This design comes from an exercise in tuning for small area and a short achievable clock period on the open sky130 flow, not from production work. The RTL was checked by simulation tests, not by an equivalence proof against the original design. The series may have gaps, and a smaller design here may also do less where the tests do not look.

`flow/design.v`:
```
module advanced_hybrid_controller_fixed (
    input wire clk,
    input wire rst_n,
    input wire start,
    output reg done,
    output reg tile_start,
    input wire tile_done,
    output reg imc_mode,
    output reg simultaneous_rows,
    output reg [63:0] row_mask,
    input wire [15:0] zero_ops_skipped,
    input wire [15:0] total_ops_executed,
    input wire [15:0] imc_energy_savings,
    input wire [7:0] computation_snr,
    output reg dram_cmd_valid,
    output reg [1:0] dram_cmd_type,
    output reg [15:0] dram_cmd_addr,
    output reg [15:0] dram_write_data,
    output reg dram_accumulate_en,
    output reg [3:0] dram_bank_activate,
    output reg dram_simultaneous_access,
    output reg [1:0] precision_mode,
    output reg sparsity_optimize_en,
    output reg adaptive_imc_en,
    output reg [7:0] system_efficiency,
    output reg [15:0] total_energy_saved,
    output reg snr_too_low
);
    reg [3:0] state;
    reg [31:0] cycle_count;
    reg [15:0] total_skipped;
    reg [15:0] total_executed;
    reg [7:0] average_snr;
    reg [2:0] imc_aggressiveness;
    reg [15:0] temp_sparsity_ratio;
    reg start_prev;
    localparam SNR_THRESHOLD_LOW = 40;
    localparam SNR_THRESHOLD_HIGH = 80;
    localparam SPARSITY_THRESHOLD = 60;
    localparam S_IDLE = 0, S_LOAD = 1, S_ANALYZE = 2, S_IMC_COMPUTE = 3, 
               S_DIGITAL_COMPUTE = 4, S_DRAM_STORE = 5, S_ADAPT = 6, S_DONE = 7;
    always @(posedge clk or negedge rst_n) begin
        if (!rst_n) begin
            state <= S_IDLE;
            done <= 0;
            precision_mode <= 2'b10;
            sparsity_optimize_en <= 1;
            adaptive_imc_en <= 1;
            imc_aggressiveness <= 3'b100;
            total_energy_saved <= 0;
            system_efficiency <= 0;
            cycle_count <= 0;
            total_skipped <= 0;
            total_executed <= 0;
            average_snr <= 100;
            snr_too_low <= 0;
            start_prev <= 0;
            tile_start <= 0;
            imc_mode <= 0;
            simultaneous_rows <= 0;
            row_mask <= 64'b0;
            dram_cmd_valid <= 0;
            dram_cmd_type <= 0;
            dram_cmd_addr <= 0;
            dram_write_data <= 0;
            dram_accumulate_en <= 0;
            dram_bank_activate <= 0;
            dram_simultaneous_access <= 0;
        end else begin
            start_prev <= start;
            tile_start <= 0;
            dram_cmd_valid <= 0;
            case (state)
                S_IDLE: begin
                    done <= 0;
                    cycle_count <= 0;
                    total_skipped <= 0;
                    total_executed <= 0;
                    average_snr <= 100;
                    if (start) state <= S_LOAD;
                end
                S_LOAD: begin
                    dram_cmd_valid <= 1;
                    dram_cmd_type <= 2'b00;  
                    dram_cmd_addr <= 0;
                    dram_bank_activate <= 4'b1111;
                    state <= S_ANALYZE;
                end
                S_ANALYZE: begin
                    if ((total_skipped + total_executed) != 0)
                        temp_sparsity_ratio = (total_skipped * 100) / (total_skipped + total_executed);
                    else
                        temp_sparsity_ratio = 0;
                    if (adaptive_imc_en) begin
                        if (temp_sparsity_ratio > SPARSITY_THRESHOLD && average_snr > SNR_THRESHOLD_LOW) begin
                            imc_mode <= 1;
                            simultaneous_rows <= 1;
                            row_mask <= 64'hFFFFFFFFFFFFFFFF;
                            imc_aggressiveness <= 3'b111;
                            state <= S_IMC_COMPUTE;
                        end else if (temp_sparsity_ratio > 30 && average_snr > SNR_THRESHOLD_HIGH) begin
                            imc_mode <= 1;
                            simultaneous_rows <= 0;
                            row_mask <= 64'h00000000FFFFFFFF;
                            imc_aggressiveness <= 3'b011;
                            state <= S_IMC_COMPUTE;
                        end else begin
                            imc_mode <= 0;
                            state <= S_DIGITAL_COMPUTE;
                        end
                    end else begin
                        imc_mode <= 1;
                        state <= S_IMC_COMPUTE;
                    end
                    tile_start <= 1;
                end
                S_IMC_COMPUTE: begin
                    if (tile_done) begin
                        total_skipped <= total_skipped + zero_ops_skipped;
                        total_executed <= total_executed + total_ops_executed;
                        total_energy_saved <= total_energy_saved + imc_energy_savings;
                        average_snr <= (average_snr + computation_snr) >> 1;
                        snr_too_low <= (computation_snr < SNR_THRESHOLD_LOW);
                        if ((zero_ops_skipped + total_ops_executed) > 0) begin
                            system_efficiency <= (zero_ops_skipped * 100) / (zero_ops_skipped + total_ops_executed);
                        end
                        state <= S_DRAM_STORE;
                    end
                end
                S_DIGITAL_COMPUTE: begin
                    if (tile_done) begin
                        total_skipped <= total_skipped + zero_ops_skipped;
                        total_executed <= total_executed + total_ops_executed;
                        if ((zero_ops_skipped + total_ops_executed) > 0) begin
                            system_efficiency <= (zero_ops_skipped * 100) / (zero_ops_skipped + total_ops_executed);
                        end
                        state <= S_DRAM_STORE;
                    end
                end
                S_DRAM_STORE: begin
                    dram_cmd_valid <= 1;
                    dram_cmd_type <= 2'b01;  
                    dram_accumulate_en <= 1;
                    dram_simultaneous_access <= 1;
                    dram_bank_activate <= 4'b1111;
                    state <= S_ADAPT;
                end
                S_ADAPT: begin
                    if (snr_too_low) begin
                        if (precision_mode > 0) begin
                            precision_mode <= precision_mode - 1;
                        end else begin
                            adaptive_imc_en <= 0;
                        end
                    end
                    if (cycle_count > 10) begin
                        state <= S_DONE;
                    end else begin
                        state <= S_ANALYZE;
                    end
                    cycle_count <= cycle_count + 1;
                end
                S_DONE: begin
                    done <= 1;
                    if (!start && start_prev) begin
                        done <= 0;
                        state <= S_IDLE;
                    end
                end
            endcase
        end
    end
endmodule
```
`flow/run.sh`:
```
#!/bin/bash
# synth_recipe.tcl (not shown) runs the flow's synth.tcl, then flattens the netlist and writes it again
# the make line also repeats each setting of config.mk as NAME=value (left out here)
make -C /OpenROAD-flow-scripts/flow DESIGN_CONFIG=/design/flow/config.mk WORK_HOME=/design/flow/orfs CLKGATE_MAP_FILE= SYNTH_SCRIPT=/design/flow/synth_recipe.tcl finish
```
`flow/config.mk`:
```
export PLATFORM = sky130hd
export DESIGN_NAME = advanced_hybrid_controller_fixed
export DESIGN_NICKNAME = advanced_hybrid_controller_fixed
export VERILOG_FILES = /design/flow/design.v
export SDC_FILE = /design/flow/constraint.sdc
export NUM_CORES = 4
export LEC_CHECK = 0
export CAP_MARGIN = 20
export CORE_MARGIN = 2
export CORE_UTILIZATION = 40
export SLEW_MARGIN = 20
```
`flow/constraint.sdc`:
```
create_clock -name core_clock -period 130.0 [get_ports {clk}]
set_input_delay 26.0000 -clock core_clock [delete_from_list [all_inputs] [get_ports {clk}]]
set_output_delay 26.0000 -clock core_clock [all_outputs]
set_load 0.01 [all_outputs]
```
==> impl_metrics.json, run 1 <==
{
  "synth_top_cell_by_area": "ha_1",
  "cts_tree": "yes",
  "drive_above_1_share_pct": 11.6,
  "grt_usage_pct": 29.0,
  "max_freq_ghz": 0.00811,
  "hold_path.class": "flip-flop to flip-flop",
  "post-route-period-util_pct": 94.9,
  "start_kind": "primary input",
  "netlist.area_leader.share_pct": 14.8,
  "drv_cap": 0,
  "crit_path_max_fanout": 21,
  "rows": 169,
  "path_common_cell": "a21o_1",
  "cp_num_cells": 540,
  "io_pins": 198,
  "cp-endpoint": "system_efficiency[0]",
  "ys_warn_count": 1,
  "placed_cells": 15000,
  "startpoint": "zero_ops_skipped[2]",
  "finalSetupViolCount": 0,
  "viasPerCell": 6.25,
  "numCtsBuffers": 9,
  "cpLargestDelayFamily": "compound AO/OA/AOI/OAI gates",
  "outcome": "timing/DRC/antenna clean",
  "wl_per_cell_um": 22.2,
  "worstHoldEndpoint": "total_energy_saved[15]",
  "synth-seq-cells": 112,
  "r2r-end": "row_mask[62]",
  "grt_pass1_wl_mm": 512,
  "dr.pass1.iters": 8,
  "tightestPinTransition_ps": 1110,
  "syn_area_um2": 85400,
  "io_buffers": 163,
  "ys.flop_type": "dfrtp_1",
  "yosysSeqAreaShare_pct": 3.29,
  "clock_sinks": 112,
  "dp_hpwl_mm": 272,
  "drt-total-wl_mm": 333,
  "cp-end-kind": "flip-flop",
  "yosys-top-cells-area": "ha_1 15%, xnor2_1 7.3%, a21oi_1 7.0%",
  "hold_viol": 0,
  "r2r-start": "total_skipped[2]",
  "drt-initial-drc-count": 7752,
  "h-tree-depth": 3,
  "slew_violations": 0,
  "area_delta_synth_final_pct": 6.86,
  "ant_nets": 0,
  "arrival_ps": 123590,
  "fillCellCount": 21800,
  "grt_overflow_total": 0,
  "antenna_found_initial": 14,
  "synth_area_per_cell_um2": 7.06,
  "drc": 0,
  "crit_required_ps": 130290,
  "clockRootBuffer": "clkbuf_16",
  "timing.hold.ws_ps": 493,
  "grt_start_max_net_pins": 72,
  "reg2reg_depth": 566,
  "layoutNonFillerInstCount": 15000,
  "cts_hold_buf": 0,
  "timing.final.ws_setup_ps": 6690,
  "yosysUniqueCellTypes": 201,
  "gp_congestion": 0.988,
  "coreArea_um2": 212000,
  "die_w_um": 466,
  "final_nets": 13300,
  "grt_pass1_vias": 89000,
  "dp_slack_ps": 2670,
  "worstHoldStart": "total_energy_saved[15]",
  "slew-limit-headroom_pct": 25.6,
  "fin_crit_ps": 123310,
  "vias": 94000,
  "die_area_um2": 217000,
  "path_clk_slew_ps": 110,
  "clockBufferDepth": 2,
  "synth_edf_count": 0,
  "holdPathStages": 1,
  "critPathMaxStageDelay_ps": 740,
  "yosysMostFrequentCell": "nor2_1",
  "initial_core_util_pct": 40.3,
  "clk-insertion-delay-late_ps": 400
}
==> run 1: area by class of cell <==
type | instances | area, um^2 | area share [%]
sequential | 112 | 2810 | 3.08
multi-input combinational | 11100 | 78400 | 85.9
tap | 2821 | 3530 | 3.87
timing repair buffer | 510 | 4280 | 4.69
antenna | 9 | 22.5 | 0.0247
inverter | 500 | 1890 | 2.07
clock inverter | 7 | 72.6 | 0.0795
clock buffer | 9 | 225 | 0.247
==> run 1: through the flow <==
stage / util (%) / cell area, um^2 / TNS [ps]
2_1_floorplan: - / 85500 / 0
3_3_place_gp: 42.4 / 89900 / 0
3_5_place_dp: 42.4 / 89900 / 0
4_1_cts: 42.5 / 90200 / 0
5_1_grt: 43.0 / 91200 / -364
6_report: 43.0 / 91200 / 0
==> run 1: flip-flops by register name, summed over array words and instances (netlist names) <==
register	flops
system_efficiency	8
average_snr	7
total_executed	16
dram_bank_activate	1
imc_mode	1
tile_start	1
snr_too_low	1
dram_cmd_valid	1
dram_simultaneous_access	1
row_mask	2
total_skipped	16
precision_mode	2
state	3
total_energy_saved	16
done	1
cycle_count	32
dram_cmd_type	1
adaptive_imc_en	1
start_prev	1
==> run 1: cell families (layout without fill, tap and decap cells) <==
kind of cell	count (synthesis)	after routing	share of synthesized area, %
buffers and inverters	950	1026	5.99
and+or+nand+nor	4477	4478	26.9
AOI/OAI and AO/OA	4047	4047	31.9
muxes	393	393	5.08
xor gates and xnor gates	1067	1067	11.2
other	2	43	0.00880
DFF	112	112	3.29
adders and majority gates	1047	1047	15.6
==> run 1: placed cells by master (no fill, tap or decap), types with 94 or more instances in the layout <==
master	synthesis	routed
nor2_1	1240	1225
a21oi_1	1190	1155
ha_1	1009	1005
nand2_1	953	947
o21ai_0	718	712
xnor2_1	712	703
a21o_1	493	493
inv_1	494	484
nand3_1	357	356
buf_4	118	343
xor2_1	334	328
nor3_1	327	317
mux2_2	243	243
nand4_1	219	219
nand2b_1	219	215
o21a_1	188	186
nor2b_1	158	157
clkdlybuf4s50_1	0	157
o21bai_1	155	154
nor4_1	148	141
mux2i_1	129	125
o31ai_1	123	118
and2_1	117	117
a31oi_1	114	111
dfrtp_1	107	107
o211ai_1	103	103
a211oi_1	98	96
or2_2	93	94
==> run 1: what timing repair did <==
action,CTS,global route
hold endpoints to repair,0,0
resized for setup,0,146
buffers inserted,0,47
setup endpoints to repair,0,9
==> run 1: per-layer routing <==
metal | share of wire, % | up-vias | global-route usage [%]
met5 | 0.0033 | - | 0
met2 | 46 | 3352 | 49.5
li1 | - | 45200 | -
met4 | 4.7 | 2 | 11.3
met3 | 5.4 | 692 | 1.80
met1 | 44 | 44700 | 38.0
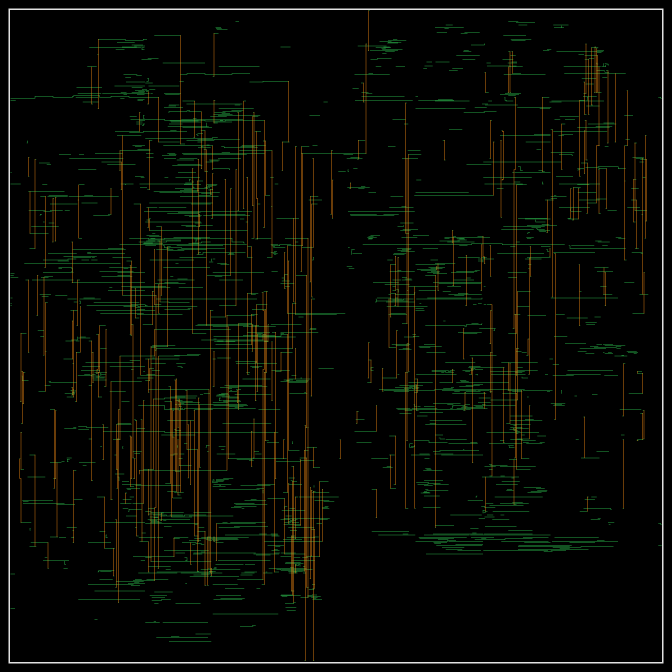
Figure 1: run 1, metal layers overlaid.
Only two layers are drawn.
legend:
  orange:
    layer: metal 4
    wire_length: 15600 um
  green:
    layer: metal 3
    wire_length: 18100 um

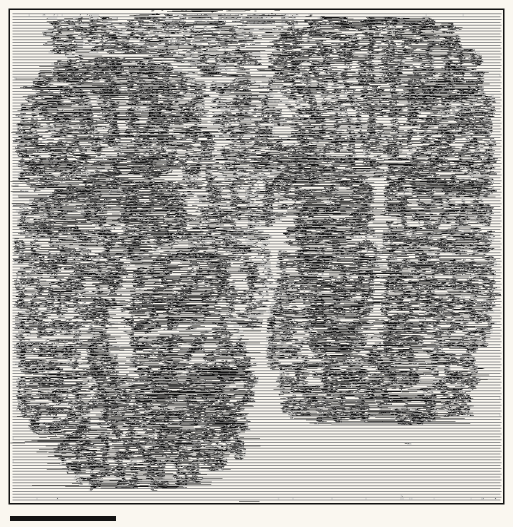
Figure 2: run 1, signal wires on met1.
The bar under the picture is 100 um long. Supply wires on this layer in gray.
main direction: horizontal
longest straight run: 183 um
wire length on this layer: 145 mm

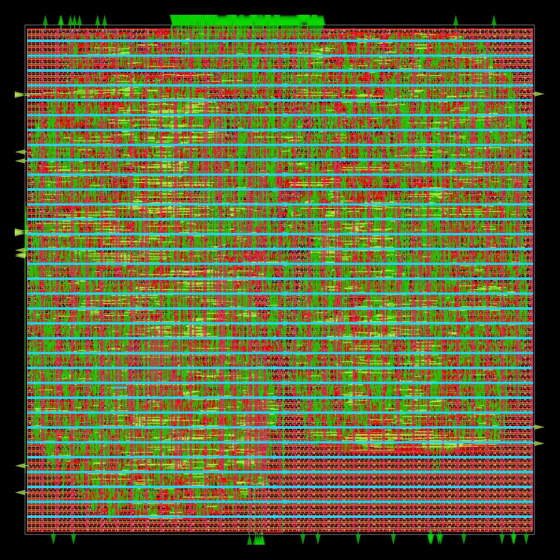
Figure 3: run 1, top view of the die.
final core utilization: 43.0%
Die Y: 466 um

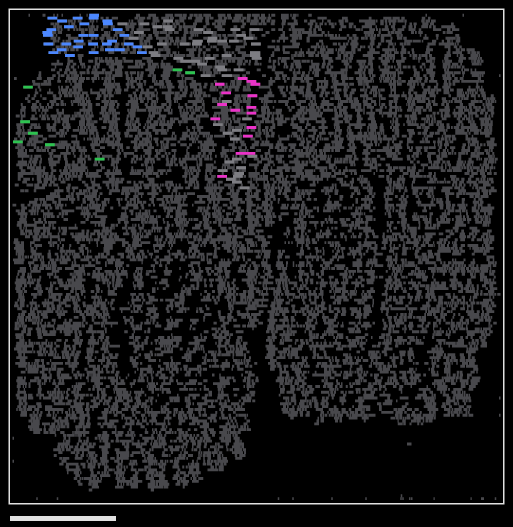
Figure 4: run 1, sequential cells colored by netlist name.
The bar under the picture is 100 um long. Other sequential cells in the stronger gray, the rest of the logic in the fainter gray.
legend:
  magenta:
    name_in_the_netlist: total_executed
    flops: 16
    where: north
  green:
    name_in_the_netlist: system_efficiency
    flops: 8
  blue:
    name_in_the_netlist: cycle_count
    flops: 32
    where: north-west

## Run 2: files that changed since run 1, shown whole
==> flow/design.v <==
module advanced_hybrid_controller_fixed (
    input wire clk,
    input wire rst_n,
    input wire start,
    output reg done,
    output reg tile_start,
    input wire tile_done,
    output reg imc_mode,
    output wire simultaneous_rows,
    output wire [63:0] row_mask,
    input wire [15:0] zero_ops_skipped,
    input wire [15:0] total_ops_executed,
    input wire [15:0] imc_energy_savings,
    input wire [7:0] computation_snr,
    output reg dram_cmd_valid,
    output wire [1:0] dram_cmd_type,
    output wire [15:0] dram_cmd_addr,
    output wire [15:0] dram_write_data,
    output wire dram_accumulate_en,
    output wire [3:0] dram_bank_activate,
    output wire dram_simultaneous_access,
    output reg [1:0] precision_mode,
    output wire sparsity_optimize_en,
    output reg adaptive_imc_en,
    output wire [7:0] system_efficiency,
    output reg [15:0] total_energy_saved,
    output reg snr_too_low
);
    localparam SNR_THRESHOLD_LOW = 40;
    localparam SNR_THRESHOLD_HIGH = 80;
    localparam [2:0] S_IDLE    = 3'b000,
                     S_LOAD    = 3'b001,
                     S_ANALYZE = 3'b011,
                     S_COMPUTE = 3'b010,
                     S_STORE   = 3'b110,
                     S_ADAPT   = 3'b111,
                     S_DONE    = 3'b101;
    reg [2:0] state;
    reg [3:0] cycle_count;
    reg [15:0] total_skipped;
    reg [15:0] total_executed;
    reg [6:0] average_snr;       
    reg start_prev;
    reg rows_hi, rows_lo;
    reg cmd_type0, bank_act, acc_en;
    reg [6:0] eff;
    assign simultaneous_rows = rows_hi;
    assign row_mask = {{32{rows_hi}}, {32{rows_lo}}};
    assign dram_cmd_type = {1'b0, cmd_type0};
    assign dram_cmd_addr = 16'd0;
    assign dram_write_data = 16'd0;
    assign dram_accumulate_en = acc_en;
    assign dram_simultaneous_access = acc_en;
    assign dram_bank_activate = {4{bank_act}};
    assign sparsity_optimize_en = 1'b1;
    assign system_efficiency = {1'b0, eff};
    wire in_analyze = (state == S_ANALYZE);
    wire [15:0] div_a = in_analyze ? total_skipped : zero_ops_skipped;
    wire [15:0] div_b = in_analyze ? total_executed : total_ops_executed;
    wire div_nz = (|div_a) | (|div_b);
    wire [16:0] div_d = {1'b0, div_a} + {1'b0, div_b};
    wire [23:0] div_n = {8'd0, div_a} * 24'd100;
    reg [23:0] rem;
    reg [6:0] q;
    reg [18:0] diff;
    integer i;
    always @* begin
        rem = div_n;
        for (i = 6; i >= 0; i = i - 1) begin
            diff = {1'b0, rem[i +: 18]} - {2'b00, div_d};
            q[i] = ~diff[18];
            if (~diff[18]) rem[i +: 18] = diff[17:0];
        end
    end
    wire ratio_gt60 = div_nz & (q > 7'd60);
    wire ratio_gt30 = div_nz & (q > 7'd30);
    wire [7:0] snr_sum = {1'b0, average_snr} + computation_snr;
    always @(posedge clk or negedge rst_n) begin
        if (!rst_n) begin
            state <= S_IDLE;
            done <= 0;
            precision_mode <= 2'b10;
            adaptive_imc_en <= 1;
            total_energy_saved <= 0;
            eff <= 0;
            cycle_count <= 0;
            total_skipped <= 0;
            total_executed <= 0;
            average_snr <= 100;
            snr_too_low <= 0;
            start_prev <= 0;
            tile_start <= 0;
            imc_mode <= 0;
            rows_hi <= 0;
            rows_lo <= 0;
            dram_cmd_valid <= 0;
            cmd_type0 <= 0;
            bank_act <= 0;
            acc_en <= 0;
        end else begin
            start_prev <= start;
            tile_start <= 0;
            dram_cmd_valid <= 0;
            done <= 0;
            case (state)
                S_IDLE: begin
                    cycle_count <= 0;
                    total_skipped <= 0;
                    total_executed <= 0;
                    average_snr <= 100;
                    if (start) state <= S_LOAD;
                end
                S_LOAD: begin
                    dram_cmd_valid <= 1;
                    cmd_type0 <= 0;
                    bank_act <= 1;
                    state <= S_ANALYZE;
                end
                S_ANALYZE: begin
                    if (adaptive_imc_en) begin
                        if (ratio_gt60 && average_snr > SNR_THRESHOLD_LOW) begin
                            imc_mode <= 1;
                            rows_hi <= 1;
                            rows_lo <= 1;
                        end else if (ratio_gt30 && average_snr > SNR_THRESHOLD_HIGH) begin
                            imc_mode <= 1;
                            rows_hi <= 0;
                            rows_lo <= 1;
                        end else begin
                            imc_mode <= 0;
                        end
                    end else begin
                        imc_mode <= 1;
                    end
                    tile_start <= 1;
                    state <= S_COMPUTE;
                end
                S_COMPUTE: begin
                    if (tile_done) begin
                        total_skipped <= total_skipped + zero_ops_skipped;
                        total_executed <= total_executed + total_ops_executed;
                        if (imc_mode) begin
                            total_energy_saved <= total_energy_saved + imc_energy_savings;
                            average_snr <= snr_sum[7:1];
                            snr_too_low <= (computation_snr < SNR_THRESHOLD_LOW);
                        end
                        if (div_nz) eff <= q;
                        state <= S_STORE;
                    end
                end
                S_STORE: begin
                    dram_cmd_valid <= 1;
                    cmd_type0 <= 1;
                    acc_en <= 1;
                    bank_act <= 1;
                    state <= S_ADAPT;
                end
                S_ADAPT: begin
                    if (snr_too_low) begin
                        if (precision_mode != 0)
                            precision_mode <= precision_mode - 1;
                        else
                            adaptive_imc_en <= 0;
                    end
                    if (cycle_count > 10) state <= S_DONE;
                    else state <= S_ANALYZE;
                    cycle_count <= cycle_count + 1;
                end
                S_DONE: begin
                    if (!start && start_prev) state <= S_IDLE;
                    else done <= 1;
                end
                default: state <= S_IDLE;
            endcase
        end
    end
endmodule
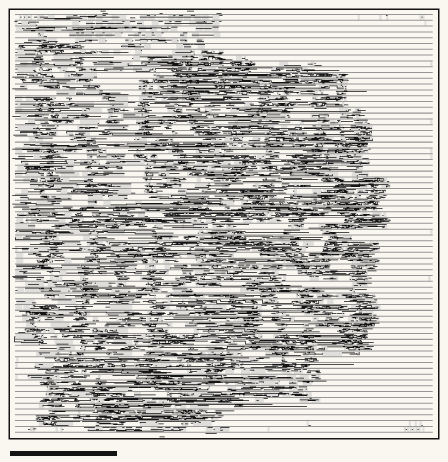
Figure 5: run 2, signal wires on met1.
The bar under the picture is 50 um long. Supply wires on this layer in gray.
main direction: horizontal
nets with wire on the layer: 2132
share of all routed wire: 47%
longest straight run: 62.1 um

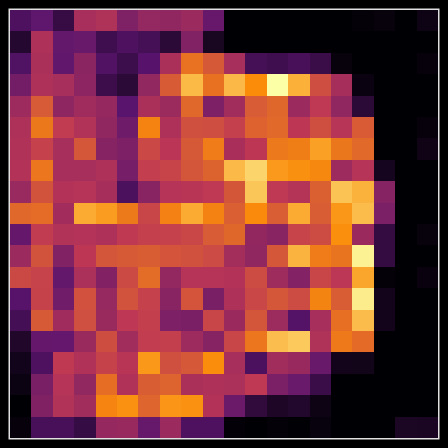
Figure 6: run 2, wiring heat map.
20 x 20 tiles, from black (low) to pale yellow (high), scaled to the fullest tile. Values are wire area over tile area, all layers added.
nearly empty tiles: 19%
fullest tile: 0.43
tiles over half the peak: 35%
densest ninth of the die: center
mean over tiles: 0.16

==> run 2 against run 1 <==
Compared with the run above: count of clock-buffer cells in the layout is 4 higher; final area down 81%; first-iteration DRC count decreased by 91%; area after synthesis shrank 82%; utilization is 2.2 points higher; hold slack worse by 5.6 ps; non-clock buffer count fell by 328; die area down 81%.
==> impl_metrics.json, run 2 <==
{
  "outcome": "timing/DRC/antenna clean",
  "rsz0062_at_grt": "false",
  "drt-initial-drc-count": 691,
  "coreArea_um2": 38400,
  "cts_hold_buf": 0,
  "max_freq_ghz": 0.0210,
  "initial_core_util_pct": 40.3,
  "cp_num_cells": 86,
  "cp-endpoint": "rows_lo",
  "reg2reg_slack_ps": 107080,
  "grt_start_max_net_pins": 71,
  "slew-limit-headroom_pct": 19.5,
  "num_antenna_cells": 0,
  "final_common_cell": "ha_1",
  "mostFrequentLayoutCells": "239 x ha_1, 161 x clkdlybuf4s50_1, 153 x nand2_1",
  "slew_violations": 0,
  "io_pins": 198,
  "ant_nets": 0,
  "cp-end-kind": "flip-flop",
  "area_delta_synth_final_pct": 12.1,
  "die_area_um2": 40300,
  "numCtsBuffers": 9,
  "ys_async_sr_fraction_pct": 100,
  "synth_top_cell_by_area": "ha_1",
  "final_nets": 2294,
  "clockBufferDepth": 2,
  "yosysMostFrequentCell": "ha_1",
  "hold_path.class": "flip-flop to flip-flop",
  "drv_cap": 0,
  "dp_slack_ps": 82190,
  "syn_area_um2": 15500,
  "synth_cells": 1890,
  "drc": 0,
  "synth_area_per_cell_um2": 8.19,
  "postLayoutCoreUtil_pct": 45.2,
  "tightestPinTransition_ps": 1210,
  "rows": 72,
  "yosysUniqueCellTypes": 91,
  "yosysSeqAreaShare_pct": 13.5,
  "die_w_um": 201,
  "crit_buf_inv": 7,
  "grt_pass1_wl_mm": 67.8,
  "gp_congestion": 0.893,
  "arrival_ps": 47880,
  "critPathKind": "primary input to flip-flop",
  "drt-total-wl_mm": 41.9,
  "crit_required_ps": 130220,
  "fin_crit_ps": 47670,
  "path_clk_slew_ps": 60,
  "cts_resized": 0,
  "viasPerCell": 5.45,
  "timing.final.ws_setup_ps": 82330,
  "synth_edf_count": 0,
  "netlist.area_leader.share_pct": 19.3,
  "synth-seq-cells": 83,
  "wl_per_cell_um": 16.8,
  "finalSetupViolCount": 0,
  "fin_setup_tns_ps": 0,
  "r2r-end": "rows_lo",
  "cts_setup_buffers": 0,
  "r2r-start": "state[2]",
  "reg2reg_depth": 87,
  "antenna_found_initial": 1,
  "cpLargestDelayFamily": "compound AO/OA/AOI/OAI gates",
  "die_h_um": 201,
  "yosys-top-cells-area": "ha_1 19%, dfrtp_1 13%, xnor2_1 5.9%",
  "clock_sinks": 83,
  "post-route-period-util_pct": 36.7,
  "ys_warn_count": 1,
  "fin_skew_ps": 8.88,
  "dr.pass1.iters": 5,
  "synth_commonest_cells": "239 x ha_1, 153 x nand2_1, 139 x a21oi_1",
  "startpoint": "zero_ops_skipped[1]",
  "clk-insertion-delay-late_ps": 340,
  "drive_above_1_share_pct": 7.83,
  "critPathMaxStageDelay_ps": 740,
  "grt_usage_pct": 20.4,
  "h-tree-depth": 3,
  "fillCellCount": 3825,
  "hold_viol": 0,
  "io_buffers": 162,
  "vias": 13600,
  "dp_hpwl_mm": 33.7,
  "crit_path_max_fanout": 30,
  "critical-path-slowest-cell": "mux2i_4",
  "path_common_cell": "a21oi_1",
  "grt_pass1_vias": 13100,
  "clockRootBuffer": "clkbuf_16",
  "start_kind": "primary input",
  "ys.flop_type": "dfrtp_1",
  "top_regs": "total_energy_saved (16), total_executed (16), total_skipped (16)",
  "cts_tree": "yes",
  "grt_overflow_total": 0
}
[run 2: cell type report]
class | count | area, um^2 | share of cell area, %
Clock inverter | 3 | 40.0 | 0.231
Timing Repair Buffer | 182 | 1770 | 10.2
Tap cell | 518 | 648 | 3.74
Multi-Input combinational cell | 1576 | 12100 | 69.7
Inverter | 123 | 462 | 2.66
Clock buffer | 13 | 250 | 1.44
Sequential cell | 83 | 2080 | 12.0
[run 2: worst register-to-register path: cells and delay by family (launching register included)]
family,cells,cell delay (ps)
and+or+nand+nor,14,3580
DFF,1,650
buffers and inverters,7,1880
xor gates and xnor gates,1,190
AOI/OAI and AO/OA,47,10070
adders and majority gates,10,3450
muxes,8,2940
[run 2: per-layer routing]
layer  GRT usage [%]  up-vias  routed length (um)
met5               0        -                  13
met1            27.1     6417               19800
li1                -     6894                   -
met2            35.1      261               19500
met4            5.00        2                 777
met3            2.66       46                1820
[run 2: kinds of logic (layout without fill, tap and decap cells)]
| family | Yosys count | count (layout) | share of synthesized area [%] |
|---|---|---|---|
| buffers and inverters | 264 | 321 | 9.28 |
| adders and majority gates | 265 | 265 | 22.3 |
| xor gates and xnor gates | 143 | 143 | 8.22 |
| muxes | 116 | 116 | 8.52 |
| other | 2 | 35 | 0.0485 |
| AOI/OAI and AO/OA | 548 | 548 | 23.6 |
| DFF | 83 | 83 | 13.5 |
| and+or+nand+nor | 469 | 469 | 14.5 |
[run 2: worst min-delay path by stage]
| stage | slack (ps) | to | start | cells after the start |
|---|---|---|---|---|
| CTS | 490 | total_energy_saved[15] | total_energy_saved[15] | 1 |
| finish | 490 | total_energy_saved[15] | total_energy_saved[15] | 1 |
| detailed placement | 470 | total_energy_saved[15] | total_energy_saved[15] | 1 |
| global placement | 470 | acc_en | acc_en | 1 |
| global route | 520 | total_energy_saved[15] | total_energy_saved[15] | 1 |
| floorplan | 460 | adaptive_imc_en | adaptive_imc_en | 2 |
[run 2: stage by stage]
| stage | cells | instance area [um^2] | hold slack [ps] |
|---|---|---|---|
| 2_1_floorplan | 1923 | 15600 | 459 |
| 3_3_place_gp | 2482 | 17100 | 475 |
| 3_5_place_dp | 2482 | 17100 | 469 |
| 4_1_cts | 2498 | 17300 | 487 |
| 5_1_grt | 2498 | 17300 | 519 |
| 6_report | 2498 | 17300 | 487 |
--- run 3 (diff from run 2) ---
--- a/flow/config.mk
+++ b/flow/config.mk
@@ -5,7 +5,8 @@
 export SDC_FILE = /design/flow/constraint.sdc
 export NUM_CORES = 4
 export LEC_CHECK = 0
+export ABC_AREA = 1
 export CAP_MARGIN = 20
 export CORE_MARGIN = 2
-export CORE_UTILIZATION = 40
+export CORE_UTILIZATION = 65
 export SLEW_MARGIN = 20
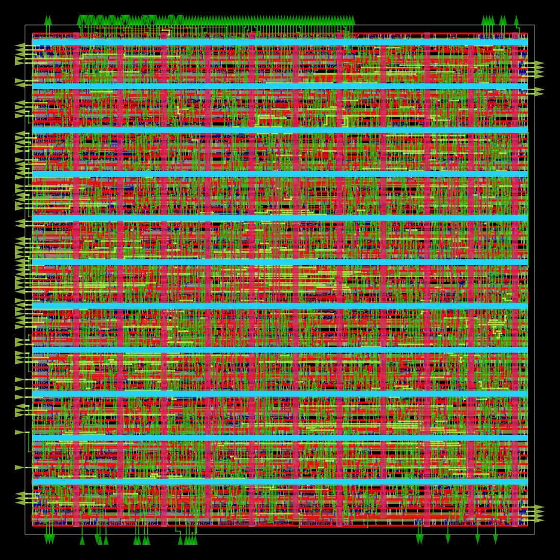
Figure 7: run 3, top view of the die.
die footprint: 24900 um^2
Die Y: 158 um
Core Rows: 56

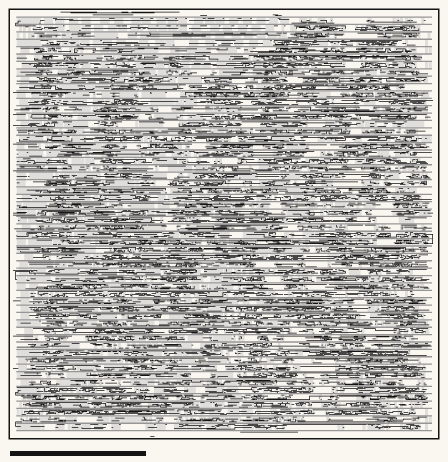
Figure 8: run 3, signal wires on met1.
The bar under the picture is 50 um long. Supply wires on this layer in gray.
DRT Wirelength: 42.9 mm
Vias: 15200

==> run 3 against run 2 <==
Compared with the run above: still clean on timing, DRC and antenna; die area down 38%; first-iteration DRC count grew 90%; hold slack worse by 17 ps; register-to-register slack improved by 3300 ps; clock skew about the same; final area down 1.9%; count of clock-buffer cells in the layout decreased by 2; wire length up 2.4%.
==> impl_metrics.json, run 3 <==
{
  "mostFrequentLayoutCells": "563 x nand2_1, 341 x inv_1, 239 x ha_1",
  "dr.pass1.iters": 6,
  "wl_per_cell_um": 15.7,
  "startpoint": "zero_ops_skipped[6]",
  "fillCellCount": 2049,
  "num_antenna_cells": 0,
  "synth-xor-area-share_pct": 6.79,
  "drive_above_1_share_pct": 5.13,
  "drt-initial-drc-count": 1312,
  "path_common_cell": "nand2_1",
  "grt_pass1_vias": 14100,
  "path_clk_slew_ps": 70,
  "yosysUniqueCellTypes": 59,
  "finalSetupViolCount": 0,
  "io_buffers": 162,
  "rsz0062_at_grt": "false",
  "clock_sinks": 83,
  "ys_async_sr_fraction_pct": 100,
  "grt_start_max_net_pins": 75,
  "fin_crit_ps": 44270,
  "crit_path_max_fanout": 30,
  "numCtsBuffers": 9,
  "arrival_ps": 44550,
  "viasPerCell": 5.55,
  "outcome": "timing/DRC/antenna clean",
  "antenna_found_initial": 0,
  "yosys-top-cells-area": "ha_1 19%, nand2_1 14%, dfrtp_1 13%",
  "yosys.area_share.adder_pct": 22.1,
  "multi_input_area_um2": 11100,
  "hold_viol": 0,
  "final_nets": 2732,
  "start_kind": "primary input",
  "syn_area_um2": 15300,
  "synth_cells": 2335,
  "h-tree-depth": 3,
  "ys.flop_type": "dfrtp_1",
  "worstHoldStart": "total_energy_saved[15]",
  "critPathMaxStageDelay_ps": 490,
  "regArea_um2": 2080,
  "cp-end-kind": "flip-flop",
  "slew_violations": 0,
  "synth_edf_count": 0,
  "yosysMostFrequentCell": "nand2_1",
  "netlist.area_leader.share_pct": 19.5,
  "final_common_cell": "nand2_1",
  "ant_nets": 0,
  "synth-seq-cells": 83,
  "cts_tree": "yes",
  "max_freq_ghz": 0.0226,
  "fin_setup_tns_ps": 0,
  "holdPathStages": 1,
  "synth_top_family_by_area": "simple AND/OR/NAND/NOR gates",
  "die_w_um": 158,
  "grt_usage_pct": 33.8,
  "synth_area_per_cell_um2": 6.57,
  "top_regs": "total_energy_saved (16), total_executed (16), total_skipped (16)",
  "cts_hold_buf": 0,
  "critical-path-slowest-cell": "fa_1",
  "initial_core_util_pct": 65.8,
  "io_pins": 198,
  "synthMuxAreaShare_pct": 0.0652,
  "synth_commonest_cells": "563 x nand2_1, 341 x inv_1, 239 x ha_1",
  "clockRootBuffer": "clkbuf_16",
  "drv_cap": 0,
  "synth-compound-area-share_pct": 16.3,
  "critPathKind": "primary input to flip-flop",
  "timing.hold.ws_ps": 470
}
## run 3: changes by cell type after synthesis, sizes merged, moves of 18 or more
cell / delta
o21ai: +82
a21o: -53
o21a: -24
nor2b: -19
a211oi: -21
inv: +232
nand3: +109
xor2: +18
mux2i: -40
mux2: -75
xnor2: -42
nand2: +434
nand2b: -18
## run 3: critical path, delay by kind of cell
family	cells	cell delay, ps
AND/OR/NAND/NOR	55	6170
adder cells (fa/ha/maj)	11	3990
AO/OA/AOI/OAI	27	5080
XOR/XNOR	1	360
buffers and inverters	14	2850
## run 3: per-stage QoR
stage / util [%] / setup slack, ps / cells / cell area, um^2
3_5_place_dp: 71.5 / 85730 / 2720 / 16700
4_1_cts: 72.8 / 86000 / 2736 / 17000
6_report: 73.0 / 85730 / 2737 / 17000
2_1_floorplan: - / 88580 / 2368 / 15500
5_1_grt: 73.0 / 83890 / 2737 / 17000
3_3_place_gp: 71.5 / 86260 / 2720 / 16700
## run 3: logic make-up after synthesis
| logic type | after synthesis |
|---|---|
| simple gates | 925 |
| buf+inv | 497 |
| compound gates | 449 |
| fa+ha+maj | 259 |
| xor+xnor | 119 |
| flops | 83 |
| other cells | 2 |
| mux | 1 |
## run 3: layout make-up
class,instances,area share (%)
clock buffer,11,1.48
clock inverter,5,0.360
inverter,356,7.87
multi-input combinational,1788,65.5
sequential,83,12.2
tap,319,2.34
timing repair buffer,175,10.2
## run 3: worst paths after layout
kind                       slack, ps                      to
setup / recovery               85730                 rows_hi
hold / removal                   470  total_energy_saved[15]
setup reg to reg              110350                 rows_hi
hold reg to reg                  470  total_energy_saved[15]
max in group asynchronous     103610          average_snr[5]
min in group asynchronous      25470   total_energy_saved[7]
## run 3: routing by layer
metal / global-route usage, % / part of all wire, %
met1: 42.8 / 43
met2: 57.7 / 46
met3: 4.74 / 6.7
met4: 14.1 / 4.1
met5: 0 / 0
==> run 4: a larger rewrite; changed files in full <==
==> flow/design.v <==
module advanced_hybrid_controller_fixed (
    input wire clk,
    input wire rst_n,
    input wire start,
    output reg done,
    output reg tile_start,
    input wire tile_done,
    output reg imc_mode,
    output wire simultaneous_rows,
    output wire [63:0] row_mask,
    input wire [15:0] zero_ops_skipped,
    input wire [15:0] total_ops_executed,
    input wire [15:0] imc_energy_savings,
    input wire [7:0] computation_snr,
    output reg dram_cmd_valid,
    output wire [1:0] dram_cmd_type,
    output wire [15:0] dram_cmd_addr,
    output wire [15:0] dram_write_data,
    output wire dram_accumulate_en,
    output wire [3:0] dram_bank_activate,
    output wire dram_simultaneous_access,
    output reg [1:0] precision_mode,
    output wire sparsity_optimize_en,
    output reg adaptive_imc_en,
    output wire [7:0] system_efficiency,
    output reg [15:0] total_energy_saved,
    output reg snr_too_low
);
    localparam SNR_THRESHOLD_LOW = 40;
    localparam SNR_THRESHOLD_HIGH = 80;
    localparam [2:0] S_IDLE    = 3'b000,
                     S_LOAD    = 3'b001,
                     S_ANALYZE = 3'b011,
                     S_COMPUTE = 3'b010,
                     S_STORE   = 3'b110,
                     S_ADAPT   = 3'b111,
                     S_DONE    = 3'b101;
    reg [2:0] state;
    reg [3:0] cycle_count;
    reg [15:0] total_skipped;
    reg [15:0] total_executed;
    reg [6:0] average_snr;       
    reg start_prev;
    reg rows_hi, rows_lo;
    reg cmd_type0, bank_act, acc_en;
    reg [6:0] eff;
    assign simultaneous_rows = rows_hi;
    assign row_mask = {{32{rows_hi}}, {32{rows_lo}}};
    assign dram_cmd_type = {1'b0, cmd_type0};
    assign dram_cmd_addr = 16'd0;
    assign dram_write_data = 16'd0;
    assign dram_accumulate_en = acc_en;
    assign dram_simultaneous_access = acc_en;
    assign dram_bank_activate = {4{bank_act}};
    assign sparsity_optimize_en = 1'b1;
    wire in_compute = (state == S_COMPUTE);
    wire [15:0] div_a = in_compute ? zero_ops_skipped : total_skipped;
    wire [15:0] div_b = in_compute ? total_ops_executed : total_executed;
    wire div_nz = (|div_a) | (|div_b);
    wire [16:0] div_d;
    wire [23:0] div_rem;
    wire [2:0] div_qh;
    hic_div_a u_div_a (.a(div_a), .b(div_b), .d(div_d), .rem(div_rem), .qh(div_qh));
    reg [16:0] p_d;
    reg [20:2] p_rem;
    reg [2:0] p_qh;
    reg p_nz;
    always @(posedge clk) begin
        p_d <= div_d;
        p_rem <= div_rem[20:2];
        p_qh <= div_qh;
        p_nz <= div_nz;
    end
    wire [3:0] div_ql;
    hic_div_b u_div_b (.d(p_d), .rem({3'd0, p_rem, 2'b00}), .ql(div_ql));
    wire [6:0] q = {p_qh, div_ql};
    reg show_new;
    assign system_efficiency = {1'b0, show_new ? q : eff};
    wire ratio_gt60 = p_nz & (q > 7'd60);
    wire ratio_gt30 = p_nz & (q > 7'd30);
    wire [7:0] snr_sum = {1'b0, average_snr} + computation_snr;
    always @(posedge clk or negedge rst_n) begin
        if (!rst_n) begin
            state <= S_IDLE;
            done <= 0;
            precision_mode <= 2'b10;
            adaptive_imc_en <= 1;
            total_energy_saved <= 0;
            eff <= 0;
            show_new <= 0;
            cycle_count <= 0;
            total_skipped <= 0;
            total_executed <= 0;
            average_snr <= 100;
            snr_too_low <= 0;
            start_prev <= 0;
            tile_start <= 0;
            imc_mode <= 0;
            rows_hi <= 0;
            rows_lo <= 0;
            dram_cmd_valid <= 0;
            cmd_type0 <= 0;
            bank_act <= 0;
            acc_en <= 0;
        end else begin
            start_prev <= start;
            show_new <= in_compute & tile_done & div_nz;
            if (show_new) eff <= q;
            tile_start <= 0;
            dram_cmd_valid <= 0;
            done <= 0;
            case (state)
                S_IDLE: begin
                    cycle_count <= 0;
                    total_skipped <= 0;
                    total_executed <= 0;
                    average_snr <= 100;
                    if (start) state <= S_LOAD;
                end
                S_LOAD: begin
                    dram_cmd_valid <= 1;
                    cmd_type0 <= 0;
                    bank_act <= 1;
                    state <= S_ANALYZE;
                end
                S_ANALYZE: begin
                    if (adaptive_imc_en) begin
                        if (ratio_gt60 && average_snr > SNR_THRESHOLD_LOW) begin
                            imc_mode <= 1;
                            rows_hi <= 1;
                            rows_lo <= 1;
                        end else if (ratio_gt30 && average_snr > SNR_THRESHOLD_HIGH) begin
                            imc_mode <= 1;
                            rows_hi <= 0;
                            rows_lo <= 1;
                        end else begin
                            imc_mode <= 0;
                        end
                    end else begin
                        imc_mode <= 1;
                    end
                    tile_start <= 1;
                    state <= S_COMPUTE;
                end
                S_COMPUTE: begin
                    if (tile_done) begin
                        total_skipped <= total_skipped + zero_ops_skipped;
                        total_executed <= total_executed + total_ops_executed;
                        if (imc_mode) begin
                            total_energy_saved <= total_energy_saved + imc_energy_savings;
                            average_snr <= snr_sum[7:1];
                            snr_too_low <= (computation_snr < SNR_THRESHOLD_LOW);
                        end
                        state <= S_STORE;
                    end
                end
                S_STORE: begin
                    dram_cmd_valid <= 1;
                    cmd_type0 <= 1;
                    acc_en <= 1;
                    bank_act <= 1;
                    state <= S_ADAPT;
                end
                S_ADAPT: begin
                    if (snr_too_low) begin
                        if (precision_mode != 0)
                            precision_mode <= precision_mode - 1;
                        else
                            adaptive_imc_en <= 0;
                    end
                    if (cycle_count > 10) state <= S_DONE;
                    else state <= S_ANALYZE;
                    cycle_count <= cycle_count + 1;
                end
                S_DONE: begin
                    if (!start && start_prev) state <= S_IDLE;
                    else done <= 1;
                end
                default: state <= S_IDLE;
            endcase
        end
    end
endmodule
module hic_div_a (input wire [15:0] a, input wire [15:0] b,
                  output wire [16:0] d, output wire [23:0] rem,
                  output wire [2:0] qh);
    assign d = {1'b0, a} + {1'b0, b};
    wire [23:0] r7 = {8'd0, a} * 24'd100;
    wire [17:0] x6 = r7[23:6];
    wire [17:0] y6 = {1'b0, d};
    wire [17:0] g6 = x6 & ~y6;
    wire [17:0] p6 = ~(x6 ^ y6);
    wire G6_0_1 = g6[1] | (p6[1] & (g6[0] | p6[0]));
    wire G6_0_3 = g6[3] | (p6[3] & g6[2]);
    wire P6_0_3 = p6[3] & p6[2];
    wire G6_0_5 = g6[5] | (p6[5] & g6[4]);
    wire P6_0_5 = p6[5] & p6[4];
    wire G6_0_7 = g6[7] | (p6[7] & g6[6]);
    wire P6_0_7 = p6[7] & p6[6];
    wire G6_0_9 = g6[9] | (p6[9] & g6[8]);
    wire P6_0_9 = p6[9] & p6[8];
    wire G6_0_11 = g6[11] | (p6[11] & g6[10]);
    wire P6_0_11 = p6[11] & p6[10];
    wire G6_0_13 = g6[13] | (p6[13] & g6[12]);
    wire P6_0_13 = p6[13] & p6[12];
    wire G6_0_15 = g6[15] | (p6[15] & g6[14]);
    wire P6_0_15 = p6[15] & p6[14];
    wire G6_0_17 = g6[17] | (p6[17] & g6[16]);
    wire P6_0_17 = p6[17] & p6[16];
    wire G6_1_2 = g6[2] | (p6[2] & G6_0_1);
    wire G6_1_3 = G6_0_3 | (P6_0_3 & G6_0_1);
    wire G6_1_6 = g6[6] | (p6[6] & G6_0_5);
    wire P6_1_6 = p6[6] & P6_0_5;
    wire G6_1_7 = G6_0_7 | (P6_0_7 & G6_0_5);
    wire P6_1_7 = P6_0_7 & P6_0_5;
    wire G6_1_10 = g6[10] | (p6[10] & G6_0_9);
    wire P6_1_10 = p6[10] & P6_0_9;
    wire G6_1_11 = G6_0_11 | (P6_0_11 & G6_0_9);
    wire P6_1_11 = P6_0_11 & P6_0_9;
    wire G6_1_14 = g6[14] | (p6[14] & G6_0_13);
    wire P6_1_14 = p6[14] & P6_0_13;
    wire G6_1_15 = G6_0_15 | (P6_0_15 & G6_0_13);
    wire P6_1_15 = P6_0_15 & P6_0_13;
    wire G6_2_4 = g6[4] | (p6[4] & G6_1_3);
    wire G6_2_5 = G6_0_5 | (P6_0_5 & G6_1_3);
    wire G6_2_6 = G6_1_6 | (P6_1_6 & G6_1_3);
    wire G6_2_7 = G6_1_7 | (P6_1_7 & G6_1_3);
    wire G6_2_12 = g6[12] | (p6[12] & G6_1_11);
    wire P6_2_12 = p6[12] & P6_1_11;
    wire G6_2_13 = G6_0_13 | (P6_0_13 & G6_1_11);
    wire P6_2_13 = P6_0_13 & P6_1_11;
    wire G6_2_14 = G6_1_14 | (P6_1_14 & G6_1_11);
    wire P6_2_14 = P6_1_14 & P6_1_11;
    wire G6_2_15 = G6_1_15 | (P6_1_15 & G6_1_11);
    wire P6_2_15 = P6_1_15 & P6_1_11;
    wire G6_3_8 = g6[8] | (p6[8] & G6_2_7);
    wire G6_3_9 = G6_0_9 | (P6_0_9 & G6_2_7);
    wire G6_3_10 = G6_1_10 | (P6_1_10 & G6_2_7);
    wire G6_3_11 = G6_1_11 | (P6_1_11 & G6_2_7);
    wire G6_3_12 = G6_2_12 | (P6_2_12 & G6_2_7);
    wire G6_3_13 = G6_2_13 | (P6_2_13 & G6_2_7);
    wire G6_3_14 = G6_2_14 | (P6_2_14 & G6_2_7);
    wire G6_3_15 = G6_2_15 | (P6_2_15 & G6_2_7);
    wire G6_4_16 = g6[16] | (p6[16] & G6_3_15);
    wire G6_4_17 = G6_0_17 | (P6_0_17 & G6_3_15);
    wire [18:0] c6;
    assign c6[0] = 1'b1;
    assign c6[1] = (g6[0] | p6[0]);
    assign c6[2] = G6_0_1;
    assign c6[3] = G6_1_2;
    assign c6[4] = G6_1_3;
    assign c6[5] = G6_2_4;
    assign c6[6] = G6_2_5;
    assign c6[7] = G6_2_6;
    assign c6[8] = G6_2_7;
    assign c6[9] = G6_3_8;
    assign c6[10] = G6_3_9;
    assign c6[11] = G6_3_10;
    assign c6[12] = G6_3_11;
    assign c6[13] = G6_3_12;
    assign c6[14] = G6_3_13;
    assign c6[15] = G6_3_14;
    assign c6[16] = G6_3_15;
    assign c6[17] = G6_4_16;
    assign c6[18] = G6_4_17;
    assign qh[2] = c6[18];
    wire [17:0] s6 = p6 ^ c6[17:0];
    wire [23:0] r6 = {(qh[2] ? s6 : x6), r7[5:0]};
    wire [17:0] x5 = r6[22:5];
    wire [17:0] y5 = {1'b0, d};
    wire [17:0] g5 = x5 & ~y5;
    wire [17:0] p5 = ~(x5 ^ y5);
    wire G5_0_1 = g5[1] | (p5[1] & (g5[0] | p5[0]));
    wire G5_0_3 = g5[3] | (p5[3] & g5[2]);
    wire P5_0_3 = p5[3] & p5[2];
    wire G5_0_5 = g5[5] | (p5[5] & g5[4]);
    wire P5_0_5 = p5[5] & p5[4];
    wire G5_0_7 = g5[7] | (p5[7] & g5[6]);
    wire P5_0_7 = p5[7] & p5[6];
    wire G5_0_9 = g5[9] | (p5[9] & g5[8]);
    wire P5_0_9 = p5[9] & p5[8];
    wire G5_0_11 = g5[11] | (p5[11] & g5[10]);
    wire P5_0_11 = p5[11] & p5[10];
    wire G5_0_13 = g5[13] | (p5[13] & g5[12]);
    wire P5_0_13 = p5[13] & p5[12];
    wire G5_0_15 = g5[15] | (p5[15] & g5[14]);
    wire P5_0_15 = p5[15] & p5[14];
    wire G5_0_17 = g5[17] | (p5[17] & g5[16]);
    wire P5_0_17 = p5[17] & p5[16];
    wire G5_1_2 = g5[2] | (p5[2] & G5_0_1);
    wire G5_1_3 = G5_0_3 | (P5_0_3 & G5_0_1);
    wire G5_1_6 = g5[6] | (p5[6] & G5_0_5);
    wire P5_1_6 = p5[6] & P5_0_5;
    wire G5_1_7 = G5_0_7 | (P5_0_7 & G5_0_5);
    wire P5_1_7 = P5_0_7 & P5_0_5;
    wire G5_1_10 = g5[10] | (p5[10] & G5_0_9);
    wire P5_1_10 = p5[10] & P5_0_9;
    wire G5_1_11 = G5_0_11 | (P5_0_11 & G5_0_9);
    wire P5_1_11 = P5_0_11 & P5_0_9;
    wire G5_1_14 = g5[14] | (p5[14] & G5_0_13);
    wire P5_1_14 = p5[14] & P5_0_13;
    wire G5_1_15 = G5_0_15 | (P5_0_15 & G5_0_13);
    wire P5_1_15 = P5_0_15 & P5_0_13;
    wire G5_2_4 = g5[4] | (p5[4] & G5_1_3);
    wire G5_2_5 = G5_0_5 | (P5_0_5 & G5_1_3);
    wire G5_2_6 = G5_1_6 | (P5_1_6 & G5_1_3);
    wire G5_2_7 = G5_1_7 | (P5_1_7 & G5_1_3);
    wire G5_2_12 = g5[12] | (p5[12] & G5_1_11);
    wire P5_2_12 = p5[12] & P5_1_11;
    wire G5_2_13 = G5_0_13 | (P5_0_13 & G5_1_11);
    wire P5_2_13 = P5_0_13 & P5_1_11;
    wire G5_2_14 = G5_1_14 | (P5_1_14 & G5_1_11);
    wire P5_2_14 = P5_1_14 & P5_1_11;
    wire G5_2_15 = G5_1_15 | (P5_1_15 & G5_1_11);
    wire P5_2_15 = P5_1_15 & P5_1_11;
    wire G5_3_8 = g5[8] | (p5[8] & G5_2_7);
    wire G5_3_9 = G5_0_9 | (P5_0_9 & G5_2_7);
    wire G5_3_10 = G5_1_10 | (P5_1_10 & G5_2_7);
    wire G5_3_11 = G5_1_11 | (P5_1_11 & G5_2_7);
    wire G5_3_12 = G5_2_12 | (P5_2_12 & G5_2_7);
    wire G5_3_13 = G5_2_13 | (P5_2_13 & G5_2_7);
    wire G5_3_14 = G5_2_14 | (P5_2_14 & G5_2_7);
    wire G5_3_15 = G5_2_15 | (P5_2_15 & G5_2_7);
    wire G5_4_16 = g5[16] | (p5[16] & G5_3_15);
    wire G5_4_17 = G5_0_17 | (P5_0_17 & G5_3_15);
    wire [18:0] c5;
    assign c5[0] = 1'b1;
    assign c5[1] = (g5[0] | p5[0]);
    assign c5[2] = G5_0_1;
    assign c5[3] = G5_1_2;
    assign c5[4] = G5_1_3;
    assign c5[5] = G5_2_4;
    assign c5[6] = G5_2_5;
    assign c5[7] = G5_2_6;
    assign c5[8] = G5_2_7;
    assign c5[9] = G5_3_8;
    assign c5[10] = G5_3_9;
    assign c5[11] = G5_3_10;
    assign c5[12] = G5_3_11;
    assign c5[13] = G5_3_12;
    assign c5[14] = G5_3_13;
    assign c5[15] = G5_3_14;
    assign c5[16] = G5_3_15;
    assign c5[17] = G5_4_16;
    assign c5[18] = G5_4_17;
    assign qh[1] = c5[18];
    wire [17:0] s5 = p5 ^ c5[17:0];
    wire [23:0] r5 = {r6[23:23], (qh[1] ? s5 : x5), r6[4:0]};
    wire [17:0] x4 = r5[21:4];
    wire [17:0] y4 = {1'b0, d};
    wire [17:0] g4 = x4 & ~y4;
    wire [17:0] p4 = ~(x4 ^ y4);
    wire G4_0_1 = g4[1] | (p4[1] & (g4[0] | p4[0]));
    wire G4_0_3 = g4[3] | (p4[3] & g4[2]);
    wire P4_0_3 = p4[3] & p4[2];
    wire G4_0_5 = g4[5] | (p4[5] & g4[4]);
    wire P4_0_5 = p4[5] & p4[4];
    wire G4_0_7 = g4[7] | (p4[7] & g4[6]);
    wire P4_0_7 = p4[7] & p4[6];
    wire G4_0_9 = g4[9] | (p4[9] & g4[8]);
    wire P4_0_9 = p4[9] & p4[8];
    wire G4_0_11 = g4[11] | (p4[11] & g4[10]);
    wire P4_0_11 = p4[11] & p4[10];
    wire G4_0_13 = g4[13] | (p4[13] & g4[12]);
    wire P4_0_13 = p4[13] & p4[12];
    wire G4_0_15 = g4[15] | (p4[15] & g4[14]);
    wire P4_0_15 = p4[15] & p4[14];
    wire G4_0_17 = g4[17] | (p4[17] & g4[16]);
    wire P4_0_17 = p4[17] & p4[16];
    wire G4_1_2 = g4[2] | (p4[2] & G4_0_1);
    wire G4_1_3 = G4_0_3 | (P4_0_3 & G4_0_1);
    wire G4_1_6 = g4[6] | (p4[6] & G4_0_5);
    wire P4_1_6 = p4[6] & P4_0_5;
    wire G4_1_7 = G4_0_7 | (P4_0_7 & G4_0_5);
    wire P4_1_7 = P4_0_7 & P4_0_5;
    wire G4_1_10 = g4[10] | (p4[10] & G4_0_9);
    wire P4_1_10 = p4[10] & P4_0_9;
    wire G4_1_11 = G4_0_11 | (P4_0_11 & G4_0_9);
    wire P4_1_11 = P4_0_11 & P4_0_9;
    wire G4_1_14 = g4[14] | (p4[14] & G4_0_13);
    wire P4_1_14 = p4[14] & P4_0_13;
    wire G4_1_15 = G4_0_15 | (P4_0_15 & G4_0_13);
    wire P4_1_15 = P4_0_15 & P4_0_13;
    wire G4_2_4 = g4[4] | (p4[4] & G4_1_3);
    wire G4_2_5 = G4_0_5 | (P4_0_5 & G4_1_3);
    wire G4_2_6 = G4_1_6 | (P4_1_6 & G4_1_3);
    wire G4_2_7 = G4_1_7 | (P4_1_7 & G4_1_3);
    wire G4_2_12 = g4[12] | (p4[12] & G4_1_11);
    wire P4_2_12 = p4[12] & P4_1_11;
    wire G4_2_13 = G4_0_13 | (P4_0_13 & G4_1_11);
    wire P4_2_13 = P4_0_13 & P4_1_11;
    wire G4_2_14 = G4_1_14 | (P4_1_14 & G4_1_11);
    wire P4_2_14 = P4_1_14 & P4_1_11;
    wire G4_2_15 = G4_1_15 | (P4_1_15 & G4_1_11);
    wire P4_2_15 = P4_1_15 & P4_1_11;
    wire G4_3_8 = g4[8] | (p4[8] & G4_2_7);
    wire G4_3_9 = G4_0_9 | (P4_0_9 & G4_2_7);
    wire G4_3_10 = G4_1_10 | (P4_1_10 & G4_2_7);
    wire G4_3_11 = G4_1_11 | (P4_1_11 & G4_2_7);
    wire G4_3_12 = G4_2_12 | (P4_2_12 & G4_2_7);
    wire G4_3_13 = G4_2_13 | (P4_2_13 & G4_2_7);
    wire G4_3_14 = G4_2_14 | (P4_2_14 & G4_2_7);
    wire G4_3_15 = G4_2_15 | (P4_2_15 & G4_2_7);
    wire G4_4_16 = g4[16] | (p4[16] & G4_3_15);
    wire G4_4_17 = G4_0_17 | (P4_0_17 & G4_3_15);
    wire [18:0] c4;
    assign c4[0] = 1'b1;
    assign c4[1] = (g4[0] | p4[0]);
    assign c4[2] = G4_0_1;
    assign c4[3] = G4_1_2;
    assign c4[4] = G4_1_3;
    assign c4[5] = G4_2_4;
    assign c4[6] = G4_2_5;
    assign c4[7] = G4_2_6;
    assign c4[8] = G4_2_7;
    assign c4[9] = G4_3_8;
    assign c4[10] = G4_3_9;
    assign c4[11] = G4_3_10;
    assign c4[12] = G4_3_11;
    assign c4[13] = G4_3_12;
    assign c4[14] = G4_3_13;
    assign c4[15] = G4_3_14;
    assign c4[16] = G4_3_15;
    assign c4[17] = G4_4_16;
    assign c4[18] = G4_4_17;
    assign qh[0] = c4[18];
    wire [17:0] s4 = p4 ^ c4[17:0];
    wire [23:0] r4 = {r5[23:22], (qh[0] ? s4 : x4), r5[3:0]};
    assign rem = r4;
endmodule
module hic_div_b (input wire [16:0] d, input wire [23:0] rem,
                  output wire [3:0] ql);
    wire [23:0] r4 = rem;
    wire [17:0] x3 = r4[20:3];
    wire [17:0] y3 = {1'b0, d};
    wire [17:0] g3 = x3 & ~y3;
    wire [17:0] p3 = ~(x3 ^ y3);
    wire G3_0_1 = g3[1] | (p3[1] & (g3[0] | p3[0]));
    wire G3_0_3 = g3[3] | (p3[3] & g3[2]);
    wire P3_0_3 = p3[3] & p3[2];
    wire G3_0_5 = g3[5] | (p3[5] & g3[4]);
    wire P3_0_5 = p3[5] & p3[4];
    wire G3_0_7 = g3[7] | (p3[7] & g3[6]);
    wire P3_0_7 = p3[7] & p3[6];
    wire G3_0_9 = g3[9] | (p3[9] & g3[8]);
    wire P3_0_9 = p3[9] & p3[8];
    wire G3_0_11 = g3[11] | (p3[11] & g3[10]);
    wire P3_0_11 = p3[11] & p3[10];
    wire G3_0_13 = g3[13] | (p3[13] & g3[12]);
    wire P3_0_13 = p3[13] & p3[12];
    wire G3_0_15 = g3[15] | (p3[15] & g3[14]);
    wire P3_0_15 = p3[15] & p3[14];
    wire G3_0_17 = g3[17] | (p3[17] & g3[16]);
    wire P3_0_17 = p3[17] & p3[16];
    wire G3_1_2 = g3[2] | (p3[2] & G3_0_1);
    wire G3_1_3 = G3_0_3 | (P3_0_3 & G3_0_1);
    wire G3_1_6 = g3[6] | (p3[6] & G3_0_5);
    wire P3_1_6 = p3[6] & P3_0_5;
    wire G3_1_7 = G3_0_7 | (P3_0_7 & G3_0_5);
    wire P3_1_7 = P3_0_7 & P3_0_5;
    wire G3_1_10 = g3[10] | (p3[10] & G3_0_9);
    wire P3_1_10 = p3[10] & P3_0_9;
    wire G3_1_11 = G3_0_11 | (P3_0_11 & G3_0_9);
    wire P3_1_11 = P3_0_11 & P3_0_9;
    wire G3_1_14 = g3[14] | (p3[14] & G3_0_13);
    wire P3_1_14 = p3[14] & P3_0_13;
    wire G3_1_15 = G3_0_15 | (P3_0_15 & G3_0_13);
    wire P3_1_15 = P3_0_15 & P3_0_13;
    wire G3_2_4 = g3[4] | (p3[4] & G3_1_3);
    wire G3_2_5 = G3_0_5 | (P3_0_5 & G3_1_3);
    wire G3_2_6 = G3_1_6 | (P3_1_6 & G3_1_3);
    wire G3_2_7 = G3_1_7 | (P3_1_7 & G3_1_3);
    wire G3_2_12 = g3[12] | (p3[12] & G3_1_11);
    wire P3_2_12 = p3[12] & P3_1_11;
    wire G3_2_13 = G3_0_13 | (P3_0_13 & G3_1_11);
    wire P3_2_13 = P3_0_13 & P3_1_11;
    wire G3_2_14 = G3_1_14 | (P3_1_14 & G3_1_11);
    wire P3_2_14 = P3_1_14 & P3_1_11;
    wire G3_2_15 = G3_1_15 | (P3_1_15 & G3_1_11);
    wire P3_2_15 = P3_1_15 & P3_1_11;
    wire G3_3_8 = g3[8] | (p3[8] & G3_2_7);
    wire G3_3_9 = G3_0_9 | (P3_0_9 & G3_2_7);
    wire G3_3_10 = G3_1_10 | (P3_1_10 & G3_2_7);
    wire G3_3_11 = G3_1_11 | (P3_1_11 & G3_2_7);
    wire G3_3_12 = G3_2_12 | (P3_2_12 & G3_2_7);
    wire G3_3_13 = G3_2_13 | (P3_2_13 & G3_2_7);
    wire G3_3_14 = G3_2_14 | (P3_2_14 & G3_2_7);
    wire G3_3_15 = G3_2_15 | (P3_2_15 & G3_2_7);
    wire G3_4_16 = g3[16] | (p3[16] & G3_3_15);
    wire G3_4_17 = G3_0_17 | (P3_0_17 & G3_3_15);
    wire [18:0] c3;
    assign c3[0] = 1'b1;
    assign c3[1] = (g3[0] | p3[0]);
    assign c3[2] = G3_0_1;
    assign c3[3] = G3_1_2;
    assign c3[4] = G3_1_3;
    assign c3[5] = G3_2_4;
    assign c3[6] = G3_2_5;
    assign c3[7] = G3_2_6;
    assign c3[8] = G3_2_7;
    assign c3[9] = G3_3_8;
    assign c3[10] = G3_3_9;
    assign c3[11] = G3_3_10;
    assign c3[12] = G3_3_11;
    assign c3[13] = G3_3_12;
    assign c3[14] = G3_3_13;
    assign c3[15] = G3_3_14;
    assign c3[16] = G3_3_15;
    assign c3[17] = G3_4_16;
    assign c3[18] = G3_4_17;
    assign ql[3] = c3[18];
    wire [17:0] s3 = p3 ^ c3[17:0];
    wire [23:0] r3 = {r4[23:21], (ql[3] ? s3 : x3), r4[2:0]};
    wire [17:0] x2 = r3[19:2];
    wire [17:0] y2 = {1'b0, d};
    wire [17:0] g2 = x2 & ~y2;
    wire [17:0] p2 = ~(x2 ^ y2);
    wire G2_0_1 = g2[1] | (p2[1] & (g2[0] | p2[0]));
    wire G2_0_3 = g2[3] | (p2[3] & g2[2]);
    wire P2_0_3 = p2[3] & p2[2];
    wire G2_0_5 = g2[5] | (p2[5] & g2[4]);
    wire P2_0_5 = p2[5] & p2[4];
    wire G2_0_7 = g2[7] | (p2[7] & g2[6]);
    wire P2_0_7 = p2[7] & p2[6];
    wire G2_0_9 = g2[9] | (p2[9] & g2[8]);
    wire P2_0_9 = p2[9] & p2[8];
    wire G2_0_11 = g2[11] | (p2[11] & g2[10]);
    wire P2_0_11 = p2[11] & p2[10];
    wire G2_0_13 = g2[13] | (p2[13] & g2[12]);
    wire P2_0_13 = p2[13] & p2[12];
    wire G2_0_15 = g2[15] | (p2[15] & g2[14]);
    wire P2_0_15 = p2[15] & p2[14];
    wire G2_0_17 = g2[17] | (p2[17] & g2[16]);
    wire P2_0_17 = p2[17] & p2[16];
    wire G2_1_2 = g2[2] | (p2[2] & G2_0_1);
    wire G2_1_3 = G2_0_3 | (P2_0_3 & G2_0_1);
    wire G2_1_6 = g2[6] | (p2[6] & G2_0_5);
    wire P2_1_6 = p2[6] & P2_0_5;
    wire G2_1_7 = G2_0_7 | (P2_0_7 & G2_0_5);
    wire P2_1_7 = P2_0_7 & P2_0_5;
    wire G2_1_10 = g2[10] | (p2[10] & G2_0_9);
    wire P2_1_10 = p2[10] & P2_0_9;
    wire G2_1_11 = G2_0_11 | (P2_0_11 & G2_0_9);
    wire P2_1_11 = P2_0_11 & P2_0_9;
    wire G2_1_14 = g2[14] | (p2[14] & G2_0_13);
    wire P2_1_14 = p2[14] & P2_0_13;
    wire G2_1_15 = G2_0_15 | (P2_0_15 & G2_0_13);
    wire P2_1_15 = P2_0_15 & P2_0_13;
    wire G2_2_4 = g2[4] | (p2[4] & G2_1_3);
    wire G2_2_5 = G2_0_5 | (P2_0_5 & G2_1_3);
    wire G2_2_6 = G2_1_6 | (P2_1_6 & G2_1_3);
    wire G2_2_7 = G2_1_7 | (P2_1_7 & G2_1_3);
    wire G2_2_12 = g2[12] | (p2[12] & G2_1_11);
    wire P2_2_12 = p2[12] & P2_1_11;
    wire G2_2_13 = G2_0_13 | (P2_0_13 & G2_1_11);
    wire P2_2_13 = P2_0_13 & P2_1_11;
    wire G2_2_14 = G2_1_14 | (P2_1_14 & G2_1_11);
    wire P2_2_14 = P2_1_14 & P2_1_11;
    wire G2_2_15 = G2_1_15 | (P2_1_15 & G2_1_11);
    wire P2_2_15 = P2_1_15 & P2_1_11;
    wire G2_3_8 = g2[8] | (p2[8] & G2_2_7);
    wire G2_3_9 = G2_0_9 | (P2_0_9 & G2_2_7);
    wire G2_3_10 = G2_1_10 | (P2_1_10 & G2_2_7);
    wire G2_3_11 = G2_1_11 | (P2_1_11 & G2_2_7);
    wire G2_3_12 = G2_2_12 | (P2_2_12 & G2_2_7);
    wire G2_3_13 = G2_2_13 | (P2_2_13 & G2_2_7);
    wire G2_3_14 = G2_2_14 | (P2_2_14 & G2_2_7);
    wire G2_3_15 = G2_2_15 | (P2_2_15 & G2_2_7);
    wire G2_4_16 = g2[16] | (p2[16] & G2_3_15);
    wire G2_4_17 = G2_0_17 | (P2_0_17 & G2_3_15);
    wire [18:0] c2;
    assign c2[0] = 1'b1;
    assign c2[1] = (g2[0] | p2[0]);
    assign c2[2] = G2_0_1;
    assign c2[3] = G2_1_2;
    assign c2[4] = G2_1_3;
    assign c2[5] = G2_2_4;
    assign c2[6] = G2_2_5;
    assign c2[7] = G2_2_6;
    assign c2[8] = G2_2_7;
    assign c2[9] = G2_3_8;
    assign c2[10] = G2_3_9;
    assign c2[11] = G2_3_10;
    assign c2[12] = G2_3_11;
    assign c2[13] = G2_3_12;
    assign c2[14] = G2_3_13;
    assign c2[15] = G2_3_14;
    assign c2[16] = G2_3_15;
    assign c2[17] = G2_4_16;
    assign c2[18] = G2_4_17;
    assign ql[2] = c2[18];
    wire [17:0] s2 = p2 ^ c2[17:0];
    wire [23:0] r2 = {r3[23:20], (ql[2] ? s2 : x2), r3[1:0]};
    wire [17:0] x1 = r2[18:1];
    wire [17:0] y1 = {1'b0, d};
    wire [17:0] g1 = x1 & ~y1;
    wire [17:0] p1 = ~(x1 ^ y1);
    wire G1_0_1 = g1[1] | (p1[1] & (g1[0] | p1[0]));
    wire G1_0_3 = g1[3] | (p1[3] & g1[2]);
    wire P1_0_3 = p1[3] & p1[2];
    wire G1_0_5 = g1[5] | (p1[5] & g1[4]);
    wire P1_0_5 = p1[5] & p1[4];
    wire G1_0_7 = g1[7] | (p1[7] & g1[6]);
    wire P1_0_7 = p1[7] & p1[6];
    wire G1_0_9 = g1[9] | (p1[9] & g1[8]);
    wire P1_0_9 = p1[9] & p1[8];
    wire G1_0_11 = g1[11] | (p1[11] & g1[10]);
    wire P1_0_11 = p1[11] & p1[10];
    wire G1_0_13 = g1[13] | (p1[13] & g1[12]);
    wire P1_0_13 = p1[13] & p1[12];
    wire G1_0_15 = g1[15] | (p1[15] & g1[14]);
    wire P1_0_15 = p1[15] & p1[14];
    wire G1_0_17 = g1[17] | (p1[17] & g1[16]);
    wire P1_0_17 = p1[17] & p1[16];
    wire G1_1_2 = g1[2] | (p1[2] & G1_0_1);
    wire G1_1_3 = G1_0_3 | (P1_0_3 & G1_0_1);
    wire G1_1_6 = g1[6] | (p1[6] & G1_0_5);
    wire P1_1_6 = p1[6] & P1_0_5;
    wire G1_1_7 = G1_0_7 | (P1_0_7 & G1_0_5);
    wire P1_1_7 = P1_0_7 & P1_0_5;
    wire G1_1_10 = g1[10] | (p1[10] & G1_0_9);
    wire P1_1_10 = p1[10] & P1_0_9;
    wire G1_1_11 = G1_0_11 | (P1_0_11 & G1_0_9);
    wire P1_1_11 = P1_0_11 & P1_0_9;
    wire G1_1_14 = g1[14] | (p1[14] & G1_0_13);
    wire P1_1_14 = p1[14] & P1_0_13;
    wire G1_1_15 = G1_0_15 | (P1_0_15 & G1_0_13);
    wire P1_1_15 = P1_0_15 & P1_0_13;
    wire G1_2_4 = g1[4] | (p1[4] & G1_1_3);
    wire G1_2_5 = G1_0_5 | (P1_0_5 & G1_1_3);
    wire G1_2_6 = G1_1_6 | (P1_1_6 & G1_1_3);
    wire G1_2_7 = G1_1_7 | (P1_1_7 & G1_1_3);
    wire G1_2_12 = g1[12] | (p1[12] & G1_1_11);
    wire P1_2_12 = p1[12] & P1_1_11;
    wire G1_2_13 = G1_0_13 | (P1_0_13 & G1_1_11);
    wire P1_2_13 = P1_0_13 & P1_1_11;
    wire G1_2_14 = G1_1_14 | (P1_1_14 & G1_1_11);
    wire P1_2_14 = P1_1_14 & P1_1_11;
    wire G1_2_15 = G1_1_15 | (P1_1_15 & G1_1_11);
    wire P1_2_15 = P1_1_15 & P1_1_11;
    wire G1_3_8 = g1[8] | (p1[8] & G1_2_7);
    wire G1_3_9 = G1_0_9 | (P1_0_9 & G1_2_7);
    wire G1_3_10 = G1_1_10 | (P1_1_10 & G1_2_7);
    wire G1_3_11 = G1_1_11 | (P1_1_11 & G1_2_7);
    wire G1_3_12 = G1_2_12 | (P1_2_12 & G1_2_7);
    wire G1_3_13 = G1_2_13 | (P1_2_13 & G1_2_7);
    wire G1_3_14 = G1_2_14 | (P1_2_14 & G1_2_7);
    wire G1_3_15 = G1_2_15 | (P1_2_15 & G1_2_7);
    wire G1_4_16 = g1[16] | (p1[16] & G1_3_15);
    wire G1_4_17 = G1_0_17 | (P1_0_17 & G1_3_15);
    wire [18:0] c1;
    assign c1[0] = 1'b1;
    assign c1[1] = (g1[0] | p1[0]);
    assign c1[2] = G1_0_1;
    assign c1[3] = G1_1_2;
    assign c1[4] = G1_1_3;
    assign c1[5] = G1_2_4;
    assign c1[6] = G1_2_5;
    assign c1[7] = G1_2_6;
    assign c1[8] = G1_2_7;
    assign c1[9] = G1_3_8;
    assign c1[10] = G1_3_9;
    assign c1[11] = G1_3_10;
    assign c1[12] = G1_3_11;
    assign c1[13] = G1_3_12;
    assign c1[14] = G1_3_13;
    assign c1[15] = G1_3_14;
    assign c1[16] = G1_3_15;
    assign c1[17] = G1_4_16;
    assign c1[18] = G1_4_17;
    assign ql[1] = c1[18];
    wire [17:0] s1 = p1 ^ c1[17:0];
    wire [23:0] r1 = {r2[23:19], (ql[1] ? s1 : x1), r2[0:0]};
    wire [17:0] x0 = r1[17:0];
    wire [17:0] y0 = {1'b0, d};
    wire [17:0] g0 = x0 & ~y0;
    wire [17:0] p0 = ~(x0 ^ y0);
    wire G0_0_1 = g0[1] | (p0[1] & (g0[0] | p0[0]));
    wire G0_0_3 = g0[3] | (p0[3] & g0[2]);
    wire P0_0_3 = p0[3] & p0[2];
    wire G0_0_5 = g0[5] | (p0[5] & g0[4]);
    wire P0_0_5 = p0[5] & p0[4];
    wire G0_0_7 = g0[7] | (p0[7] & g0[6]);
    wire P0_0_7 = p0[7] & p0[6];
    wire G0_0_9 = g0[9] | (p0[9] & g0[8]);
    wire P0_0_9 = p0[9] & p0[8];
    wire G0_0_11 = g0[11] | (p0[11] & g0[10]);
    wire P0_0_11 = p0[11] & p0[10];
    wire G0_0_13 = g0[13] | (p0[13] & g0[12]);
    wire P0_0_13 = p0[13] & p0[12];
    wire G0_0_15 = g0[15] | (p0[15] & g0[14]);
    wire P0_0_15 = p0[15] & p0[14];
    wire G0_0_17 = g0[17] | (p0[17] & g0[16]);
    wire P0_0_17 = p0[17] & p0[16];
    wire G0_1_2 = g0[2] | (p0[2] & G0_0_1);
    wire G0_1_3 = G0_0_3 | (P0_0_3 & G0_0_1);
    wire G0_1_6 = g0[6] | (p0[6] & G0_0_5);
    wire P0_1_6 = p0[6] & P0_0_5;
    wire G0_1_7 = G0_0_7 | (P0_0_7 & G0_0_5);
    wire P0_1_7 = P0_0_7 & P0_0_5;
    wire G0_1_10 = g0[10] | (p0[10] & G0_0_9);
    wire P0_1_10 = p0[10] & P0_0_9;
    wire G0_1_11 = G0_0_11 | (P0_0_11 & G0_0_9);
    wire P0_1_11 = P0_0_11 & P0_0_9;
    wire G0_1_14 = g0[14] | (p0[14] & G0_0_13);
    wire P0_1_14 = p0[14] & P0_0_13;
    wire G0_1_15 = G0_0_15 | (P0_0_15 & G0_0_13);
    wire P0_1_15 = P0_0_15 & P0_0_13;
    wire G0_2_4 = g0[4] | (p0[4] & G0_1_3);
    wire G0_2_5 = G0_0_5 | (P0_0_5 & G0_1_3);
    wire G0_2_6 = G0_1_6 | (P0_1_6 & G0_1_3);
    wire G0_2_7 = G0_1_7 | (P0_1_7 & G0_1_3);
    wire G0_2_12 = g0[12] | (p0[12] & G0_1_11);
    wire P0_2_12 = p0[12] & P0_1_11;
    wire G0_2_13 = G0_0_13 | (P0_0_13 & G0_1_11);
    wire P0_2_13 = P0_0_13 & P0_1_11;
    wire G0_2_14 = G0_1_14 | (P0_1_14 & G0_1_11);
    wire P0_2_14 = P0_1_14 & P0_1_11;
    wire G0_2_15 = G0_1_15 | (P0_1_15 & G0_1_11);
    wire P0_2_15 = P0_1_15 & P0_1_11;
    wire G0_3_8 = g0[8] | (p0[8] & G0_2_7);
    wire G0_3_9 = G0_0_9 | (P0_0_9 & G0_2_7);
    wire G0_3_10 = G0_1_10 | (P0_1_10 & G0_2_7);
    wire G0_3_11 = G0_1_11 | (P0_1_11 & G0_2_7);
    wire G0_3_12 = G0_2_12 | (P0_2_12 & G0_2_7);
    wire G0_3_13 = G0_2_13 | (P0_2_13 & G0_2_7);
    wire G0_3_14 = G0_2_14 | (P0_2_14 & G0_2_7);
    wire G0_3_15 = G0_2_15 | (P0_2_15 & G0_2_7);
    wire G0_4_16 = g0[16] | (p0[16] & G0_3_15);
    wire G0_4_17 = G0_0_17 | (P0_0_17 & G0_3_15);
    wire [18:0] c0;
    assign c0[0] = 1'b1;
    assign c0[1] = (g0[0] | p0[0]);
    assign c0[2] = G0_0_1;
    assign c0[3] = G0_1_2;
    assign c0[4] = G0_1_3;
    assign c0[5] = G0_2_4;
    assign c0[6] = G0_2_5;
    assign c0[7] = G0_2_6;
    assign c0[8] = G0_2_7;
    assign c0[9] = G0_3_8;
    assign c0[10] = G0_3_9;
    assign c0[11] = G0_3_10;
    assign c0[12] = G0_3_11;
    assign c0[13] = G0_3_12;
    assign c0[14] = G0_3_13;
    assign c0[15] = G0_3_14;
    assign c0[16] = G0_3_15;
    assign c0[17] = G0_4_16;
    assign c0[18] = G0_4_17;
    assign ql[0] = c0[18];
endmodule
==> run 4 against run 3 <==
Compared with the run above: wire length is 17% lower; global-route usage is 3.7 points lower; fmax is 18% higher; register-to-register slack better by 6700 ps; die area is 2.1% lower; clock skew is 6.5 ps higher; worst setup slack better by 6600 ps; area after synthesis is 2.2% lower; first-iteration DRC count is 39% lower; count of clock-buffer cells in the layout is 8 higher.
==> impl_metrics.json, run 4 <==
{
  "cts_resized": 0,
  "outcome": "timing/DRC/antenna clean",
  "mostFrequentLayoutCells": "446 x nand2_1, 326 x inv_1, 241 x ha_1",
  "crit_buf_inv": 9,
  "yosys-top-cells-area": "ha_1 20%, dfrtp_1 13%, nand2_1 11%",
  "yosysMostFrequentCell": "nand2_1",
  "grt_pass1_vias": 12700,
  "largest_reg_flops": 19,
  "drive_above_1_share_pct": 4.02,
  "clockBufferDepth": 2,
  "synth_commonest_cells": "446 x nand2_1, 327 x inv_1, 241 x ha_1",
  "vias": 13400,
  "drt-total-wl_mm": 35.6,
  "max_freq_ghz": 0.0266,
  "crit_path_max_fanout": 30,
  "die_area_um2": 24300,
  "syn_area_um2": 15000,
  "drc": 0,
  "num_antenna_cells": 0,
  "ys_async_sr_fraction_pct": 67.7,
  "dr.pass1.iters": 5,
  "cts_hold_buf": 0,
  "critPathKind": "primary input to flip-flop",
  "dp_hpwl_mm": 28.9,
  "hold_path.class": "flip-flop to flip-flop",
  "critPathMaxStageDelay_ps": 690,
  "clockRootBuffer": "clkbuf_16",
  "h-tree-depth": 4,
  "ys_warn_count": 1,
  "rsz0062_at_grt": "false",
  "fin_skew_ps": 15.6,
  "crit_required_ps": 130330,
  "drv_cap": 0,
  "io_buffers": 162,
  "grt_usage_pct": 30.1,
  "slew_violations": 0,
  "synth_area_per_cell_um2": 7.24,
  "synth_top_cell_by_area": "ha_1",
  "die_h_um": 156,
  "tightestPinTransition_ps": 1050,
  "critical-path-slowest-cell": "fa_1",
  "wl_per_cell_um": 14.5,
  "start_kind": "primary input",
  "cts_tree": "yes",
  "netlist.area_leader.share_pct": 20.1,
  "ys.flop_type": "dfrtp_1",
  "dp_slack_ps": 91960,
  "timing.final.ws_setup_ps": 92350,
  "regMostFlops": "p_rem",
  "top_regs": "p_rem (19), p_d (17)",
  "finalSetupViolCount": 0,
  "synth-seq-cells": 124,
  "placed_cells": 2419,
  "clk-insertion-delay-late_ps": 420,
  "area_delta_synth_final_pct": 11.7,
  "numCtsBuffers": 17,
  "grt_overflow_total": 0,
  "io_pins": 198,
  "gp_congestion": 0.915,
  "yosysSeqAreaShare_pct": 19.4,
  "initial_core_util_pct": 66.3,
  "synth_edf_count": 0,
  "slew-limit-headroom_pct": 30.1,
  "final_common_cell": "nand2_1",
  "arrival_ps": 37970,
  "cts_setup_buffers": 0,
  "post-route-period-util_pct": 29.0,
  "clock_sinks": 124,
  "fin_crit_ps": 37650,
  "die_w_um": 156,
  "hold_viol": 0,
  "cpLargestDelayFamily": "compound AO/OA/AOI/OAI gates",
  "grt_start_max_net_pins": 67,
  "rows": 55,
  "coreArea_um2": 22600,
  "ant_nets": 0,
  "drt-initial-drc-count": 795,
  "path_clk_slew_ps": 50,
  "final_nets": 2495,
  "fin_setup_tns_ps": 0,
  "grt_pass1_wl_mm": 59.6,
  "viasPerCell": 5.45,
  "cp-end-kind": "flip-flop",
  "yosysUniqueCellTypes": 63,
  "synth_cells": 2074,
  "antenna_found_initial": 0,
  "layoutNonFillerInstCount": 2451
}
==> run 4: cell types whose count changed after synthesis, moves of 15 or more <==
cell     change
o21ai_0     -23
nand2_2     -15
nand2_1    -117
o21ai_1     +15
dfxtp_1     +40
xnor2_1     -29
fa_1        +21
nand3_1     -66
==> run 4: kinds of logic after synthesis <==
| logic type | after synthesis | synth area share, % |
|---|---|---|
| XOR/XNOR | 97 | 5.66 |
| AND/OR/NAND/NOR | 670 | 18.3 |
| AO/OA/AOI/OAI | 427 | 16.3 |
| other | 2 | 0.0500 |
| adder cells (fa/ha/maj) | 282 | 25.6 |
| flip-flops | 124 | 19.4 |
| multiplexers | 1 | 0.0667 |
| buffers and inverters | 471 | 14.7 |
==> run 4: path summary, 6_finish.rpt <==
check	from	endpoint	slack, ps	cells after the start
max in group asynchronous	rst_n	eff[1]	103400	2
max	zero_ops_skipped[1]	p_rem[15]	92350	55
max reg2reg	state[2]	p_rem[15]	117080	58
min reg2reg	eff[4]	eff[4]	470	2
min in group asynchronous	rst_n	total_executed[11]	25450	1
min	eff[4]	eff[4]	470	2
==> run 4: worst register-to-register path, delay by kind of cell (launching register included) <==
kind / cells / cell delay, ps
AO/OA/AOI/OAI: 23 / 4830
adder cells (fa/ha/maj): 8 / 3120
buffers and inverters: 10 / 2500
AND/OR/NAND/NOR: 16 / 1740
XOR/XNOR: 1 / 170
flip-flops: 1 / 440
==> run 4: layout make-up <==
| cell class | count | area, um^2 |
|---|---|---|
| clock inverter | 13 | 131 |
| multi-input combinational | 1512 | 10000 |
| sequential | 124 | 2910 |
| inverter | 332 | 1250 |
| tap | 285 | 357 |
| fill | 1812 | 5880 |
| clock buffer | 19 | 443 |
| timing repair buffer | 166 | 1650 |
==> run 4: layer usage <==
metal  routed length [um]  up-vias  track usage [%]
li1                     -     6789                -
met4                 1340        0             11.8
met5                    0        -                0
met1                15600     6048             37.7
met2                16800      432             52.7
met3                 1930       84             3.75
==> run 4: metrics by stage <==
step           utilization [%]  instance area [um^2]  hold slack, ps
6_report                  74.0                 16800             469
5_1_grt                   74.0                 16800             494
4_1_cts                   74.0                 16800             472
3_5_place_dp              71.5                 16200             440
3_3_place_gp              71.5                 16200             439
2_1_floorplan                -                 15100             443
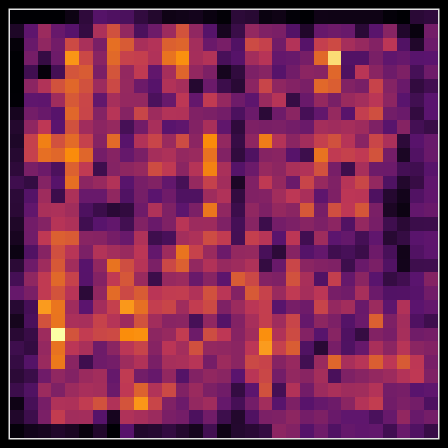
Figure 9: run 4, wiring heat map.
31 x 31 tiles, from black (low) to pale yellow (high), scaled to the fullest tile. Values are wire area over tile area, all layers added.
tiles over half the peak: 18%
mean over tiles: 0.24
fullest tile: 0.68

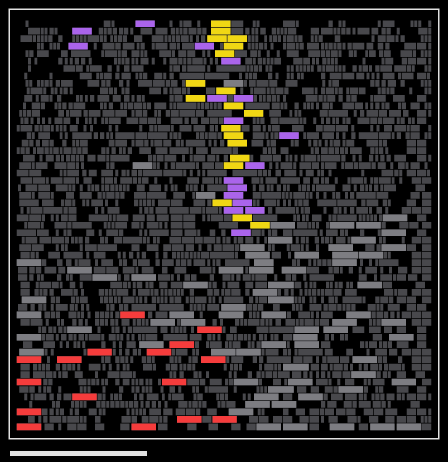
Figure 10: run 4, sequential cells colored by netlist name.
The bar under the picture is 50 um long. Other sequential cells in the stronger gray, the rest of the logic in the fainter gray.
legend:
  yellow:
    name_in_the_netlist: p_rem
    flops: 19
  purple:
    name_in_the_netlist: p_d
    flops: 17
  red:
    name_in_the_netlist: total_executed
    flops: 16

--- run 5 (diff from run 4) ---
--- a/flow/design.v
+++ b/flow/design.v
@@ -59,20 +59,20 @@
     wire div_nz = (|div_a) | (|div_b);
     wire [16:0] div_d;
     wire [23:0] div_rem;
-    wire [2:0] div_qh;
+    wire [3:0] div_qh;
     hic_div_a u_div_a (.a(div_a), .b(div_b), .d(div_d), .rem(div_rem), .qh(div_qh));
     reg [16:0] p_d;
-    reg [20:2] p_rem;
-    reg [2:0] p_qh;
+    reg [19:2] p_rem;
+    reg [3:0] p_qh;
     reg p_nz;
     always @(posedge clk) begin
         p_d <= div_d;
-        p_rem <= div_rem[20:2];
+        p_rem <= div_rem[19:2];
         p_qh <= div_qh;
         p_nz <= div_nz;
     end
-    wire [3:0] div_ql;
-    hic_div_b u_div_b (.d(p_d), .rem({3'd0, p_rem, 2'b00}), .ql(div_ql));
+    wire [2:0] div_ql;
+    hic_div_b u_div_b (.d(p_d), .rem({4'd0, p_rem, 2'b00}), .ql(div_ql));
     wire [6:0] q = {p_qh, div_ql};
     reg show_new;
     assign system_efficiency = {1'b0, show_new ? q : eff};
@@ -183,7 +183,7 @@
 endmodule
 module hic_div_a (input wire [15:0] a, input wire [15:0] b,
                   output wire [16:0] d, output wire [23:0] rem,
-                  output wire [2:0] qh);
+                  output wire [3:0] qh);
     assign d = {1'b0, a} + {1'b0, b};
     wire [23:0] r7 = {8'd0, a} * 24'd100;
     wire [17:0] x6 = r7[23:6];
@@ -263,9 +263,9 @@
     assign c6[16] = G6_3_15;
     assign c6[17] = G6_4_16;
     assign c6[18] = G6_4_17;
-    assign qh[2] = c6[18];
+    assign qh[3] = c6[18];
     wire [17:0] s6 = p6 ^ c6[17:0];
-    wire [23:0] r6 = {(qh[2] ? s6 : x6), r7[5:0]};
+    wire [23:0] r6 = {(qh[3] ? s6 : x6), r7[5:0]};
     wire [17:0] x5 = r6[22:5];
     wire [17:0] y5 = {1'b0, d};
     wire [17:0] g5 = x5 & ~y5;
@@ -343,9 +343,9 @@
     assign c5[16] = G5_3_15;
     assign c5[17] = G5_4_16;
     assign c5[18] = G5_4_17;
-    assign qh[1] = c5[18];
+    assign qh[2] = c5[18];
     wire [17:0] s5 = p5 ^ c5[17:0];
-    wire [23:0] r5 = {r6[23:23], (qh[1] ? s5 : x5), r6[4:0]};
+    wire [23:0] r5 = {r6[23:23], (qh[2] ? s5 : x5), r6[4:0]};
     wire [17:0] x4 = r5[21:4];
     wire [17:0] y4 = {1'b0, d};
     wire [17:0] g4 = x4 & ~y4;
@@ -423,14 +423,9 @@
     assign c4[16] = G4_3_15;
     assign c4[17] = G4_4_16;
     assign c4[18] = G4_4_17;
-    assign qh[0] = c4[18];
+    assign qh[1] = c4[18];
     wire [17:0] s4 = p4 ^ c4[17:0];
-    wire [23:0] r4 = {r5[23:22], (qh[0] ? s4 : x4), r5[3:0]};
-    assign rem = r4;
-endmodule
-module hic_div_b (input wire [16:0] d, input wire [23:0] rem,
-                  output wire [3:0] ql);
-    wire [23:0] r4 = rem;
+    wire [23:0] r4 = {r5[23:22], (qh[1] ? s4 : x4), r5[3:0]};
     wire [17:0] x3 = r4[20:3];
     wire [17:0] y3 = {1'b0, d};
     wire [17:0] g3 = x3 & ~y3;
@@ -508,9 +503,14 @@
     assign c3[16] = G3_3_15;
     assign c3[17] = G3_4_16;
     assign c3[18] = G3_4_17;
-    assign ql[3] = c3[18];
+    assign qh[0] = c3[18];
     wire [17:0] s3 = p3 ^ c3[17:0];
-    wire [23:0] r3 = {r4[23:21], (ql[3] ? s3 : x3), r4[2:0]};
+    wire [23:0] r3 = {r4[23:21], (qh[0] ? s3 : x3), r4[2:0]};
+    assign rem = r3;
+endmodule
+module hic_div_b (input wire [16:0] d, input wire [23:0] rem,
+                  output wire [2:0] ql);
+    wire [23:0] r3 = rem;
     wire [17:0] x2 = r3[19:2];
     wire [17:0] y2 = {1'b0, d};
     wire [17:0] g2 = x2 & ~y2;
==> run 5 against run 4 <==
Compared with the run above: critical endpoint is now p_rem[5]; non-clock buffer count rose by 3; critical path depth rose by 15; highest routed layer unchanged; still clean on timing, DRC and antenna.
==> impl_metrics.json, run 5 <==
{
  "fin_setup_tns_ps": 0,
  "drt-initial-drc-count": 703,
  "reg2reg_slack_ps": 115350,
  "synth_top_cell_by_area": "ha_1",
  "die_h_um": 156,
  "slew-limit-headroom_pct": 37.8,
  "cp-end-kind": "flip-flop",
  "coreArea_um2": 22600,
  "critPathMaxStageDelay_ps": 730,
  "use_met1_pct": 38.2,
  "hold_viol": 0,
  "busiest_layer": "met2",
  "r2r-end": "p_rem[5]",
  "use_met2_pct": 54.1,
  "slew_violations": 0,
  "crit_required_ps": 130350,
  "yosys-top-cells-area": "ha_1 19%, dfrtp_1 13%, nand2_1 11%",
  "grt_start_max_net_pins": 66,
  "rows": 55,
  "fin_skew_ps": 14.8,
  "worstHoldEndpoint": "adaptive_imc_en",
  "startpoint": "zero_ops_skipped[1]",
  "top_regs": "p_rem (18), p_d (17)",
  "clockBufferDepth": 2,
  "largest_reg_flops": 18,
  "final_common_cell": "nand2_1",
  "clock_sinks": 124,
  "drive_above_1_share_pct": 5.41,
  "final_nets": 2462,
  "hold_path.class": "flip-flop to flip-flop",
  "cts_resized": 0,
  "viasPerCell": 5.45,
  "clk-insertion-delay-late_ps": 430,
  "layoutNonFillerInstCount": 2430,
  "placed_cells": 2398,
  "finalSetupViolCount": 0,
  "critical-path-slowest-cell": "o21ai_0",
  "io_pins": 198,
  "cts_hold_buf": 0,
  "die_area_um2": 24300,
  "drc": 0,
  "met3_usage_pct": 3.44,
  "ys.flop_type": "dfrtp_1",
  "netlist.area_leader.share_pct": 19.2,
  "post-route-period-util_pct": 30.3,
  "drv_cap": 0,
  "synth_edf_count": 0,
  "start_kind": "primary input",
  "ys_async_sr_fraction_pct": 67.7,
  "synth_commonest_cells": "423 x nand2_1, 302 x inv_1, 230 x ha_1",
  "synth_cells": 2050,
  "yosysUniqueCellTypes": 67,
  "r2r-start": "state[2]",
  "crit_path_max_fanout": 27,
  "grt_overflow_total": 0,
  "clockRootBuffer": "clkbuf_16",
  "mostFrequentLayoutCells": "423 x nand2_1, 302 x inv_1, 230 x ha_1",
  "syn_area_um2": 15000,
  "cts_tree": "yes",
  "grt_usage_pct": 30.5,
  "critPathKind": "primary input to flip-flop",
  "wl_per_cell_um": 15.1,
  "numCtsBuffers": 17,
  "h-tree-depth": 4,
  "reg2reg_depth": 70,
  "tightestPinTransition_ps": 923,
  "arrival_ps": 39710,
  "num_antenna_cells": 0,
  "drt-total-wl_mm": 36.6,
  "die_w_um": 156,
  "cts_setup_buffers": 0,
  "grt_pass1_wl_mm": 59.9,
  "holdPathStages": 2,
  "path_common_cell": "nand2_1",
  "dp_hpwl_mm": 29.8,
  "synth_area_per_cell_um2": 7.32,
  "path_clk_slew_ps": 60,
  "vias": 13200,
  "worstHoldStart": "adaptive_imc_en",
  "yosysMostFrequentCell": "nand2_1",
  "io_buffers": 162,
  "antenna_found_initial": 0,
  "dr.pass1.iters": 5,
  "rsz0062_at_grt": "false",
  "synth-seq-cells": 124,
  "gp_congestion": 0.906,
  "ant_nets": 0,
  "max_freq_ghz": 0.0254,
  "initial_core_util_pct": 66.3,
  "area_delta_synth_final_pct": 11.8,
  "outcome": "timing/DRC/antenna clean",
  "yosysSeqAreaShare_pct": 19.4,
  "grt_pass1_vias": 12600,
  "regMostFlops": "p_rem",
  "fin_crit_ps": 39360,
  "ys_warn_count": 1
}
run 5: cell count changes in the layout (fill, tap and decap cells not counted), sizes merged, moves of 7 or more:
cell	previous run	this run
nand2	451	435
ha	241	230
o21bai	18	11
or2	17	10
inv	336	313
xnor2	34	44
nor2	102	118
a21oi	136	144
o21ai	199	192
run 5: cell families (layout without fill, tap and decap cells):
kind of cell	count (synthesis)	after routing	share of synthesized area, %
AOI/OAI and AO/OA	430	430	16.9
xor gates and xnor gates	107	107	6.24
adders and majority gates	270	270	24.5
buffers and inverters	453	515	14.4
DFF	124	124	19.4
muxes	4	4	0.283
other	2	35	0.0500
and+or+nand+nor	660	660	18.3
run 5: layout make-up:
| cell class | instances | area [um^2] |
|---|---|---|
| Sequential cell | 124 | 2910 |
| Fill cell | 1772 | 5850 |
| Inverter | 314 | 1180 |
| Multi-Input combinational cell | 1506 | 10100 |
| Timing Repair Buffer | 169 | 1670 |
| Clock buffer | 21 | 450 |
| Tap cell | 285 | 357 |
| Clock inverter | 11 | 146 |
run 5: layer usage:
layer | part of all wire, % | vias up
met5 | 0 | -
met4 | 3.3 | 0
met3 | 5.1 | 70
met2 | 48 | 397
met1 | 44 | 6046
li1 | - | 6731
run 5: worst max-delay path by stage:
| stage | endpoint | slack, ps | depth (start not counted) |
|---|---|---|---|
| final | p_rem[5] | 90640 | 70 |
| after global routing | p_rem[9] | 89310 | 73 |
| after CTS | p_rem[5] | 90740 | 69 |
| after detailed placement | p_rem[10] | 90340 | 68 |
| after global placement | p_rem[10] | 90720 | 73 |
| after floorplan | p_rem[10] | 93070 | 75 |
run 5: worst max-delay path, delay by kind of cell:
family	cells	cell delay, ps
buffers and inverters	7	1750
AND/OR/NAND/NOR	28	3420
adder cells (fa/ha/maj)	9	3480
AO/OA/AOI/OAI	25	4780
XOR/XNOR	1	270
run 5: metrics by stage:
stage	utilization (%)	setup slack (ps)	hold slack (ps)	area [um^2]
floorplan	-	93070	443	15100
global placement	71.5	90720	440	16200
detailed placement	71.5	90340	450	16200
CTS	74.2	90740	457	16800
global route	74.2	89310	502	16800
finish	74.2	90640	458	16800
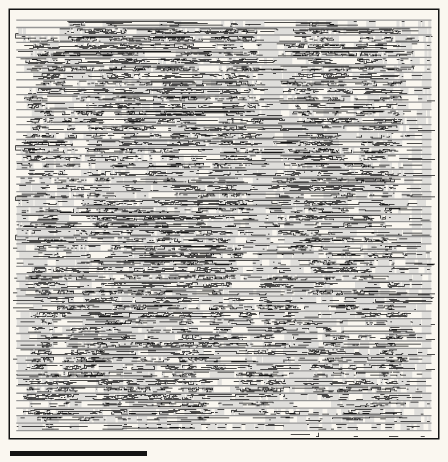
Figure 11: run 5, signal wires on met1.
The bar under the picture is 50 um long. Supply wires on this layer in gray.
share of all routed wire: 44%
wire length on this layer: 16000 um
longest straight run: 46.9 um
main direction: horizontal
nets with wire on the layer: 2286

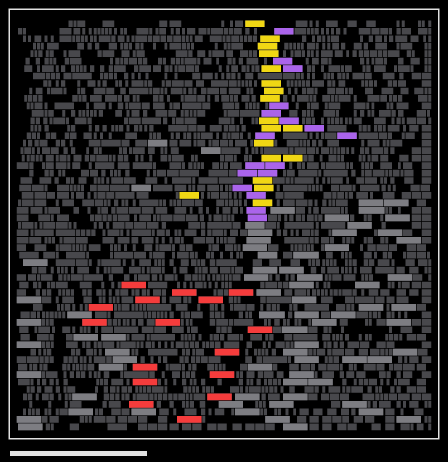
Figure 12: run 5, sequential cells colored by netlist name.
The bar under the picture is 50 um long. Other sequential cells in the stronger gray, the rest of the logic in the fainter gray.
legend:
  purple:
    name_in_the_netlist: p_d
    flops: 17
  yellow:
    name_in_the_netlist: p_rem
    flops: 18
  red:
    name_in_the_netlist: total_executed
    flops: 16

## Run 6: large edit since run 5, in outline
flow/design.v: 752 -> 980 lines; modules unchanged: 0
  advanced_hybrid_controller_fixed: edited, 183 -> 211 lines
  hic_div_a: edited, 327 -> 447 lines
  hic_div_b: edited, 242 -> 322 lines
==> module advanced_hybrid_controller_fixed as of run 6 <==
module advanced_hybrid_controller_fixed (
    input wire clk,
    input wire rst_n,
    input wire start,
    output reg done,
    output reg tile_start,
    input wire tile_done,
    output reg imc_mode,
    output wire simultaneous_rows,
    output wire [63:0] row_mask,
    input wire [15:0] zero_ops_skipped,
    input wire [15:0] total_ops_executed,
    input wire [15:0] imc_energy_savings,
    input wire [7:0] computation_snr,
    output reg dram_cmd_valid,
    output wire [1:0] dram_cmd_type,
    output wire [15:0] dram_cmd_addr,
    output wire [15:0] dram_write_data,
    output wire dram_accumulate_en,
    output wire [3:0] dram_bank_activate,
    output wire dram_simultaneous_access,
    output reg [1:0] precision_mode,
    output wire sparsity_optimize_en,
    output reg adaptive_imc_en,
    output wire [7:0] system_efficiency,
    output reg [15:0] total_energy_saved,
    output reg snr_too_low
);
    localparam SNR_THRESHOLD_LOW = 40;
    localparam SNR_THRESHOLD_HIGH = 80;
    localparam [2:0] S_IDLE    = 3'b000,
                     S_LOAD    = 3'b001,
                     S_ANALYZE = 3'b011,
                     S_COMPUTE = 3'b010,
                     S_STORE   = 3'b110,
                     S_ADAPT   = 3'b111,
                     S_DONE    = 3'b101;
    reg [2:0] state;
    reg [3:0] cycle_count;
    reg [15:0] total_skipped;
    reg [15:0] total_executed;
    reg [6:0] average_snr;       
    reg start_prev;
    reg rows_hi, rows_lo;
    reg cmd_type0, bank_act, acc_en;
    reg [6:0] eff;
    assign simultaneous_rows = rows_hi;
    assign row_mask = {{32{rows_hi}}, {32{rows_lo}}};
    assign dram_cmd_type = {1'b0, cmd_type0};
    assign dram_cmd_addr = 16'd0;
    assign dram_write_data = 16'd0;
    assign dram_accumulate_en = acc_en;
    assign dram_simultaneous_access = acc_en;
    assign dram_bank_activate = {4{bank_act}};
    assign sparsity_optimize_en = 1'b1;
    wire in_compute = (state == S_COMPUTE);
    wire [15:0] div_a = in_compute ? zero_ops_skipped : total_skipped;
    wire [15:0] div_b = in_compute ? total_ops_executed : total_executed;
    wire div_nz = (|div_a) | (|div_b);
    wire [16:0] div_d;
    wire [23:0] div_rem;
    wire [2:0] div_qh;
    hic_div_a u_div_a (.a(div_a), .b(div_b), .d(div_d), .rem(div_rem), .qh(div_qh));
    reg [16:0] p_d;
    reg [20:2] p_rem;
    reg [2:0] p_qh;
    reg p_nz;
    always @(posedge clk) begin
        p_d <= div_d;
        p_rem <= div_rem[20:2];
        p_qh <= div_qh;
        p_nz <= div_nz;
    end
    wire [3:0] div_ql;
    hic_div_b u_div_b (.d(p_d), .rem({3'd0, p_rem, 2'b00}), .ql(div_ql));
    wire [6:0] q = {p_qh, div_ql};
    reg show_new;
    assign system_efficiency = {1'b0, show_new ? q : eff};
    wire ratio_gt60 = p_nz & (q > 7'd60);
    wire ratio_gt30 = p_nz & (q > 7'd30);
    function [15:0] radd16;
        input [15:0] x;
        input [15:0] y;
        integer k;
        reg c;
        begin
            c = 1'b0;
            for (k = 0; k < 16; k = k + 1) begin
                radd16[k] = x[k] ^ y[k] ^ c;
                c = (x[k] & y[k]) | (c & (x[k] ^ y[k]));
            end
        end
    endfunction
    function [7:0] radd8;
        input [7:0] x;
        input [7:0] y;
        integer k;
        reg c;
        begin
            c = 1'b0;
            for (k = 0; k < 8; k = k + 1) begin
                radd8[k] = x[k] ^ y[k] ^ c;
                c = (x[k] & y[k]) | (c & (x[k] ^ y[k]));
            end
        end
    endfunction
    wire [7:0] snr_sum = radd8({1'b0, average_snr}, computation_snr);
    always @(posedge clk) begin
        if (state == S_IDLE) begin
            cycle_count <= 0;
            total_skipped <= 0;
            total_executed <= 0;
            average_snr <= 100;
        end
        if (in_compute && tile_done) begin
            total_skipped <= radd16(total_skipped, zero_ops_skipped);
            total_executed <= radd16(total_executed, total_ops_executed);
            if (imc_mode) average_snr <= snr_sum[7:1];
        end
        if (state == S_ADAPT) cycle_count <= cycle_count + 1;
    end
    always @(posedge clk or negedge rst_n) begin
        if (!rst_n) begin
            state <= S_IDLE;
            done <= 0;
            precision_mode <= 2'b10;
            adaptive_imc_en <= 1;
            total_energy_saved <= 0;
            eff <= 0;
            show_new <= 0;
            snr_too_low <= 0;
            start_prev <= 0;
            tile_start <= 0;
            imc_mode <= 0;
            rows_hi <= 0;
            rows_lo <= 0;
            dram_cmd_valid <= 0;
            cmd_type0 <= 0;
            bank_act <= 0;
            acc_en <= 0;
        end else begin
            start_prev <= start;
            show_new <= in_compute & tile_done & div_nz;
            if (show_new) eff <= q;
            tile_start <= 0;
            dram_cmd_valid <= 0;
            done <= 0;
            case (state)
                S_IDLE: begin
                    if (start) state <= S_LOAD;
                end
                S_LOAD: begin
                    dram_cmd_valid <= 1;
                    cmd_type0 <= 0;
                    bank_act <= 1;
                    state <= S_ANALYZE;
                end
                S_ANALYZE: begin
                    if (adaptive_imc_en) begin
                        if (ratio_gt60 && average_snr > SNR_THRESHOLD_LOW) begin
                            imc_mode <= 1;
                            rows_hi <= 1;
                            rows_lo <= 1;
                        end else if (ratio_gt30 && average_snr > SNR_THRESHOLD_HIGH) begin
                            imc_mode <= 1;
                            rows_hi <= 0;
                            rows_lo <= 1;
                        end else begin
                            imc_mode <= 0;
                        end
                    end else begin
                        imc_mode <= 1;
                    end
                    tile_start <= 1;
                    state <= S_COMPUTE;
                end
                S_COMPUTE: begin
                    if (tile_done) begin
                        if (imc_mode) begin
                            total_energy_saved <= radd16(total_energy_saved, imc_energy_savings);
                            snr_too_low <= (computation_snr < SNR_THRESHOLD_LOW);
                        end
                        state <= S_STORE;
                    end
                end
                S_STORE: begin
                    dram_cmd_valid <= 1;
                    cmd_type0 <= 1;
                    acc_en <= 1;
                    bank_act <= 1;
                    state <= S_ADAPT;
                end
                S_ADAPT: begin
                    if (snr_too_low) begin
                        if (precision_mode != 0)
                            precision_mode <= precision_mode - 1;
                        else
                            adaptive_imc_en <= 0;
                    end
                    if (cycle_count > 10) state <= S_DONE;
                    else state <= S_ANALYZE;
                end
                S_DONE: begin
                    if (!start && start_prev) state <= S_IDLE;
                    else done <= 1;
                end
                default: state <= S_IDLE;
            endcase
        end
    end
endmodule
==> run 6 against run 5 <==
Compared with the run above: synthesized cell count down 16%; critical path depth down 3; wire length decreased by 19%; count of clock-buffer cells in the layout is 4 lower; cell count decreased by 14%; hold slack got worse by 1.7 ps; non-clock buffer count down 3; sequential share of layout area increased by 2.7 points; first-iteration DRC count decreased by 8.7%; global-route usage shrank 2.1 points; clock skew fell by 2.7 ps; critical path type unchanged.
==> impl_metrics.json, run 6 <==
{
  "outcome": "timing/DRC/antenna clean",
  "ant_nets": 0,
  "grt_pass1_vias": 10600,
  "synth_area_per_cell_um2": 7.89,
  "max_freq_ghz": 0.0270,
  "grt_pass1_wl_mm": 50.3,
  "fillCellCount": 1589,
  "ys_async_sr_fraction_pct": 33.1,
  "h-tree-depth": 4,
  "r2r-start": "state[1]",
  "yosysMostFrequentCell": "nand2_1",
  "final_common_cell": "nand2_1",
  "clockRootBuffer": "clkbuf_16",
  "io_pins": 198,
  "ys_warn_count": 1,
  "clk-insertion-delay-late_ps": 430,
  "cp_num_cells": 67,
  "regMostFlops": "p_rem",
  "slew_violations": 0,
  "drc": 0,
  "rows": 52,
  "netlist.area_leader.share_pct": 14.8,
  "die_h_um": 148,
  "cts_tree": "yes",
  "numCtsBuffers": 17,
  "fin_crit_ps": 37030,
  "finalSetupViolCount": 0,
  "hold_path.class": "flip-flop to flip-flop",
  "synth_cells": 1716,
  "mostFrequentLayoutCells": "414 x nand2_1, 271 x inv_1, 161 x clkdlybuf4s50_1",
  "crit_path_max_fanout": 22,
  "die_area_um2": 22000,
  "wl_per_cell_um": 14.3,
  "gp_congestion": 0.920,
  "yosysSeqAreaShare_pct": 22.5,
  "cp-end-kind": "flip-flop",
  "start_kind": "primary input",
  "cts_resized": 0,
  "die_w_um": 148,
  "clock_sinks": 124,
  "tightestPinTransition_ps": 922,
  "synth_commonest_cells": "414 x nand2_1, 271 x inv_1, 160 x ha_1",
  "post-route-period-util_pct": 28.5,
  "critPathKind": "primary input to flip-flop",
  "initial_core_util_pct": 66.4,
  "fin_setup_tns_ps": 0,
  "grt_start_max_net_pins": 42,
  "final_nets": 2111,
  "yosysUniqueCellTypes": 57,
  "area_delta_synth_final_pct": 12.8,
  "r2r-end": "p_rem[6]",
  "rsz0062_at_grt": "false",
  "antenna_found_initial": 0,
  "drive_above_1_share_pct": 5.58,
  "crit_required_ps": 130360,
  "dr.pass1.iters": 4,
  "crit_buf_inv": 7,
  "dp_hpwl_mm": 24.0,
  "startpoint": "zero_ops_skipped[4]",
  "clockBufferDepth": 2,
  "largest_reg_flops": 19,
  "io_buffers": 162,
  "drt-initial-drc-count": 642,
  "cts_hold_buf": 0,
  "grt_overflow_total": 0,
  "ys.flop_type": "dfxtp_1",
  "synth_top_cell_by_area": "ha_1",
  "cp-endpoint": "p_rem[6]",
  "cts_setup_buffers": 0,
  "yosys-top-cells-area": "ha_1 15%, fa_1 14%, nand2_1 11%",
  "coreArea_um2": 20400,
  "drv_cap": 0,
  "cpLargestDelayFamily": "compound AO/OA/AOI/OAI gates",
  "viasPerCell": 5.20,
  "synth-seq-cells": 124,
  "grt_usage_pct": 28.4,
  "hold_viol": 0,
  "syn_area_um2": 13500,
  "reg2reg_slack_ps": 117700,
  "slew-limit-headroom_pct": 38.5,
  "fin_skew_ps": 12.1,
  "reg2reg_depth": 71,
  "arrival_ps": 37390,
  "path_clk_slew_ps": 60,
  "critical-path-slowest-cell": "fa_1",
  "path_common_cell": "nand2_1",
  "synth_edf_count": 36,
  "critPathMaxStageDelay_ps": 680,
  "top_regs": "p_rem (19), p_d (17)"
}
[run 6: cell types whose count changed in the layout (fill, tap and decap cells not counted), sizes merged, moves of 11 or more]
| cell | change |
|---|---|
| xor2 | -17 |
| o21ai | -85 |
| nor2 | -36 |
| nand3 | -11 |
| edfxtp | +36 |
| a21oi | -76 |
| o22ai | -16 |
| or2 | +22 |
| fa | +53 |
| inv | -31 |
| ha | -70 |
| dfrtp | -40 |
[run 6: cell type report]
cell class	count	area (um^2)	area share [%]
clock inverter	15	136	0.894
tap	270	338	2.21
inverter	276	1040	6.79
timing repair buffer	166	1650	10.8
clock buffer	17	425	2.79
sequential	124	3050	20.0
multi-input combinational	1213	8610	56.5
antenna	1	2.50	0.0164
[run 6: per-stage QoR]
| stage | setup slack, ps | std cells | hold slack [ps] | cell area [um^2] |
|---|---|---|---|---|
| 2_1_floorplan | 94580 | 1749 | 453 | 13700 |
| 3_3_place_gp | 93160 | 2048 | 438 | 14700 |
| 3_5_place_dp | 92750 | 2048 | 450 | 14700 |
| 4_1_cts | 93070 | 2080 | 459 | 15200 |
| 5_1_grt | 91620 | 2081 | 461 | 15300 |
| 6_report | 92970 | 2082 | 456 | 15300 |
[run 6: how the worst min path moves through the flow]
stage	slack, ps	cells after the start	endpoint	from
finish	460	2	adaptive_imc_en	adaptive_imc_en
detailed placement	450	2	adaptive_imc_en	adaptive_imc_en
global route	460	2	adaptive_imc_en	adaptive_imc_en
global placement	440	2	adaptive_imc_en	adaptive_imc_en
floorplan	450	2	adaptive_imc_en	adaptive_imc_en
CTS	460	2	adaptive_imc_en	adaptive_imc_en
[run 6: worst reg2reg max path, delay by kind of cell, from the launching register on]
family          cells  cell delay, ps
simple gates       38            3560
fa+ha+maj           7            2710
buf+inv             9            1870
xor+xnor            1             180
compound gates     16            3580
flops               1             380
[run 6: cells by family (layout without fill, tap and decap cells)]
kind of cell	count (synthesis)	after routing	share of synthesized area [%]
other cells	2	36	0.0555
flops	124	124	22.5
compound gates	225	225	9.44
fa+ha+maj	253	253	28.6
xor+xnor	85	85	5.50
mux	1	1	0.0740
buf+inv	412	474	14.7
simple gates	614	614	19.1
[run 6: layer usage]
metal | share of wire (%) | wire [um] | vias to the layer above | track usage, %
met3 | 3.9 | 1170 | 50 | 4.23
met2 | 50 | 14900 | 283 | 50.7
li1 | - | - | 5444 | -
met1 | 43 | 12900 | 5053 | 35.5
met5 | 0 | 0 | - | 0
met4 | 2.4 | 707 | 0 | 8.81
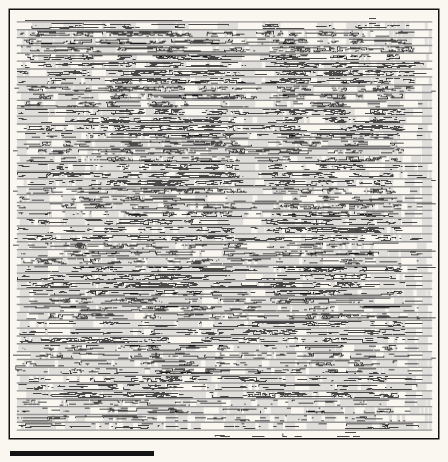
Figure 13: run 6, signal wires on met1.
The bar under the picture is 50 um long. Supply wires on this layer in gray.
DRT Wirelength: 29.7 mm
Vias: 10800
grt met1 use: 35.5%

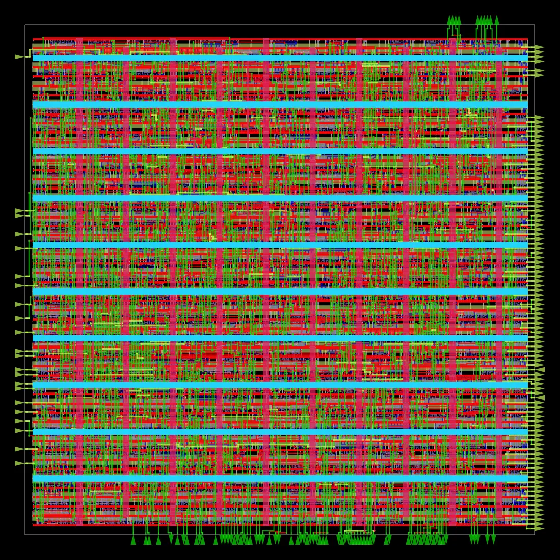
Figure 14: run 6, top view of the die.
Finished Layout Cells: 2082
final core utilization: 74.9%

--- run 7 (diff from run 6) ---
--- a/flow/design.v
+++ b/flow/design.v
@@ -414,86 +414,166 @@
     assign ac1[21] = AG1_4_20;
     assign n25 = {ac1[21], ap1 ^ ac1[20:0]};
     wire [23:0] r7 = {n25[20:0], 2'b00};
-    wire [17:0] x6 = r7[23:6];
-    wire [17:0] y6 = {1'b0, d};
-    wire [17:0] g6 = x6 & ~y6;
-    wire [17:0] p6 = ~(x6 ^ y6);
-    wire G6_0_1 = g6[1] | (p6[1] & (g6[0] | p6[0]));
-    wire G6_0_3 = g6[3] | (p6[3] & g6[2]);
-    wire P6_0_3 = p6[3] & p6[2];
-    wire G6_0_5 = g6[5] | (p6[5] & g6[4]);
-    wire P6_0_5 = p6[5] & p6[4];
-    wire G6_0_7 = g6[7] | (p6[7] & g6[6]);
-    wire P6_0_7 = p6[7] & p6[6];
-    wire G6_0_9 = g6[9] | (p6[9] & g6[8]);
-    wire P6_0_9 = p6[9] & p6[8];
-    wire G6_0_11 = g6[11] | (p6[11] & g6[10]);
-    wire P6_0_11 = p6[11] & p6[10];
-    wire G6_0_13 = g6[13] | (p6[13] & g6[12]);
-    wire P6_0_13 = p6[13] & p6[12];
-    wire G6_0_15 = g6[15] | (p6[15] & g6[14]);
-    wire P6_0_15 = p6[15] & p6[14];
-    wire G6_0_17 = g6[17] | (p6[17] & g6[16]);
-    wire P6_0_17 = p6[17] & p6[16];
-    wire G6_1_2 = g6[2] | (p6[2] & G6_0_1);
-    wire G6_1_3 = G6_0_3 | (P6_0_3 & G6_0_1);
-    wire G6_1_6 = g6[6] | (p6[6] & G6_0_5);
-    wire P6_1_6 = p6[6] & P6_0_5;
-    wire G6_1_7 = G6_0_7 | (P6_0_7 & G6_0_5);
-    wire P6_1_7 = P6_0_7 & P6_0_5;
-    wire G6_1_10 = g6[10] | (p6[10] & G6_0_9);
-    wire P6_1_10 = p6[10] & P6_0_9;
-    wire G6_1_11 = G6_0_11 | (P6_0_11 & G6_0_9);
-    wire P6_1_11 = P6_0_11 & P6_0_9;
-    wire G6_1_14 = g6[14] | (p6[14] & G6_0_13);
-    wire P6_1_14 = p6[14] & P6_0_13;
-    wire G6_1_15 = G6_0_15 | (P6_0_15 & G6_0_13);
-    wire P6_1_15 = P6_0_15 & P6_0_13;
-    wire G6_2_4 = g6[4] | (p6[4] & G6_1_3);
-    wire G6_2_5 = G6_0_5 | (P6_0_5 & G6_1_3);
-    wire G6_2_6 = G6_1_6 | (P6_1_6 & G6_1_3);
-    wire G6_2_7 = G6_1_7 | (P6_1_7 & G6_1_3);
-    wire G6_2_12 = g6[12] | (p6[12] & G6_1_11);
-    wire P6_2_12 = p6[12] & P6_1_11;
-    wire G6_2_13 = G6_0_13 | (P6_0_13 & G6_1_11);
-    wire P6_2_13 = P6_0_13 & P6_1_11;
-    wire G6_2_14 = G6_1_14 | (P6_1_14 & G6_1_11);
-    wire P6_2_14 = P6_1_14 & P6_1_11;
-    wire G6_2_15 = G6_1_15 | (P6_1_15 & G6_1_11);
-    wire P6_2_15 = P6_1_15 & P6_1_11;
-    wire G6_3_8 = g6[8] | (p6[8] & G6_2_7);
-    wire G6_3_9 = G6_0_9 | (P6_0_9 & G6_2_7);
-    wire G6_3_10 = G6_1_10 | (P6_1_10 & G6_2_7);
-    wire G6_3_11 = G6_1_11 | (P6_1_11 & G6_2_7);
-    wire G6_3_12 = G6_2_12 | (P6_2_12 & G6_2_7);
-    wire G6_3_13 = G6_2_13 | (P6_2_13 & G6_2_7);
-    wire G6_3_14 = G6_2_14 | (P6_2_14 & G6_2_7);
-    wire G6_3_15 = G6_2_15 | (P6_2_15 & G6_2_7);
-    wire G6_4_16 = g6[16] | (p6[16] & G6_3_15);
-    wire G6_4_17 = G6_0_17 | (P6_0_17 & G6_3_15);
-    wire [18:0] c6;
-    assign c6[0] = 1'b1;
-    assign c6[1] = (g6[0] | p6[0]);
-    assign c6[2] = G6_0_1;
-    assign c6[3] = G6_1_2;
-    assign c6[4] = G6_1_3;
-    assign c6[5] = G6_2_4;
-    assign c6[6] = G6_2_5;
-    assign c6[7] = G6_2_6;
-    assign c6[8] = G6_2_7;
-    assign c6[9] = G6_3_8;
-    assign c6[10] = G6_3_9;
-    assign c6[11] = G6_3_10;
-    assign c6[12] = G6_3_11;
-    assign c6[13] = G6_3_12;
-    assign c6[14] = G6_3_13;
-    assign c6[15] = G6_3_14;
-    assign c6[16] = G6_3_15;
-    assign c6[17] = G6_4_16;
-    assign c6[18] = G6_4_17;
-    assign qh[2] = c6[18];
-    wire [17:0] s6 = p6 ^ c6[17:0];
-    wire [23:0] r6 = {(qh[2] ? s6 : x6), r7[5:0]};
+    wire [26:0] t0 = {6'd0, a, 5'd0};
+    wire [26:0] t1 = {9'd0, a, 2'd0};
+    wire [26:0] t2 = ~{5'd0, b, 6'd0};
+    wire [26:0] ts = t0 ^ t1 ^ t2;
+    wire [26:0] tc = {(t0[25:0] & t1[25:0]) | (t0[25:0] & t2[25:0]) | (t1[25:0] & t2[25:0]), 1'b0};
+    wire [27:0] t6;
+    wire [26:0] ag2 = ts & tc;
+    wire [26:0] ap2 = ts ^ tc;
+    wire AG2_0_1 = ag2[1] | (ap2[1] & (ag2[0] | ap2[0]));
+    wire AP2_0_1 = ap2[1] & ap2[0];
+    wire AG2_0_3 = ag2[3] | (ap2[3] & ag2[2]);
+    wire AP2_0_3 = ap2[3] & ap2[2];
+    wire AG2_0_5 = ag2[5] | (ap2[5] & ag2[4]);
+    wire AP2_0_5 = ap2[5] & ap2[4];
+    wire AG2_0_7 = ag2[7] | (ap2[7] & ag2[6]);
+    wire AP2_0_7 = ap2[7] & ap2[6];
+    wire AG2_0_9 = ag2[9] | (ap2[9] & ag2[8]);
+    wire AP2_0_9 = ap2[9] & ap2[8];
+    wire AG2_0_11 = ag2[11] | (ap2[11] & ag2[10]);
+    wire AP2_0_11 = ap2[11] & ap2[10];
+    wire AG2_0_13 = ag2[13] | (ap2[13] & ag2[12]);
+    wire AP2_0_13 = ap2[13] & ap2[12];
+    wire AG2_0_15 = ag2[15] | (ap2[15] & ag2[14]);
+    wire AP2_0_15 = ap2[15] & ap2[14];
+    wire AG2_0_17 = ag2[17] | (ap2[17] & ag2[16]);
+    wire AP2_0_17 = ap2[17] & ap2[16];
+    wire AG2_0_19 = ag2[19] | (ap2[19] & ag2[18]);
+    wire AP2_0_19 = ap2[19] & ap2[18];
+    wire AG2_0_21 = ag2[21] | (ap2[21] & ag2[20]);
+    wire AP2_0_21 = ap2[21] & ap2[20];
+    wire AG2_0_23 = ag2[23] | (ap2[23] & ag2[22]);
+    wire AP2_0_23 = ap2[23] & ap2[22];
+    wire AG2_0_25 = ag2[25] | (ap2[25] & ag2[24]);
+    wire AP2_0_25 = ap2[25] & ap2[24];
+    wire AG2_1_2 = ag2[2] | (ap2[2] & AG2_0_1);
+    wire AP2_1_2 = ap2[2] & AP2_0_1;
+    wire AG2_1_3 = AG2_0_3 | (AP2_0_3 & AG2_0_1);
+    wire AP2_1_3 = AP2_0_3 & AP2_0_1;
+    wire AG2_1_6 = ag2[6] | (ap2[6] & AG2_0_5);
+    wire AP2_1_6 = ap2[6] & AP2_0_5;
+    wire AG2_1_7 = AG2_0_7 | (AP2_0_7 & AG2_0_5);
+    wire AP2_1_7 = AP2_0_7 & AP2_0_5;
+    wire AG2_1_10 = ag2[10] | (ap2[10] & AG2_0_9);
+    wire AP2_1_10 = ap2[10] & AP2_0_9;
+    wire AG2_1_11 = AG2_0_11 | (AP2_0_11 & AG2_0_9);
+    wire AP2_1_11 = AP2_0_11 & AP2_0_9;
+    wire AG2_1_14 = ag2[14] | (ap2[14] & AG2_0_13);
+    wire AP2_1_14 = ap2[14] & AP2_0_13;
+    wire AG2_1_15 = AG2_0_15 | (AP2_0_15 & AG2_0_13);
+    wire AP2_1_15 = AP2_0_15 & AP2_0_13;
+    wire AG2_1_18 = ag2[18] | (ap2[18] & AG2_0_17);
+    wire AP2_1_18 = ap2[18] & AP2_0_17;
+    wire AG2_1_19 = AG2_0_19 | (AP2_0_19 & AG2_0_17);
+    wire AP2_1_19 = AP2_0_19 & AP2_0_17;
+    wire AG2_1_22 = ag2[22] | (ap2[22] & AG2_0_21);
+    wire AP2_1_22 = ap2[22] & AP2_0_21;
+    wire AG2_1_23 = AG2_0_23 | (AP2_0_23 & AG2_0_21);
+    wire AP2_1_23 = AP2_0_23 & AP2_0_21;
+    wire AG2_1_26 = ag2[26] | (ap2[26] & AG2_0_25);
+    wire AP2_1_26 = ap2[26] & AP2_0_25;
+    wire AG2_2_4 = ag2[4] | (ap2[4] & AG2_1_3);
+    wire AP2_2_4 = ap2[4] & AP2_1_3;
+    wire AG2_2_5 = AG2_0_5 | (AP2_0_5 & AG2_1_3);
+    wire AP2_2_5 = AP2_0_5 & AP2_1_3;
+    wire AG2_2_6 = AG2_1_6 | (AP2_1_6 & AG2_1_3);
+    wire AP2_2_6 = AP2_1_6 & AP2_1_3;
+    wire AG2_2_7 = AG2_1_7 | (AP2_1_7 & AG2_1_3);
+    wire AP2_2_7 = AP2_1_7 & AP2_1_3;
+    wire AG2_2_12 = ag2[12] | (ap2[12] & AG2_1_11);
+    wire AP2_2_12 = ap2[12] & AP2_1_11;
+    wire AG2_2_13 = AG2_0_13 | (AP2_0_13 & AG2_1_11);
+    wire AP2_2_13 = AP2_0_13 & AP2_1_11;
+    wire AG2_2_14 = AG2_1_14 | (AP2_1_14 & AG2_1_11);
+    wire AP2_2_14 = AP2_1_14 & AP2_1_11;
+    wire AG2_2_15 = AG2_1_15 | (AP2_1_15 & AG2_1_11);
+    wire AP2_2_15 = AP2_1_15 & AP2_1_11;
+    wire AG2_2_20 = ag2[20] | (ap2[20] & AG2_1_19);
+    wire AP2_2_20 = ap2[20] & AP2_1_19;
+    wire AG2_2_21 = AG2_0_21 | (AP2_0_21 & AG2_1_19);
+    wire AP2_2_21 = AP2_0_21 & AP2_1_19;
+    wire AG2_2_22 = AG2_1_22 | (AP2_1_22 & AG2_1_19);
+    wire AP2_2_22 = AP2_1_22 & AP2_1_19;
+    wire AG2_2_23 = AG2_1_23 | (AP2_1_23 & AG2_1_19);
+    wire AP2_2_23 = AP2_1_23 & AP2_1_19;
+    wire AG2_3_8 = ag2[8] | (ap2[8] & AG2_2_7);
+    wire AP2_3_8 = ap2[8] & AP2_2_7;
+    wire AG2_3_9 = AG2_0_9 | (AP2_0_9 & AG2_2_7);
+    wire AP2_3_9 = AP2_0_9 & AP2_2_7;
+    wire AG2_3_10 = AG2_1_10 | (AP2_1_10 & AG2_2_7);
+    wire AP2_3_10 = AP2_1_10 & AP2_2_7;
+    wire AG2_3_11 = AG2_1_11 | (AP2_1_11 & AG2_2_7);
+    wire AP2_3_11 = AP2_1_11 & AP2_2_7;
+    wire AG2_3_12 = AG2_2_12 | (AP2_2_12 & AG2_2_7);
+    wire AP2_3_12 = AP2_2_12 & AP2_2_7;
+    wire AG2_3_13 = AG2_2_13 | (AP2_2_13 & AG2_2_7);
+    wire AP2_3_13 = AP2_2_13 & AP2_2_7;
+    wire AG2_3_14 = AG2_2_14 | (AP2_2_14 & AG2_2_7);
+    wire AP2_3_14 = AP2_2_14 & AP2_2_7;
+    wire AG2_3_15 = AG2_2_15 | (AP2_2_15 & AG2_2_7);
+    wire AP2_3_15 = AP2_2_15 & AP2_2_7;
+    wire AG2_3_24 = ag2[24] | (ap2[24] & AG2_2_23);
+    wire AP2_3_24 = ap2[24] & AP2_2_23;
+    wire AG2_3_25 = AG2_0_25 | (AP2_0_25 & AG2_2_23);
+    wire AP2_3_25 = AP2_0_25 & AP2_2_23;
+    wire AG2_3_26 = AG2_1_26 | (AP2_1_26 & AG2_2_23);
+    wire AP2_3_26 = AP2_1_26 & AP2_2_23;
+    wire AG2_4_16 = ag2[16] | (ap2[16] & AG2_3_15);
+    wire AP2_4_16 = ap2[16] & AP2_3_15;
+    wire AG2_4_17 = AG2_0_17 | (AP2_0_17 & AG2_3_15);
+    wire AP2_4_17 = AP2_0_17 & AP2_3_15;
+    wire AG2_4_18 = AG2_1_18 | (AP2_1_18 & AG2_3_15);
+    wire AP2_4_18 = AP2_1_18 & AP2_3_15;
+    wire AG2_4_19 = AG2_1_19 | (AP2_1_19 & AG2_3_15);
+    wire AP2_4_19 = AP2_1_19 & AP2_3_15;
+    wire AG2_4_20 = AG2_2_20 | (AP2_2_20 & AG2_3_15);
+    wire AP2_4_20 = AP2_2_20 & AP2_3_15;
+    wire AG2_4_21 = AG2_2_21 | (AP2_2_21 & AG2_3_15);
+    wire AP2_4_21 = AP2_2_21 & AP2_3_15;
+    wire AG2_4_22 = AG2_2_22 | (AP2_2_22 & AG2_3_15);
+    wire AP2_4_22 = AP2_2_22 & AP2_3_15;
+    wire AG2_4_23 = AG2_2_23 | (AP2_2_23 & AG2_3_15);
+    wire AP2_4_23 = AP2_2_23 & AP2_3_15;
+    wire AG2_4_24 = AG2_3_24 | (AP2_3_24 & AG2_3_15);
+    wire AP2_4_24 = AP2_3_24 & AP2_3_15;
+    wire AG2_4_25 = AG2_3_25 | (AP2_3_25 & AG2_3_15);
+    wire AP2_4_25 = AP2_3_25 & AP2_3_15;
+    wire AG2_4_26 = AG2_3_26 | (AP2_3_26 & AG2_3_15);
+    wire AP2_4_26 = AP2_3_26 & AP2_3_15;
+    wire [27:0] ac2;
+    assign ac2[0] = 1'b1;
+    assign ac2[1] = (ag2[0] | ap2[0]);
+    assign ac2[2] = AG2_0_1;
+    assign ac2[3] = AG2_1_2;
+    assign ac2[4] = AG2_1_3;
+    assign ac2[5] = AG2_2_4;
+    assign ac2[6] = AG2_2_5;
+    assign ac2[7] = AG2_2_6;
+    assign ac2[8] = AG2_2_7;
+    assign ac2[9] = AG2_3_8;
+    assign ac2[10] = AG2_3_9;
+    assign ac2[11] = AG2_3_10;
+    assign ac2[12] = AG2_3_11;
+    assign ac2[13] = AG2_3_12;
+    assign ac2[14] = AG2_3_13;
+    assign ac2[15] = AG2_3_14;
+    assign ac2[16] = AG2_3_15;
+    assign ac2[17] = AG2_4_16;
+    assign ac2[18] = AG2_4_17;
+    assign ac2[19] = AG2_4_18;
+    assign ac2[20] = AG2_4_19;
+    assign ac2[21] = AG2_4_20;
+    assign ac2[22] = AG2_4_21;
+    assign ac2[23] = AG2_4_22;
+    assign ac2[24] = AG2_4_23;
+    assign ac2[25] = AG2_4_24;
+    assign ac2[26] = AG2_4_25;
+    assign ac2[27] = AG2_4_26;
+    assign t6 = {ac2[27], ap2 ^ ac2[26:0]};
+    assign qh[2] = ~t6[26];
+    wire [23:0] r6 = qh[2] ? t6[23:0] : r7;
     wire [17:0] x5 = r6[22:5];
     wire [17:0] y5 = {1'b0, d};
     wire [17:0] g5 = x5 & ~y5;
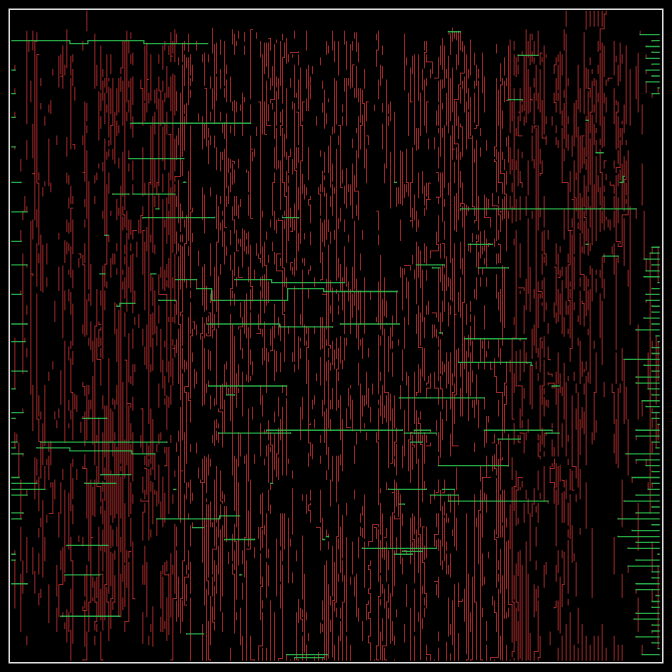
Figure 15: run 7, metal layers overlaid.
Only two layers are drawn.
mean routed wirelength per cell: 14.1 um
DRT Wirelength: 29.8 mm
Vias: 10900

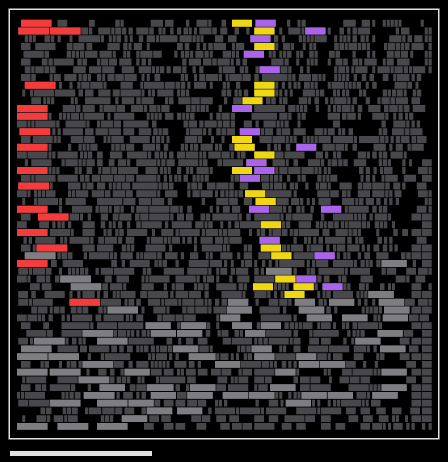
Figure 16: run 7, sequential cells colored by netlist name.
The bar under the picture is 50 um long. Other sequential cells in the stronger gray, the rest of the logic in the fainter gray.
legend:
  purple:
    name_in_the_netlist: p_d
    flops: 17
  red:
    name_in_the_netlist: total_executed
    flops: 16
  yellow:
    name_in_the_netlist: p_rem
    flops: 19
not colored: 72

==> run 7 against run 6 <==
Compared with the run above: register-to-register slack better by 1900 ps; sequential cell count stayed put; count of clock-buffer cells in the layout is 1 higher; utilization is 0.29 points lower; clock skew is 4.7 ps higher; cell count is 1.3% higher; area after synthesis is 2.7% higher; critical path type is now flip-flop to output pin; highest routed layer unchanged.
==> impl_metrics.json, run 7 <==
{
  "max_freq_ghz": 0.0278,
  "mostFrequentLayoutCells": "350 x nand2_1, 291 x inv_1, 167 x ha_1",
  "reg2reg_depth": 54,
  "grt_overflow_total": 0,
  "io_pins": 198,
  "worstHoldStart": "adaptive_imc_en",
  "crit_required_ps": 104000,
  "cpLargestDelayFamily": "simple AND/OR/NAND/NOR gates",
  "critPathMaxStageDelay_ps": 580,
  "yosys-top-cells-area": "ha_1 15%, fa_1 15%, nand2_1 9.5%",
  "finalSetupViolCount": 0,
  "rows": 53,
  "die_w_um": 150,
  "drt-initial-drc-count": 426,
  "synth_commonest_cells": "350 x nand2_1, 292 x inv_1, 167 x ha_1",
  "regMostFlops": "p_rem",
  "drive_above_1_share_pct": 5.34,
  "cts_setup_buffers": 0,
  "synth_cells": 1738,
  "drv_cap": 0,
  "io_buffers": 162,
  "dr.pass1.iters": 5,
  "gp_congestion": 0.925,
  "h-tree-depth": 4,
  "die_area_um2": 22600,
  "ys.flop_type": "dfxtp_1",
  "netlist.area_leader.share_pct": 15.0,
  "r2r-start": "state[1]",
  "initial_core_util_pct": 66.1,
  "ys_async_sr_fraction_pct": 33.1,
  "synth_top_cell_by_area": "ha_1",
  "path_common_cell": "nand2_1",
  "ant_nets": 0,
  "hold_path.class": "flip-flop to flip-flop",
  "clockRootBuffer": "clkbuf_16",
  "final_common_cell": "nand2_1",
  "area_delta_synth_final_pct": 12.9,
  "clock_sinks": 124,
  "path_clk_slew_ps": 60,
  "worstHoldEndpoint": "adaptive_imc_en",
  "slew-limit-headroom_pct": 23.6,
  "r2r-end": "p_rem[5]",
  "place_area_um2": 15100,
  "yosysSeqAreaShare_pct": 22.0,
  "coreArea_um2": 21000,
  "layoutNonFillerInstCount": 2109,
  "crit_buf_inv": 8,
  "grt_usage_pct": 27.9,
  "ys_warn_count": 1,
  "critical-path-slowest-cell": "inv_1",
  "clockBufferDepth": 2,
  "grt_pass1_wl_mm": 50.3,
  "fin_skew_ps": 16.8,
  "cts_hold_buf": 0,
  "top_regs": "p_rem (19), p_d (17)",
  "final_area_um2": 15700,
  "viasPerCell": 5.16,
  "hold_viol": 0,
  "clk-insertion-delay-late_ps": 440,
  "start_kind": "flip-flop",
  "post-route-period-util_pct": 27.6,
  "num_antenna_cells": 0,
  "outcome": "timing/DRC/antenna clean",
  "synth-seq-cells": 124,
  "synth_area_per_cell_um2": 7.99,
  "grt_start_max_net_pins": 42,
  "die_h_um": 150,
  "critPathKind": "flip-flop to output pin",
  "dp_hpwl_mm": 24.3,
  "cts_resized": 0,
  "syn_area_um2": 13900,
  "fin_setup_tns_ps": 0,
  "holdPathStages": 2,
  "final_nets": 2150,
  "cts_tree": "yes",
  "slew_violations": 0,
  "grt_pass1_vias": 10900,
  "antenna_found_initial": 0,
  "fin_crit_ps": 35930,
  "placed_cells": 2076,
  "cp-end-kind": "output pin",
  "reg2reg_slack_ps": 119640,
  "arrival_ps": 9930,
  "rsz0062_at_grt": "false",
  "crit_path_max_fanout": 32,
  "largest_reg_flops": 19,
  "tightestPinTransition_ps": 1130,
  "yosysMostFrequentCell": "nand2_1",
  "drc": 0,
  "yosysUniqueCellTypes": 51,
  "numCtsBuffers": 17,
  "synth_edf_count": 36
}
[run 7: cell count changes after synthesis, sizes merged, moves of 7 or more]
cell / previous run / this run
a21o: 7 / 15
fa: 93 / 102
ha: 160 / 167
inv: 276 / 298
nand2: 427 / 355
nand3: 42 / 49
o21ai: 107 / 137
[run 7: metal layers]
layer / global-route usage (%) / wire, um
met3: 3.58 / 1060
met2: 48.9 / 14700
met5: 0 / 0
met1: 35.8 / 13200
met4: 9.39 / 726
[run 7: cell families after synthesis]
group / after synthesis / synth area share [%]
flops: 124 / 22.0
mux: 3 / 0.216
other cells: 2 / 0.0541
xor+xnor: 80 / 5.04
fa+ha+maj: 269 / 29.7
compound gates: 260 / 10.6
simple gates: 566 / 17.6
buf+inv: 434 / 14.8
[run 7: worst register-to-register path, delay by kind of cell (launching register included)]
kind | cells | cell delay, ps
adders and majority gates | 4 | 1560
DFF | 1 | 410
buffers and inverters | 11 | 1730
AOI/OAI and AO/OA | 16 | 3470
and+or+nand+nor | 23 | 3090
[run 7: final cells by class]
type | count | area (um^2)
multi-input cells | 1213 | 8910
inverters | 298 | 1120
well taps | 275 | 344
fillers | 1592 | 5330
repair buffers | 167 | 1670
clock inverters | 14 | 163
clock buffers | 18 | 429
flip-flops and latches | 124 | 3050
[run 7: how the worst max path moves through the flow]
stage                              from                   end  slack (ps)  cells past startpoint
floorplan           zero_ops_skipped[2]              p_rem[4]       96530                     50
global placement    zero_ops_skipped[4]              p_rem[5]       94510                     49
detailed placement  zero_ops_skipped[4]              p_rem[5]       94320                     49
CTS                              p_d[4]  system_efficiency[0]       93990                     49
global route                     p_d[4]  system_efficiency[0]       92800                     51
finish                           p_d[4]  system_efficiency[0]       94070                     45
[run 7: per-stage QoR]
stage,utilization (%),setup WS (ps),hold slack (ps)
after floorplan,-,96530,453
after global placement,71.7,94510,443
after detailed placement,71.7,94320,439
after CTS,74.5,93990,449
after global routing,74.6,92800,465
final,74.6,94070,447

## port drivers added, routing unchanged
Ports are ideal in the flow. The routed layouts listed here were re-timed in OpenROAD.
Step 1 (the two cells are an assumption about what drives the block):
set clk [get_ports {clk}]
set_driving_cell -lib_cell sky130_fd_sc_hd__clkbuf_16 $clk
set_driving_cell -lib_cell sky130_fd_sc_hd__buf_2 [delete_from_list [all_inputs] $clk]
Step 2 moves the port delays by t, midway between the first and last clock arrival at a register: inputs arrive t later, outputs are due t later. That takes back most of the time a late clock gives input paths.
Three values: ideal ports, drivers, drivers and shift; two values: the first two.
run	t (ns)	setup WS [ns]	worst hold slack (ns)	worst data-port slew with drivers (ns)	pins driven straight from the clock port
run 1	0.437	6.694 / 6.713 / 6.276	0.493 / 0.493 / 0.493	0.18	1
run 2	0.381	82.334 / 82.341 / 81.960	0.487 / 0.487 / 0.487	0.07	1
run 3	0.385	85.730 / 85.753 / 85.368	0.470 / 0.470 / 0.470	0.06	1
run 4	0.465	92.353 / 92.345 / 91.880	0.469 / 0.469 / 0.469	0.08	1
run 5	0.467	90.638 / 90.663 / 90.196	0.458 / 0.458 / 0.458	0.07	1
run 6	0.472	92.968 / 92.995 / 92.523	0.456 / 0.456 / 0.456	0.06	1
run 7	0.477	94.067 / 94.017 / 94.322	0.447 / 0.447 / 0.447	0.05	1
After both steps every run listed still meets setup and hold. For run 4, which loses most, drivers alone change the setup slack by -0.008 ns; drivers and shift together by -0.473 ns.
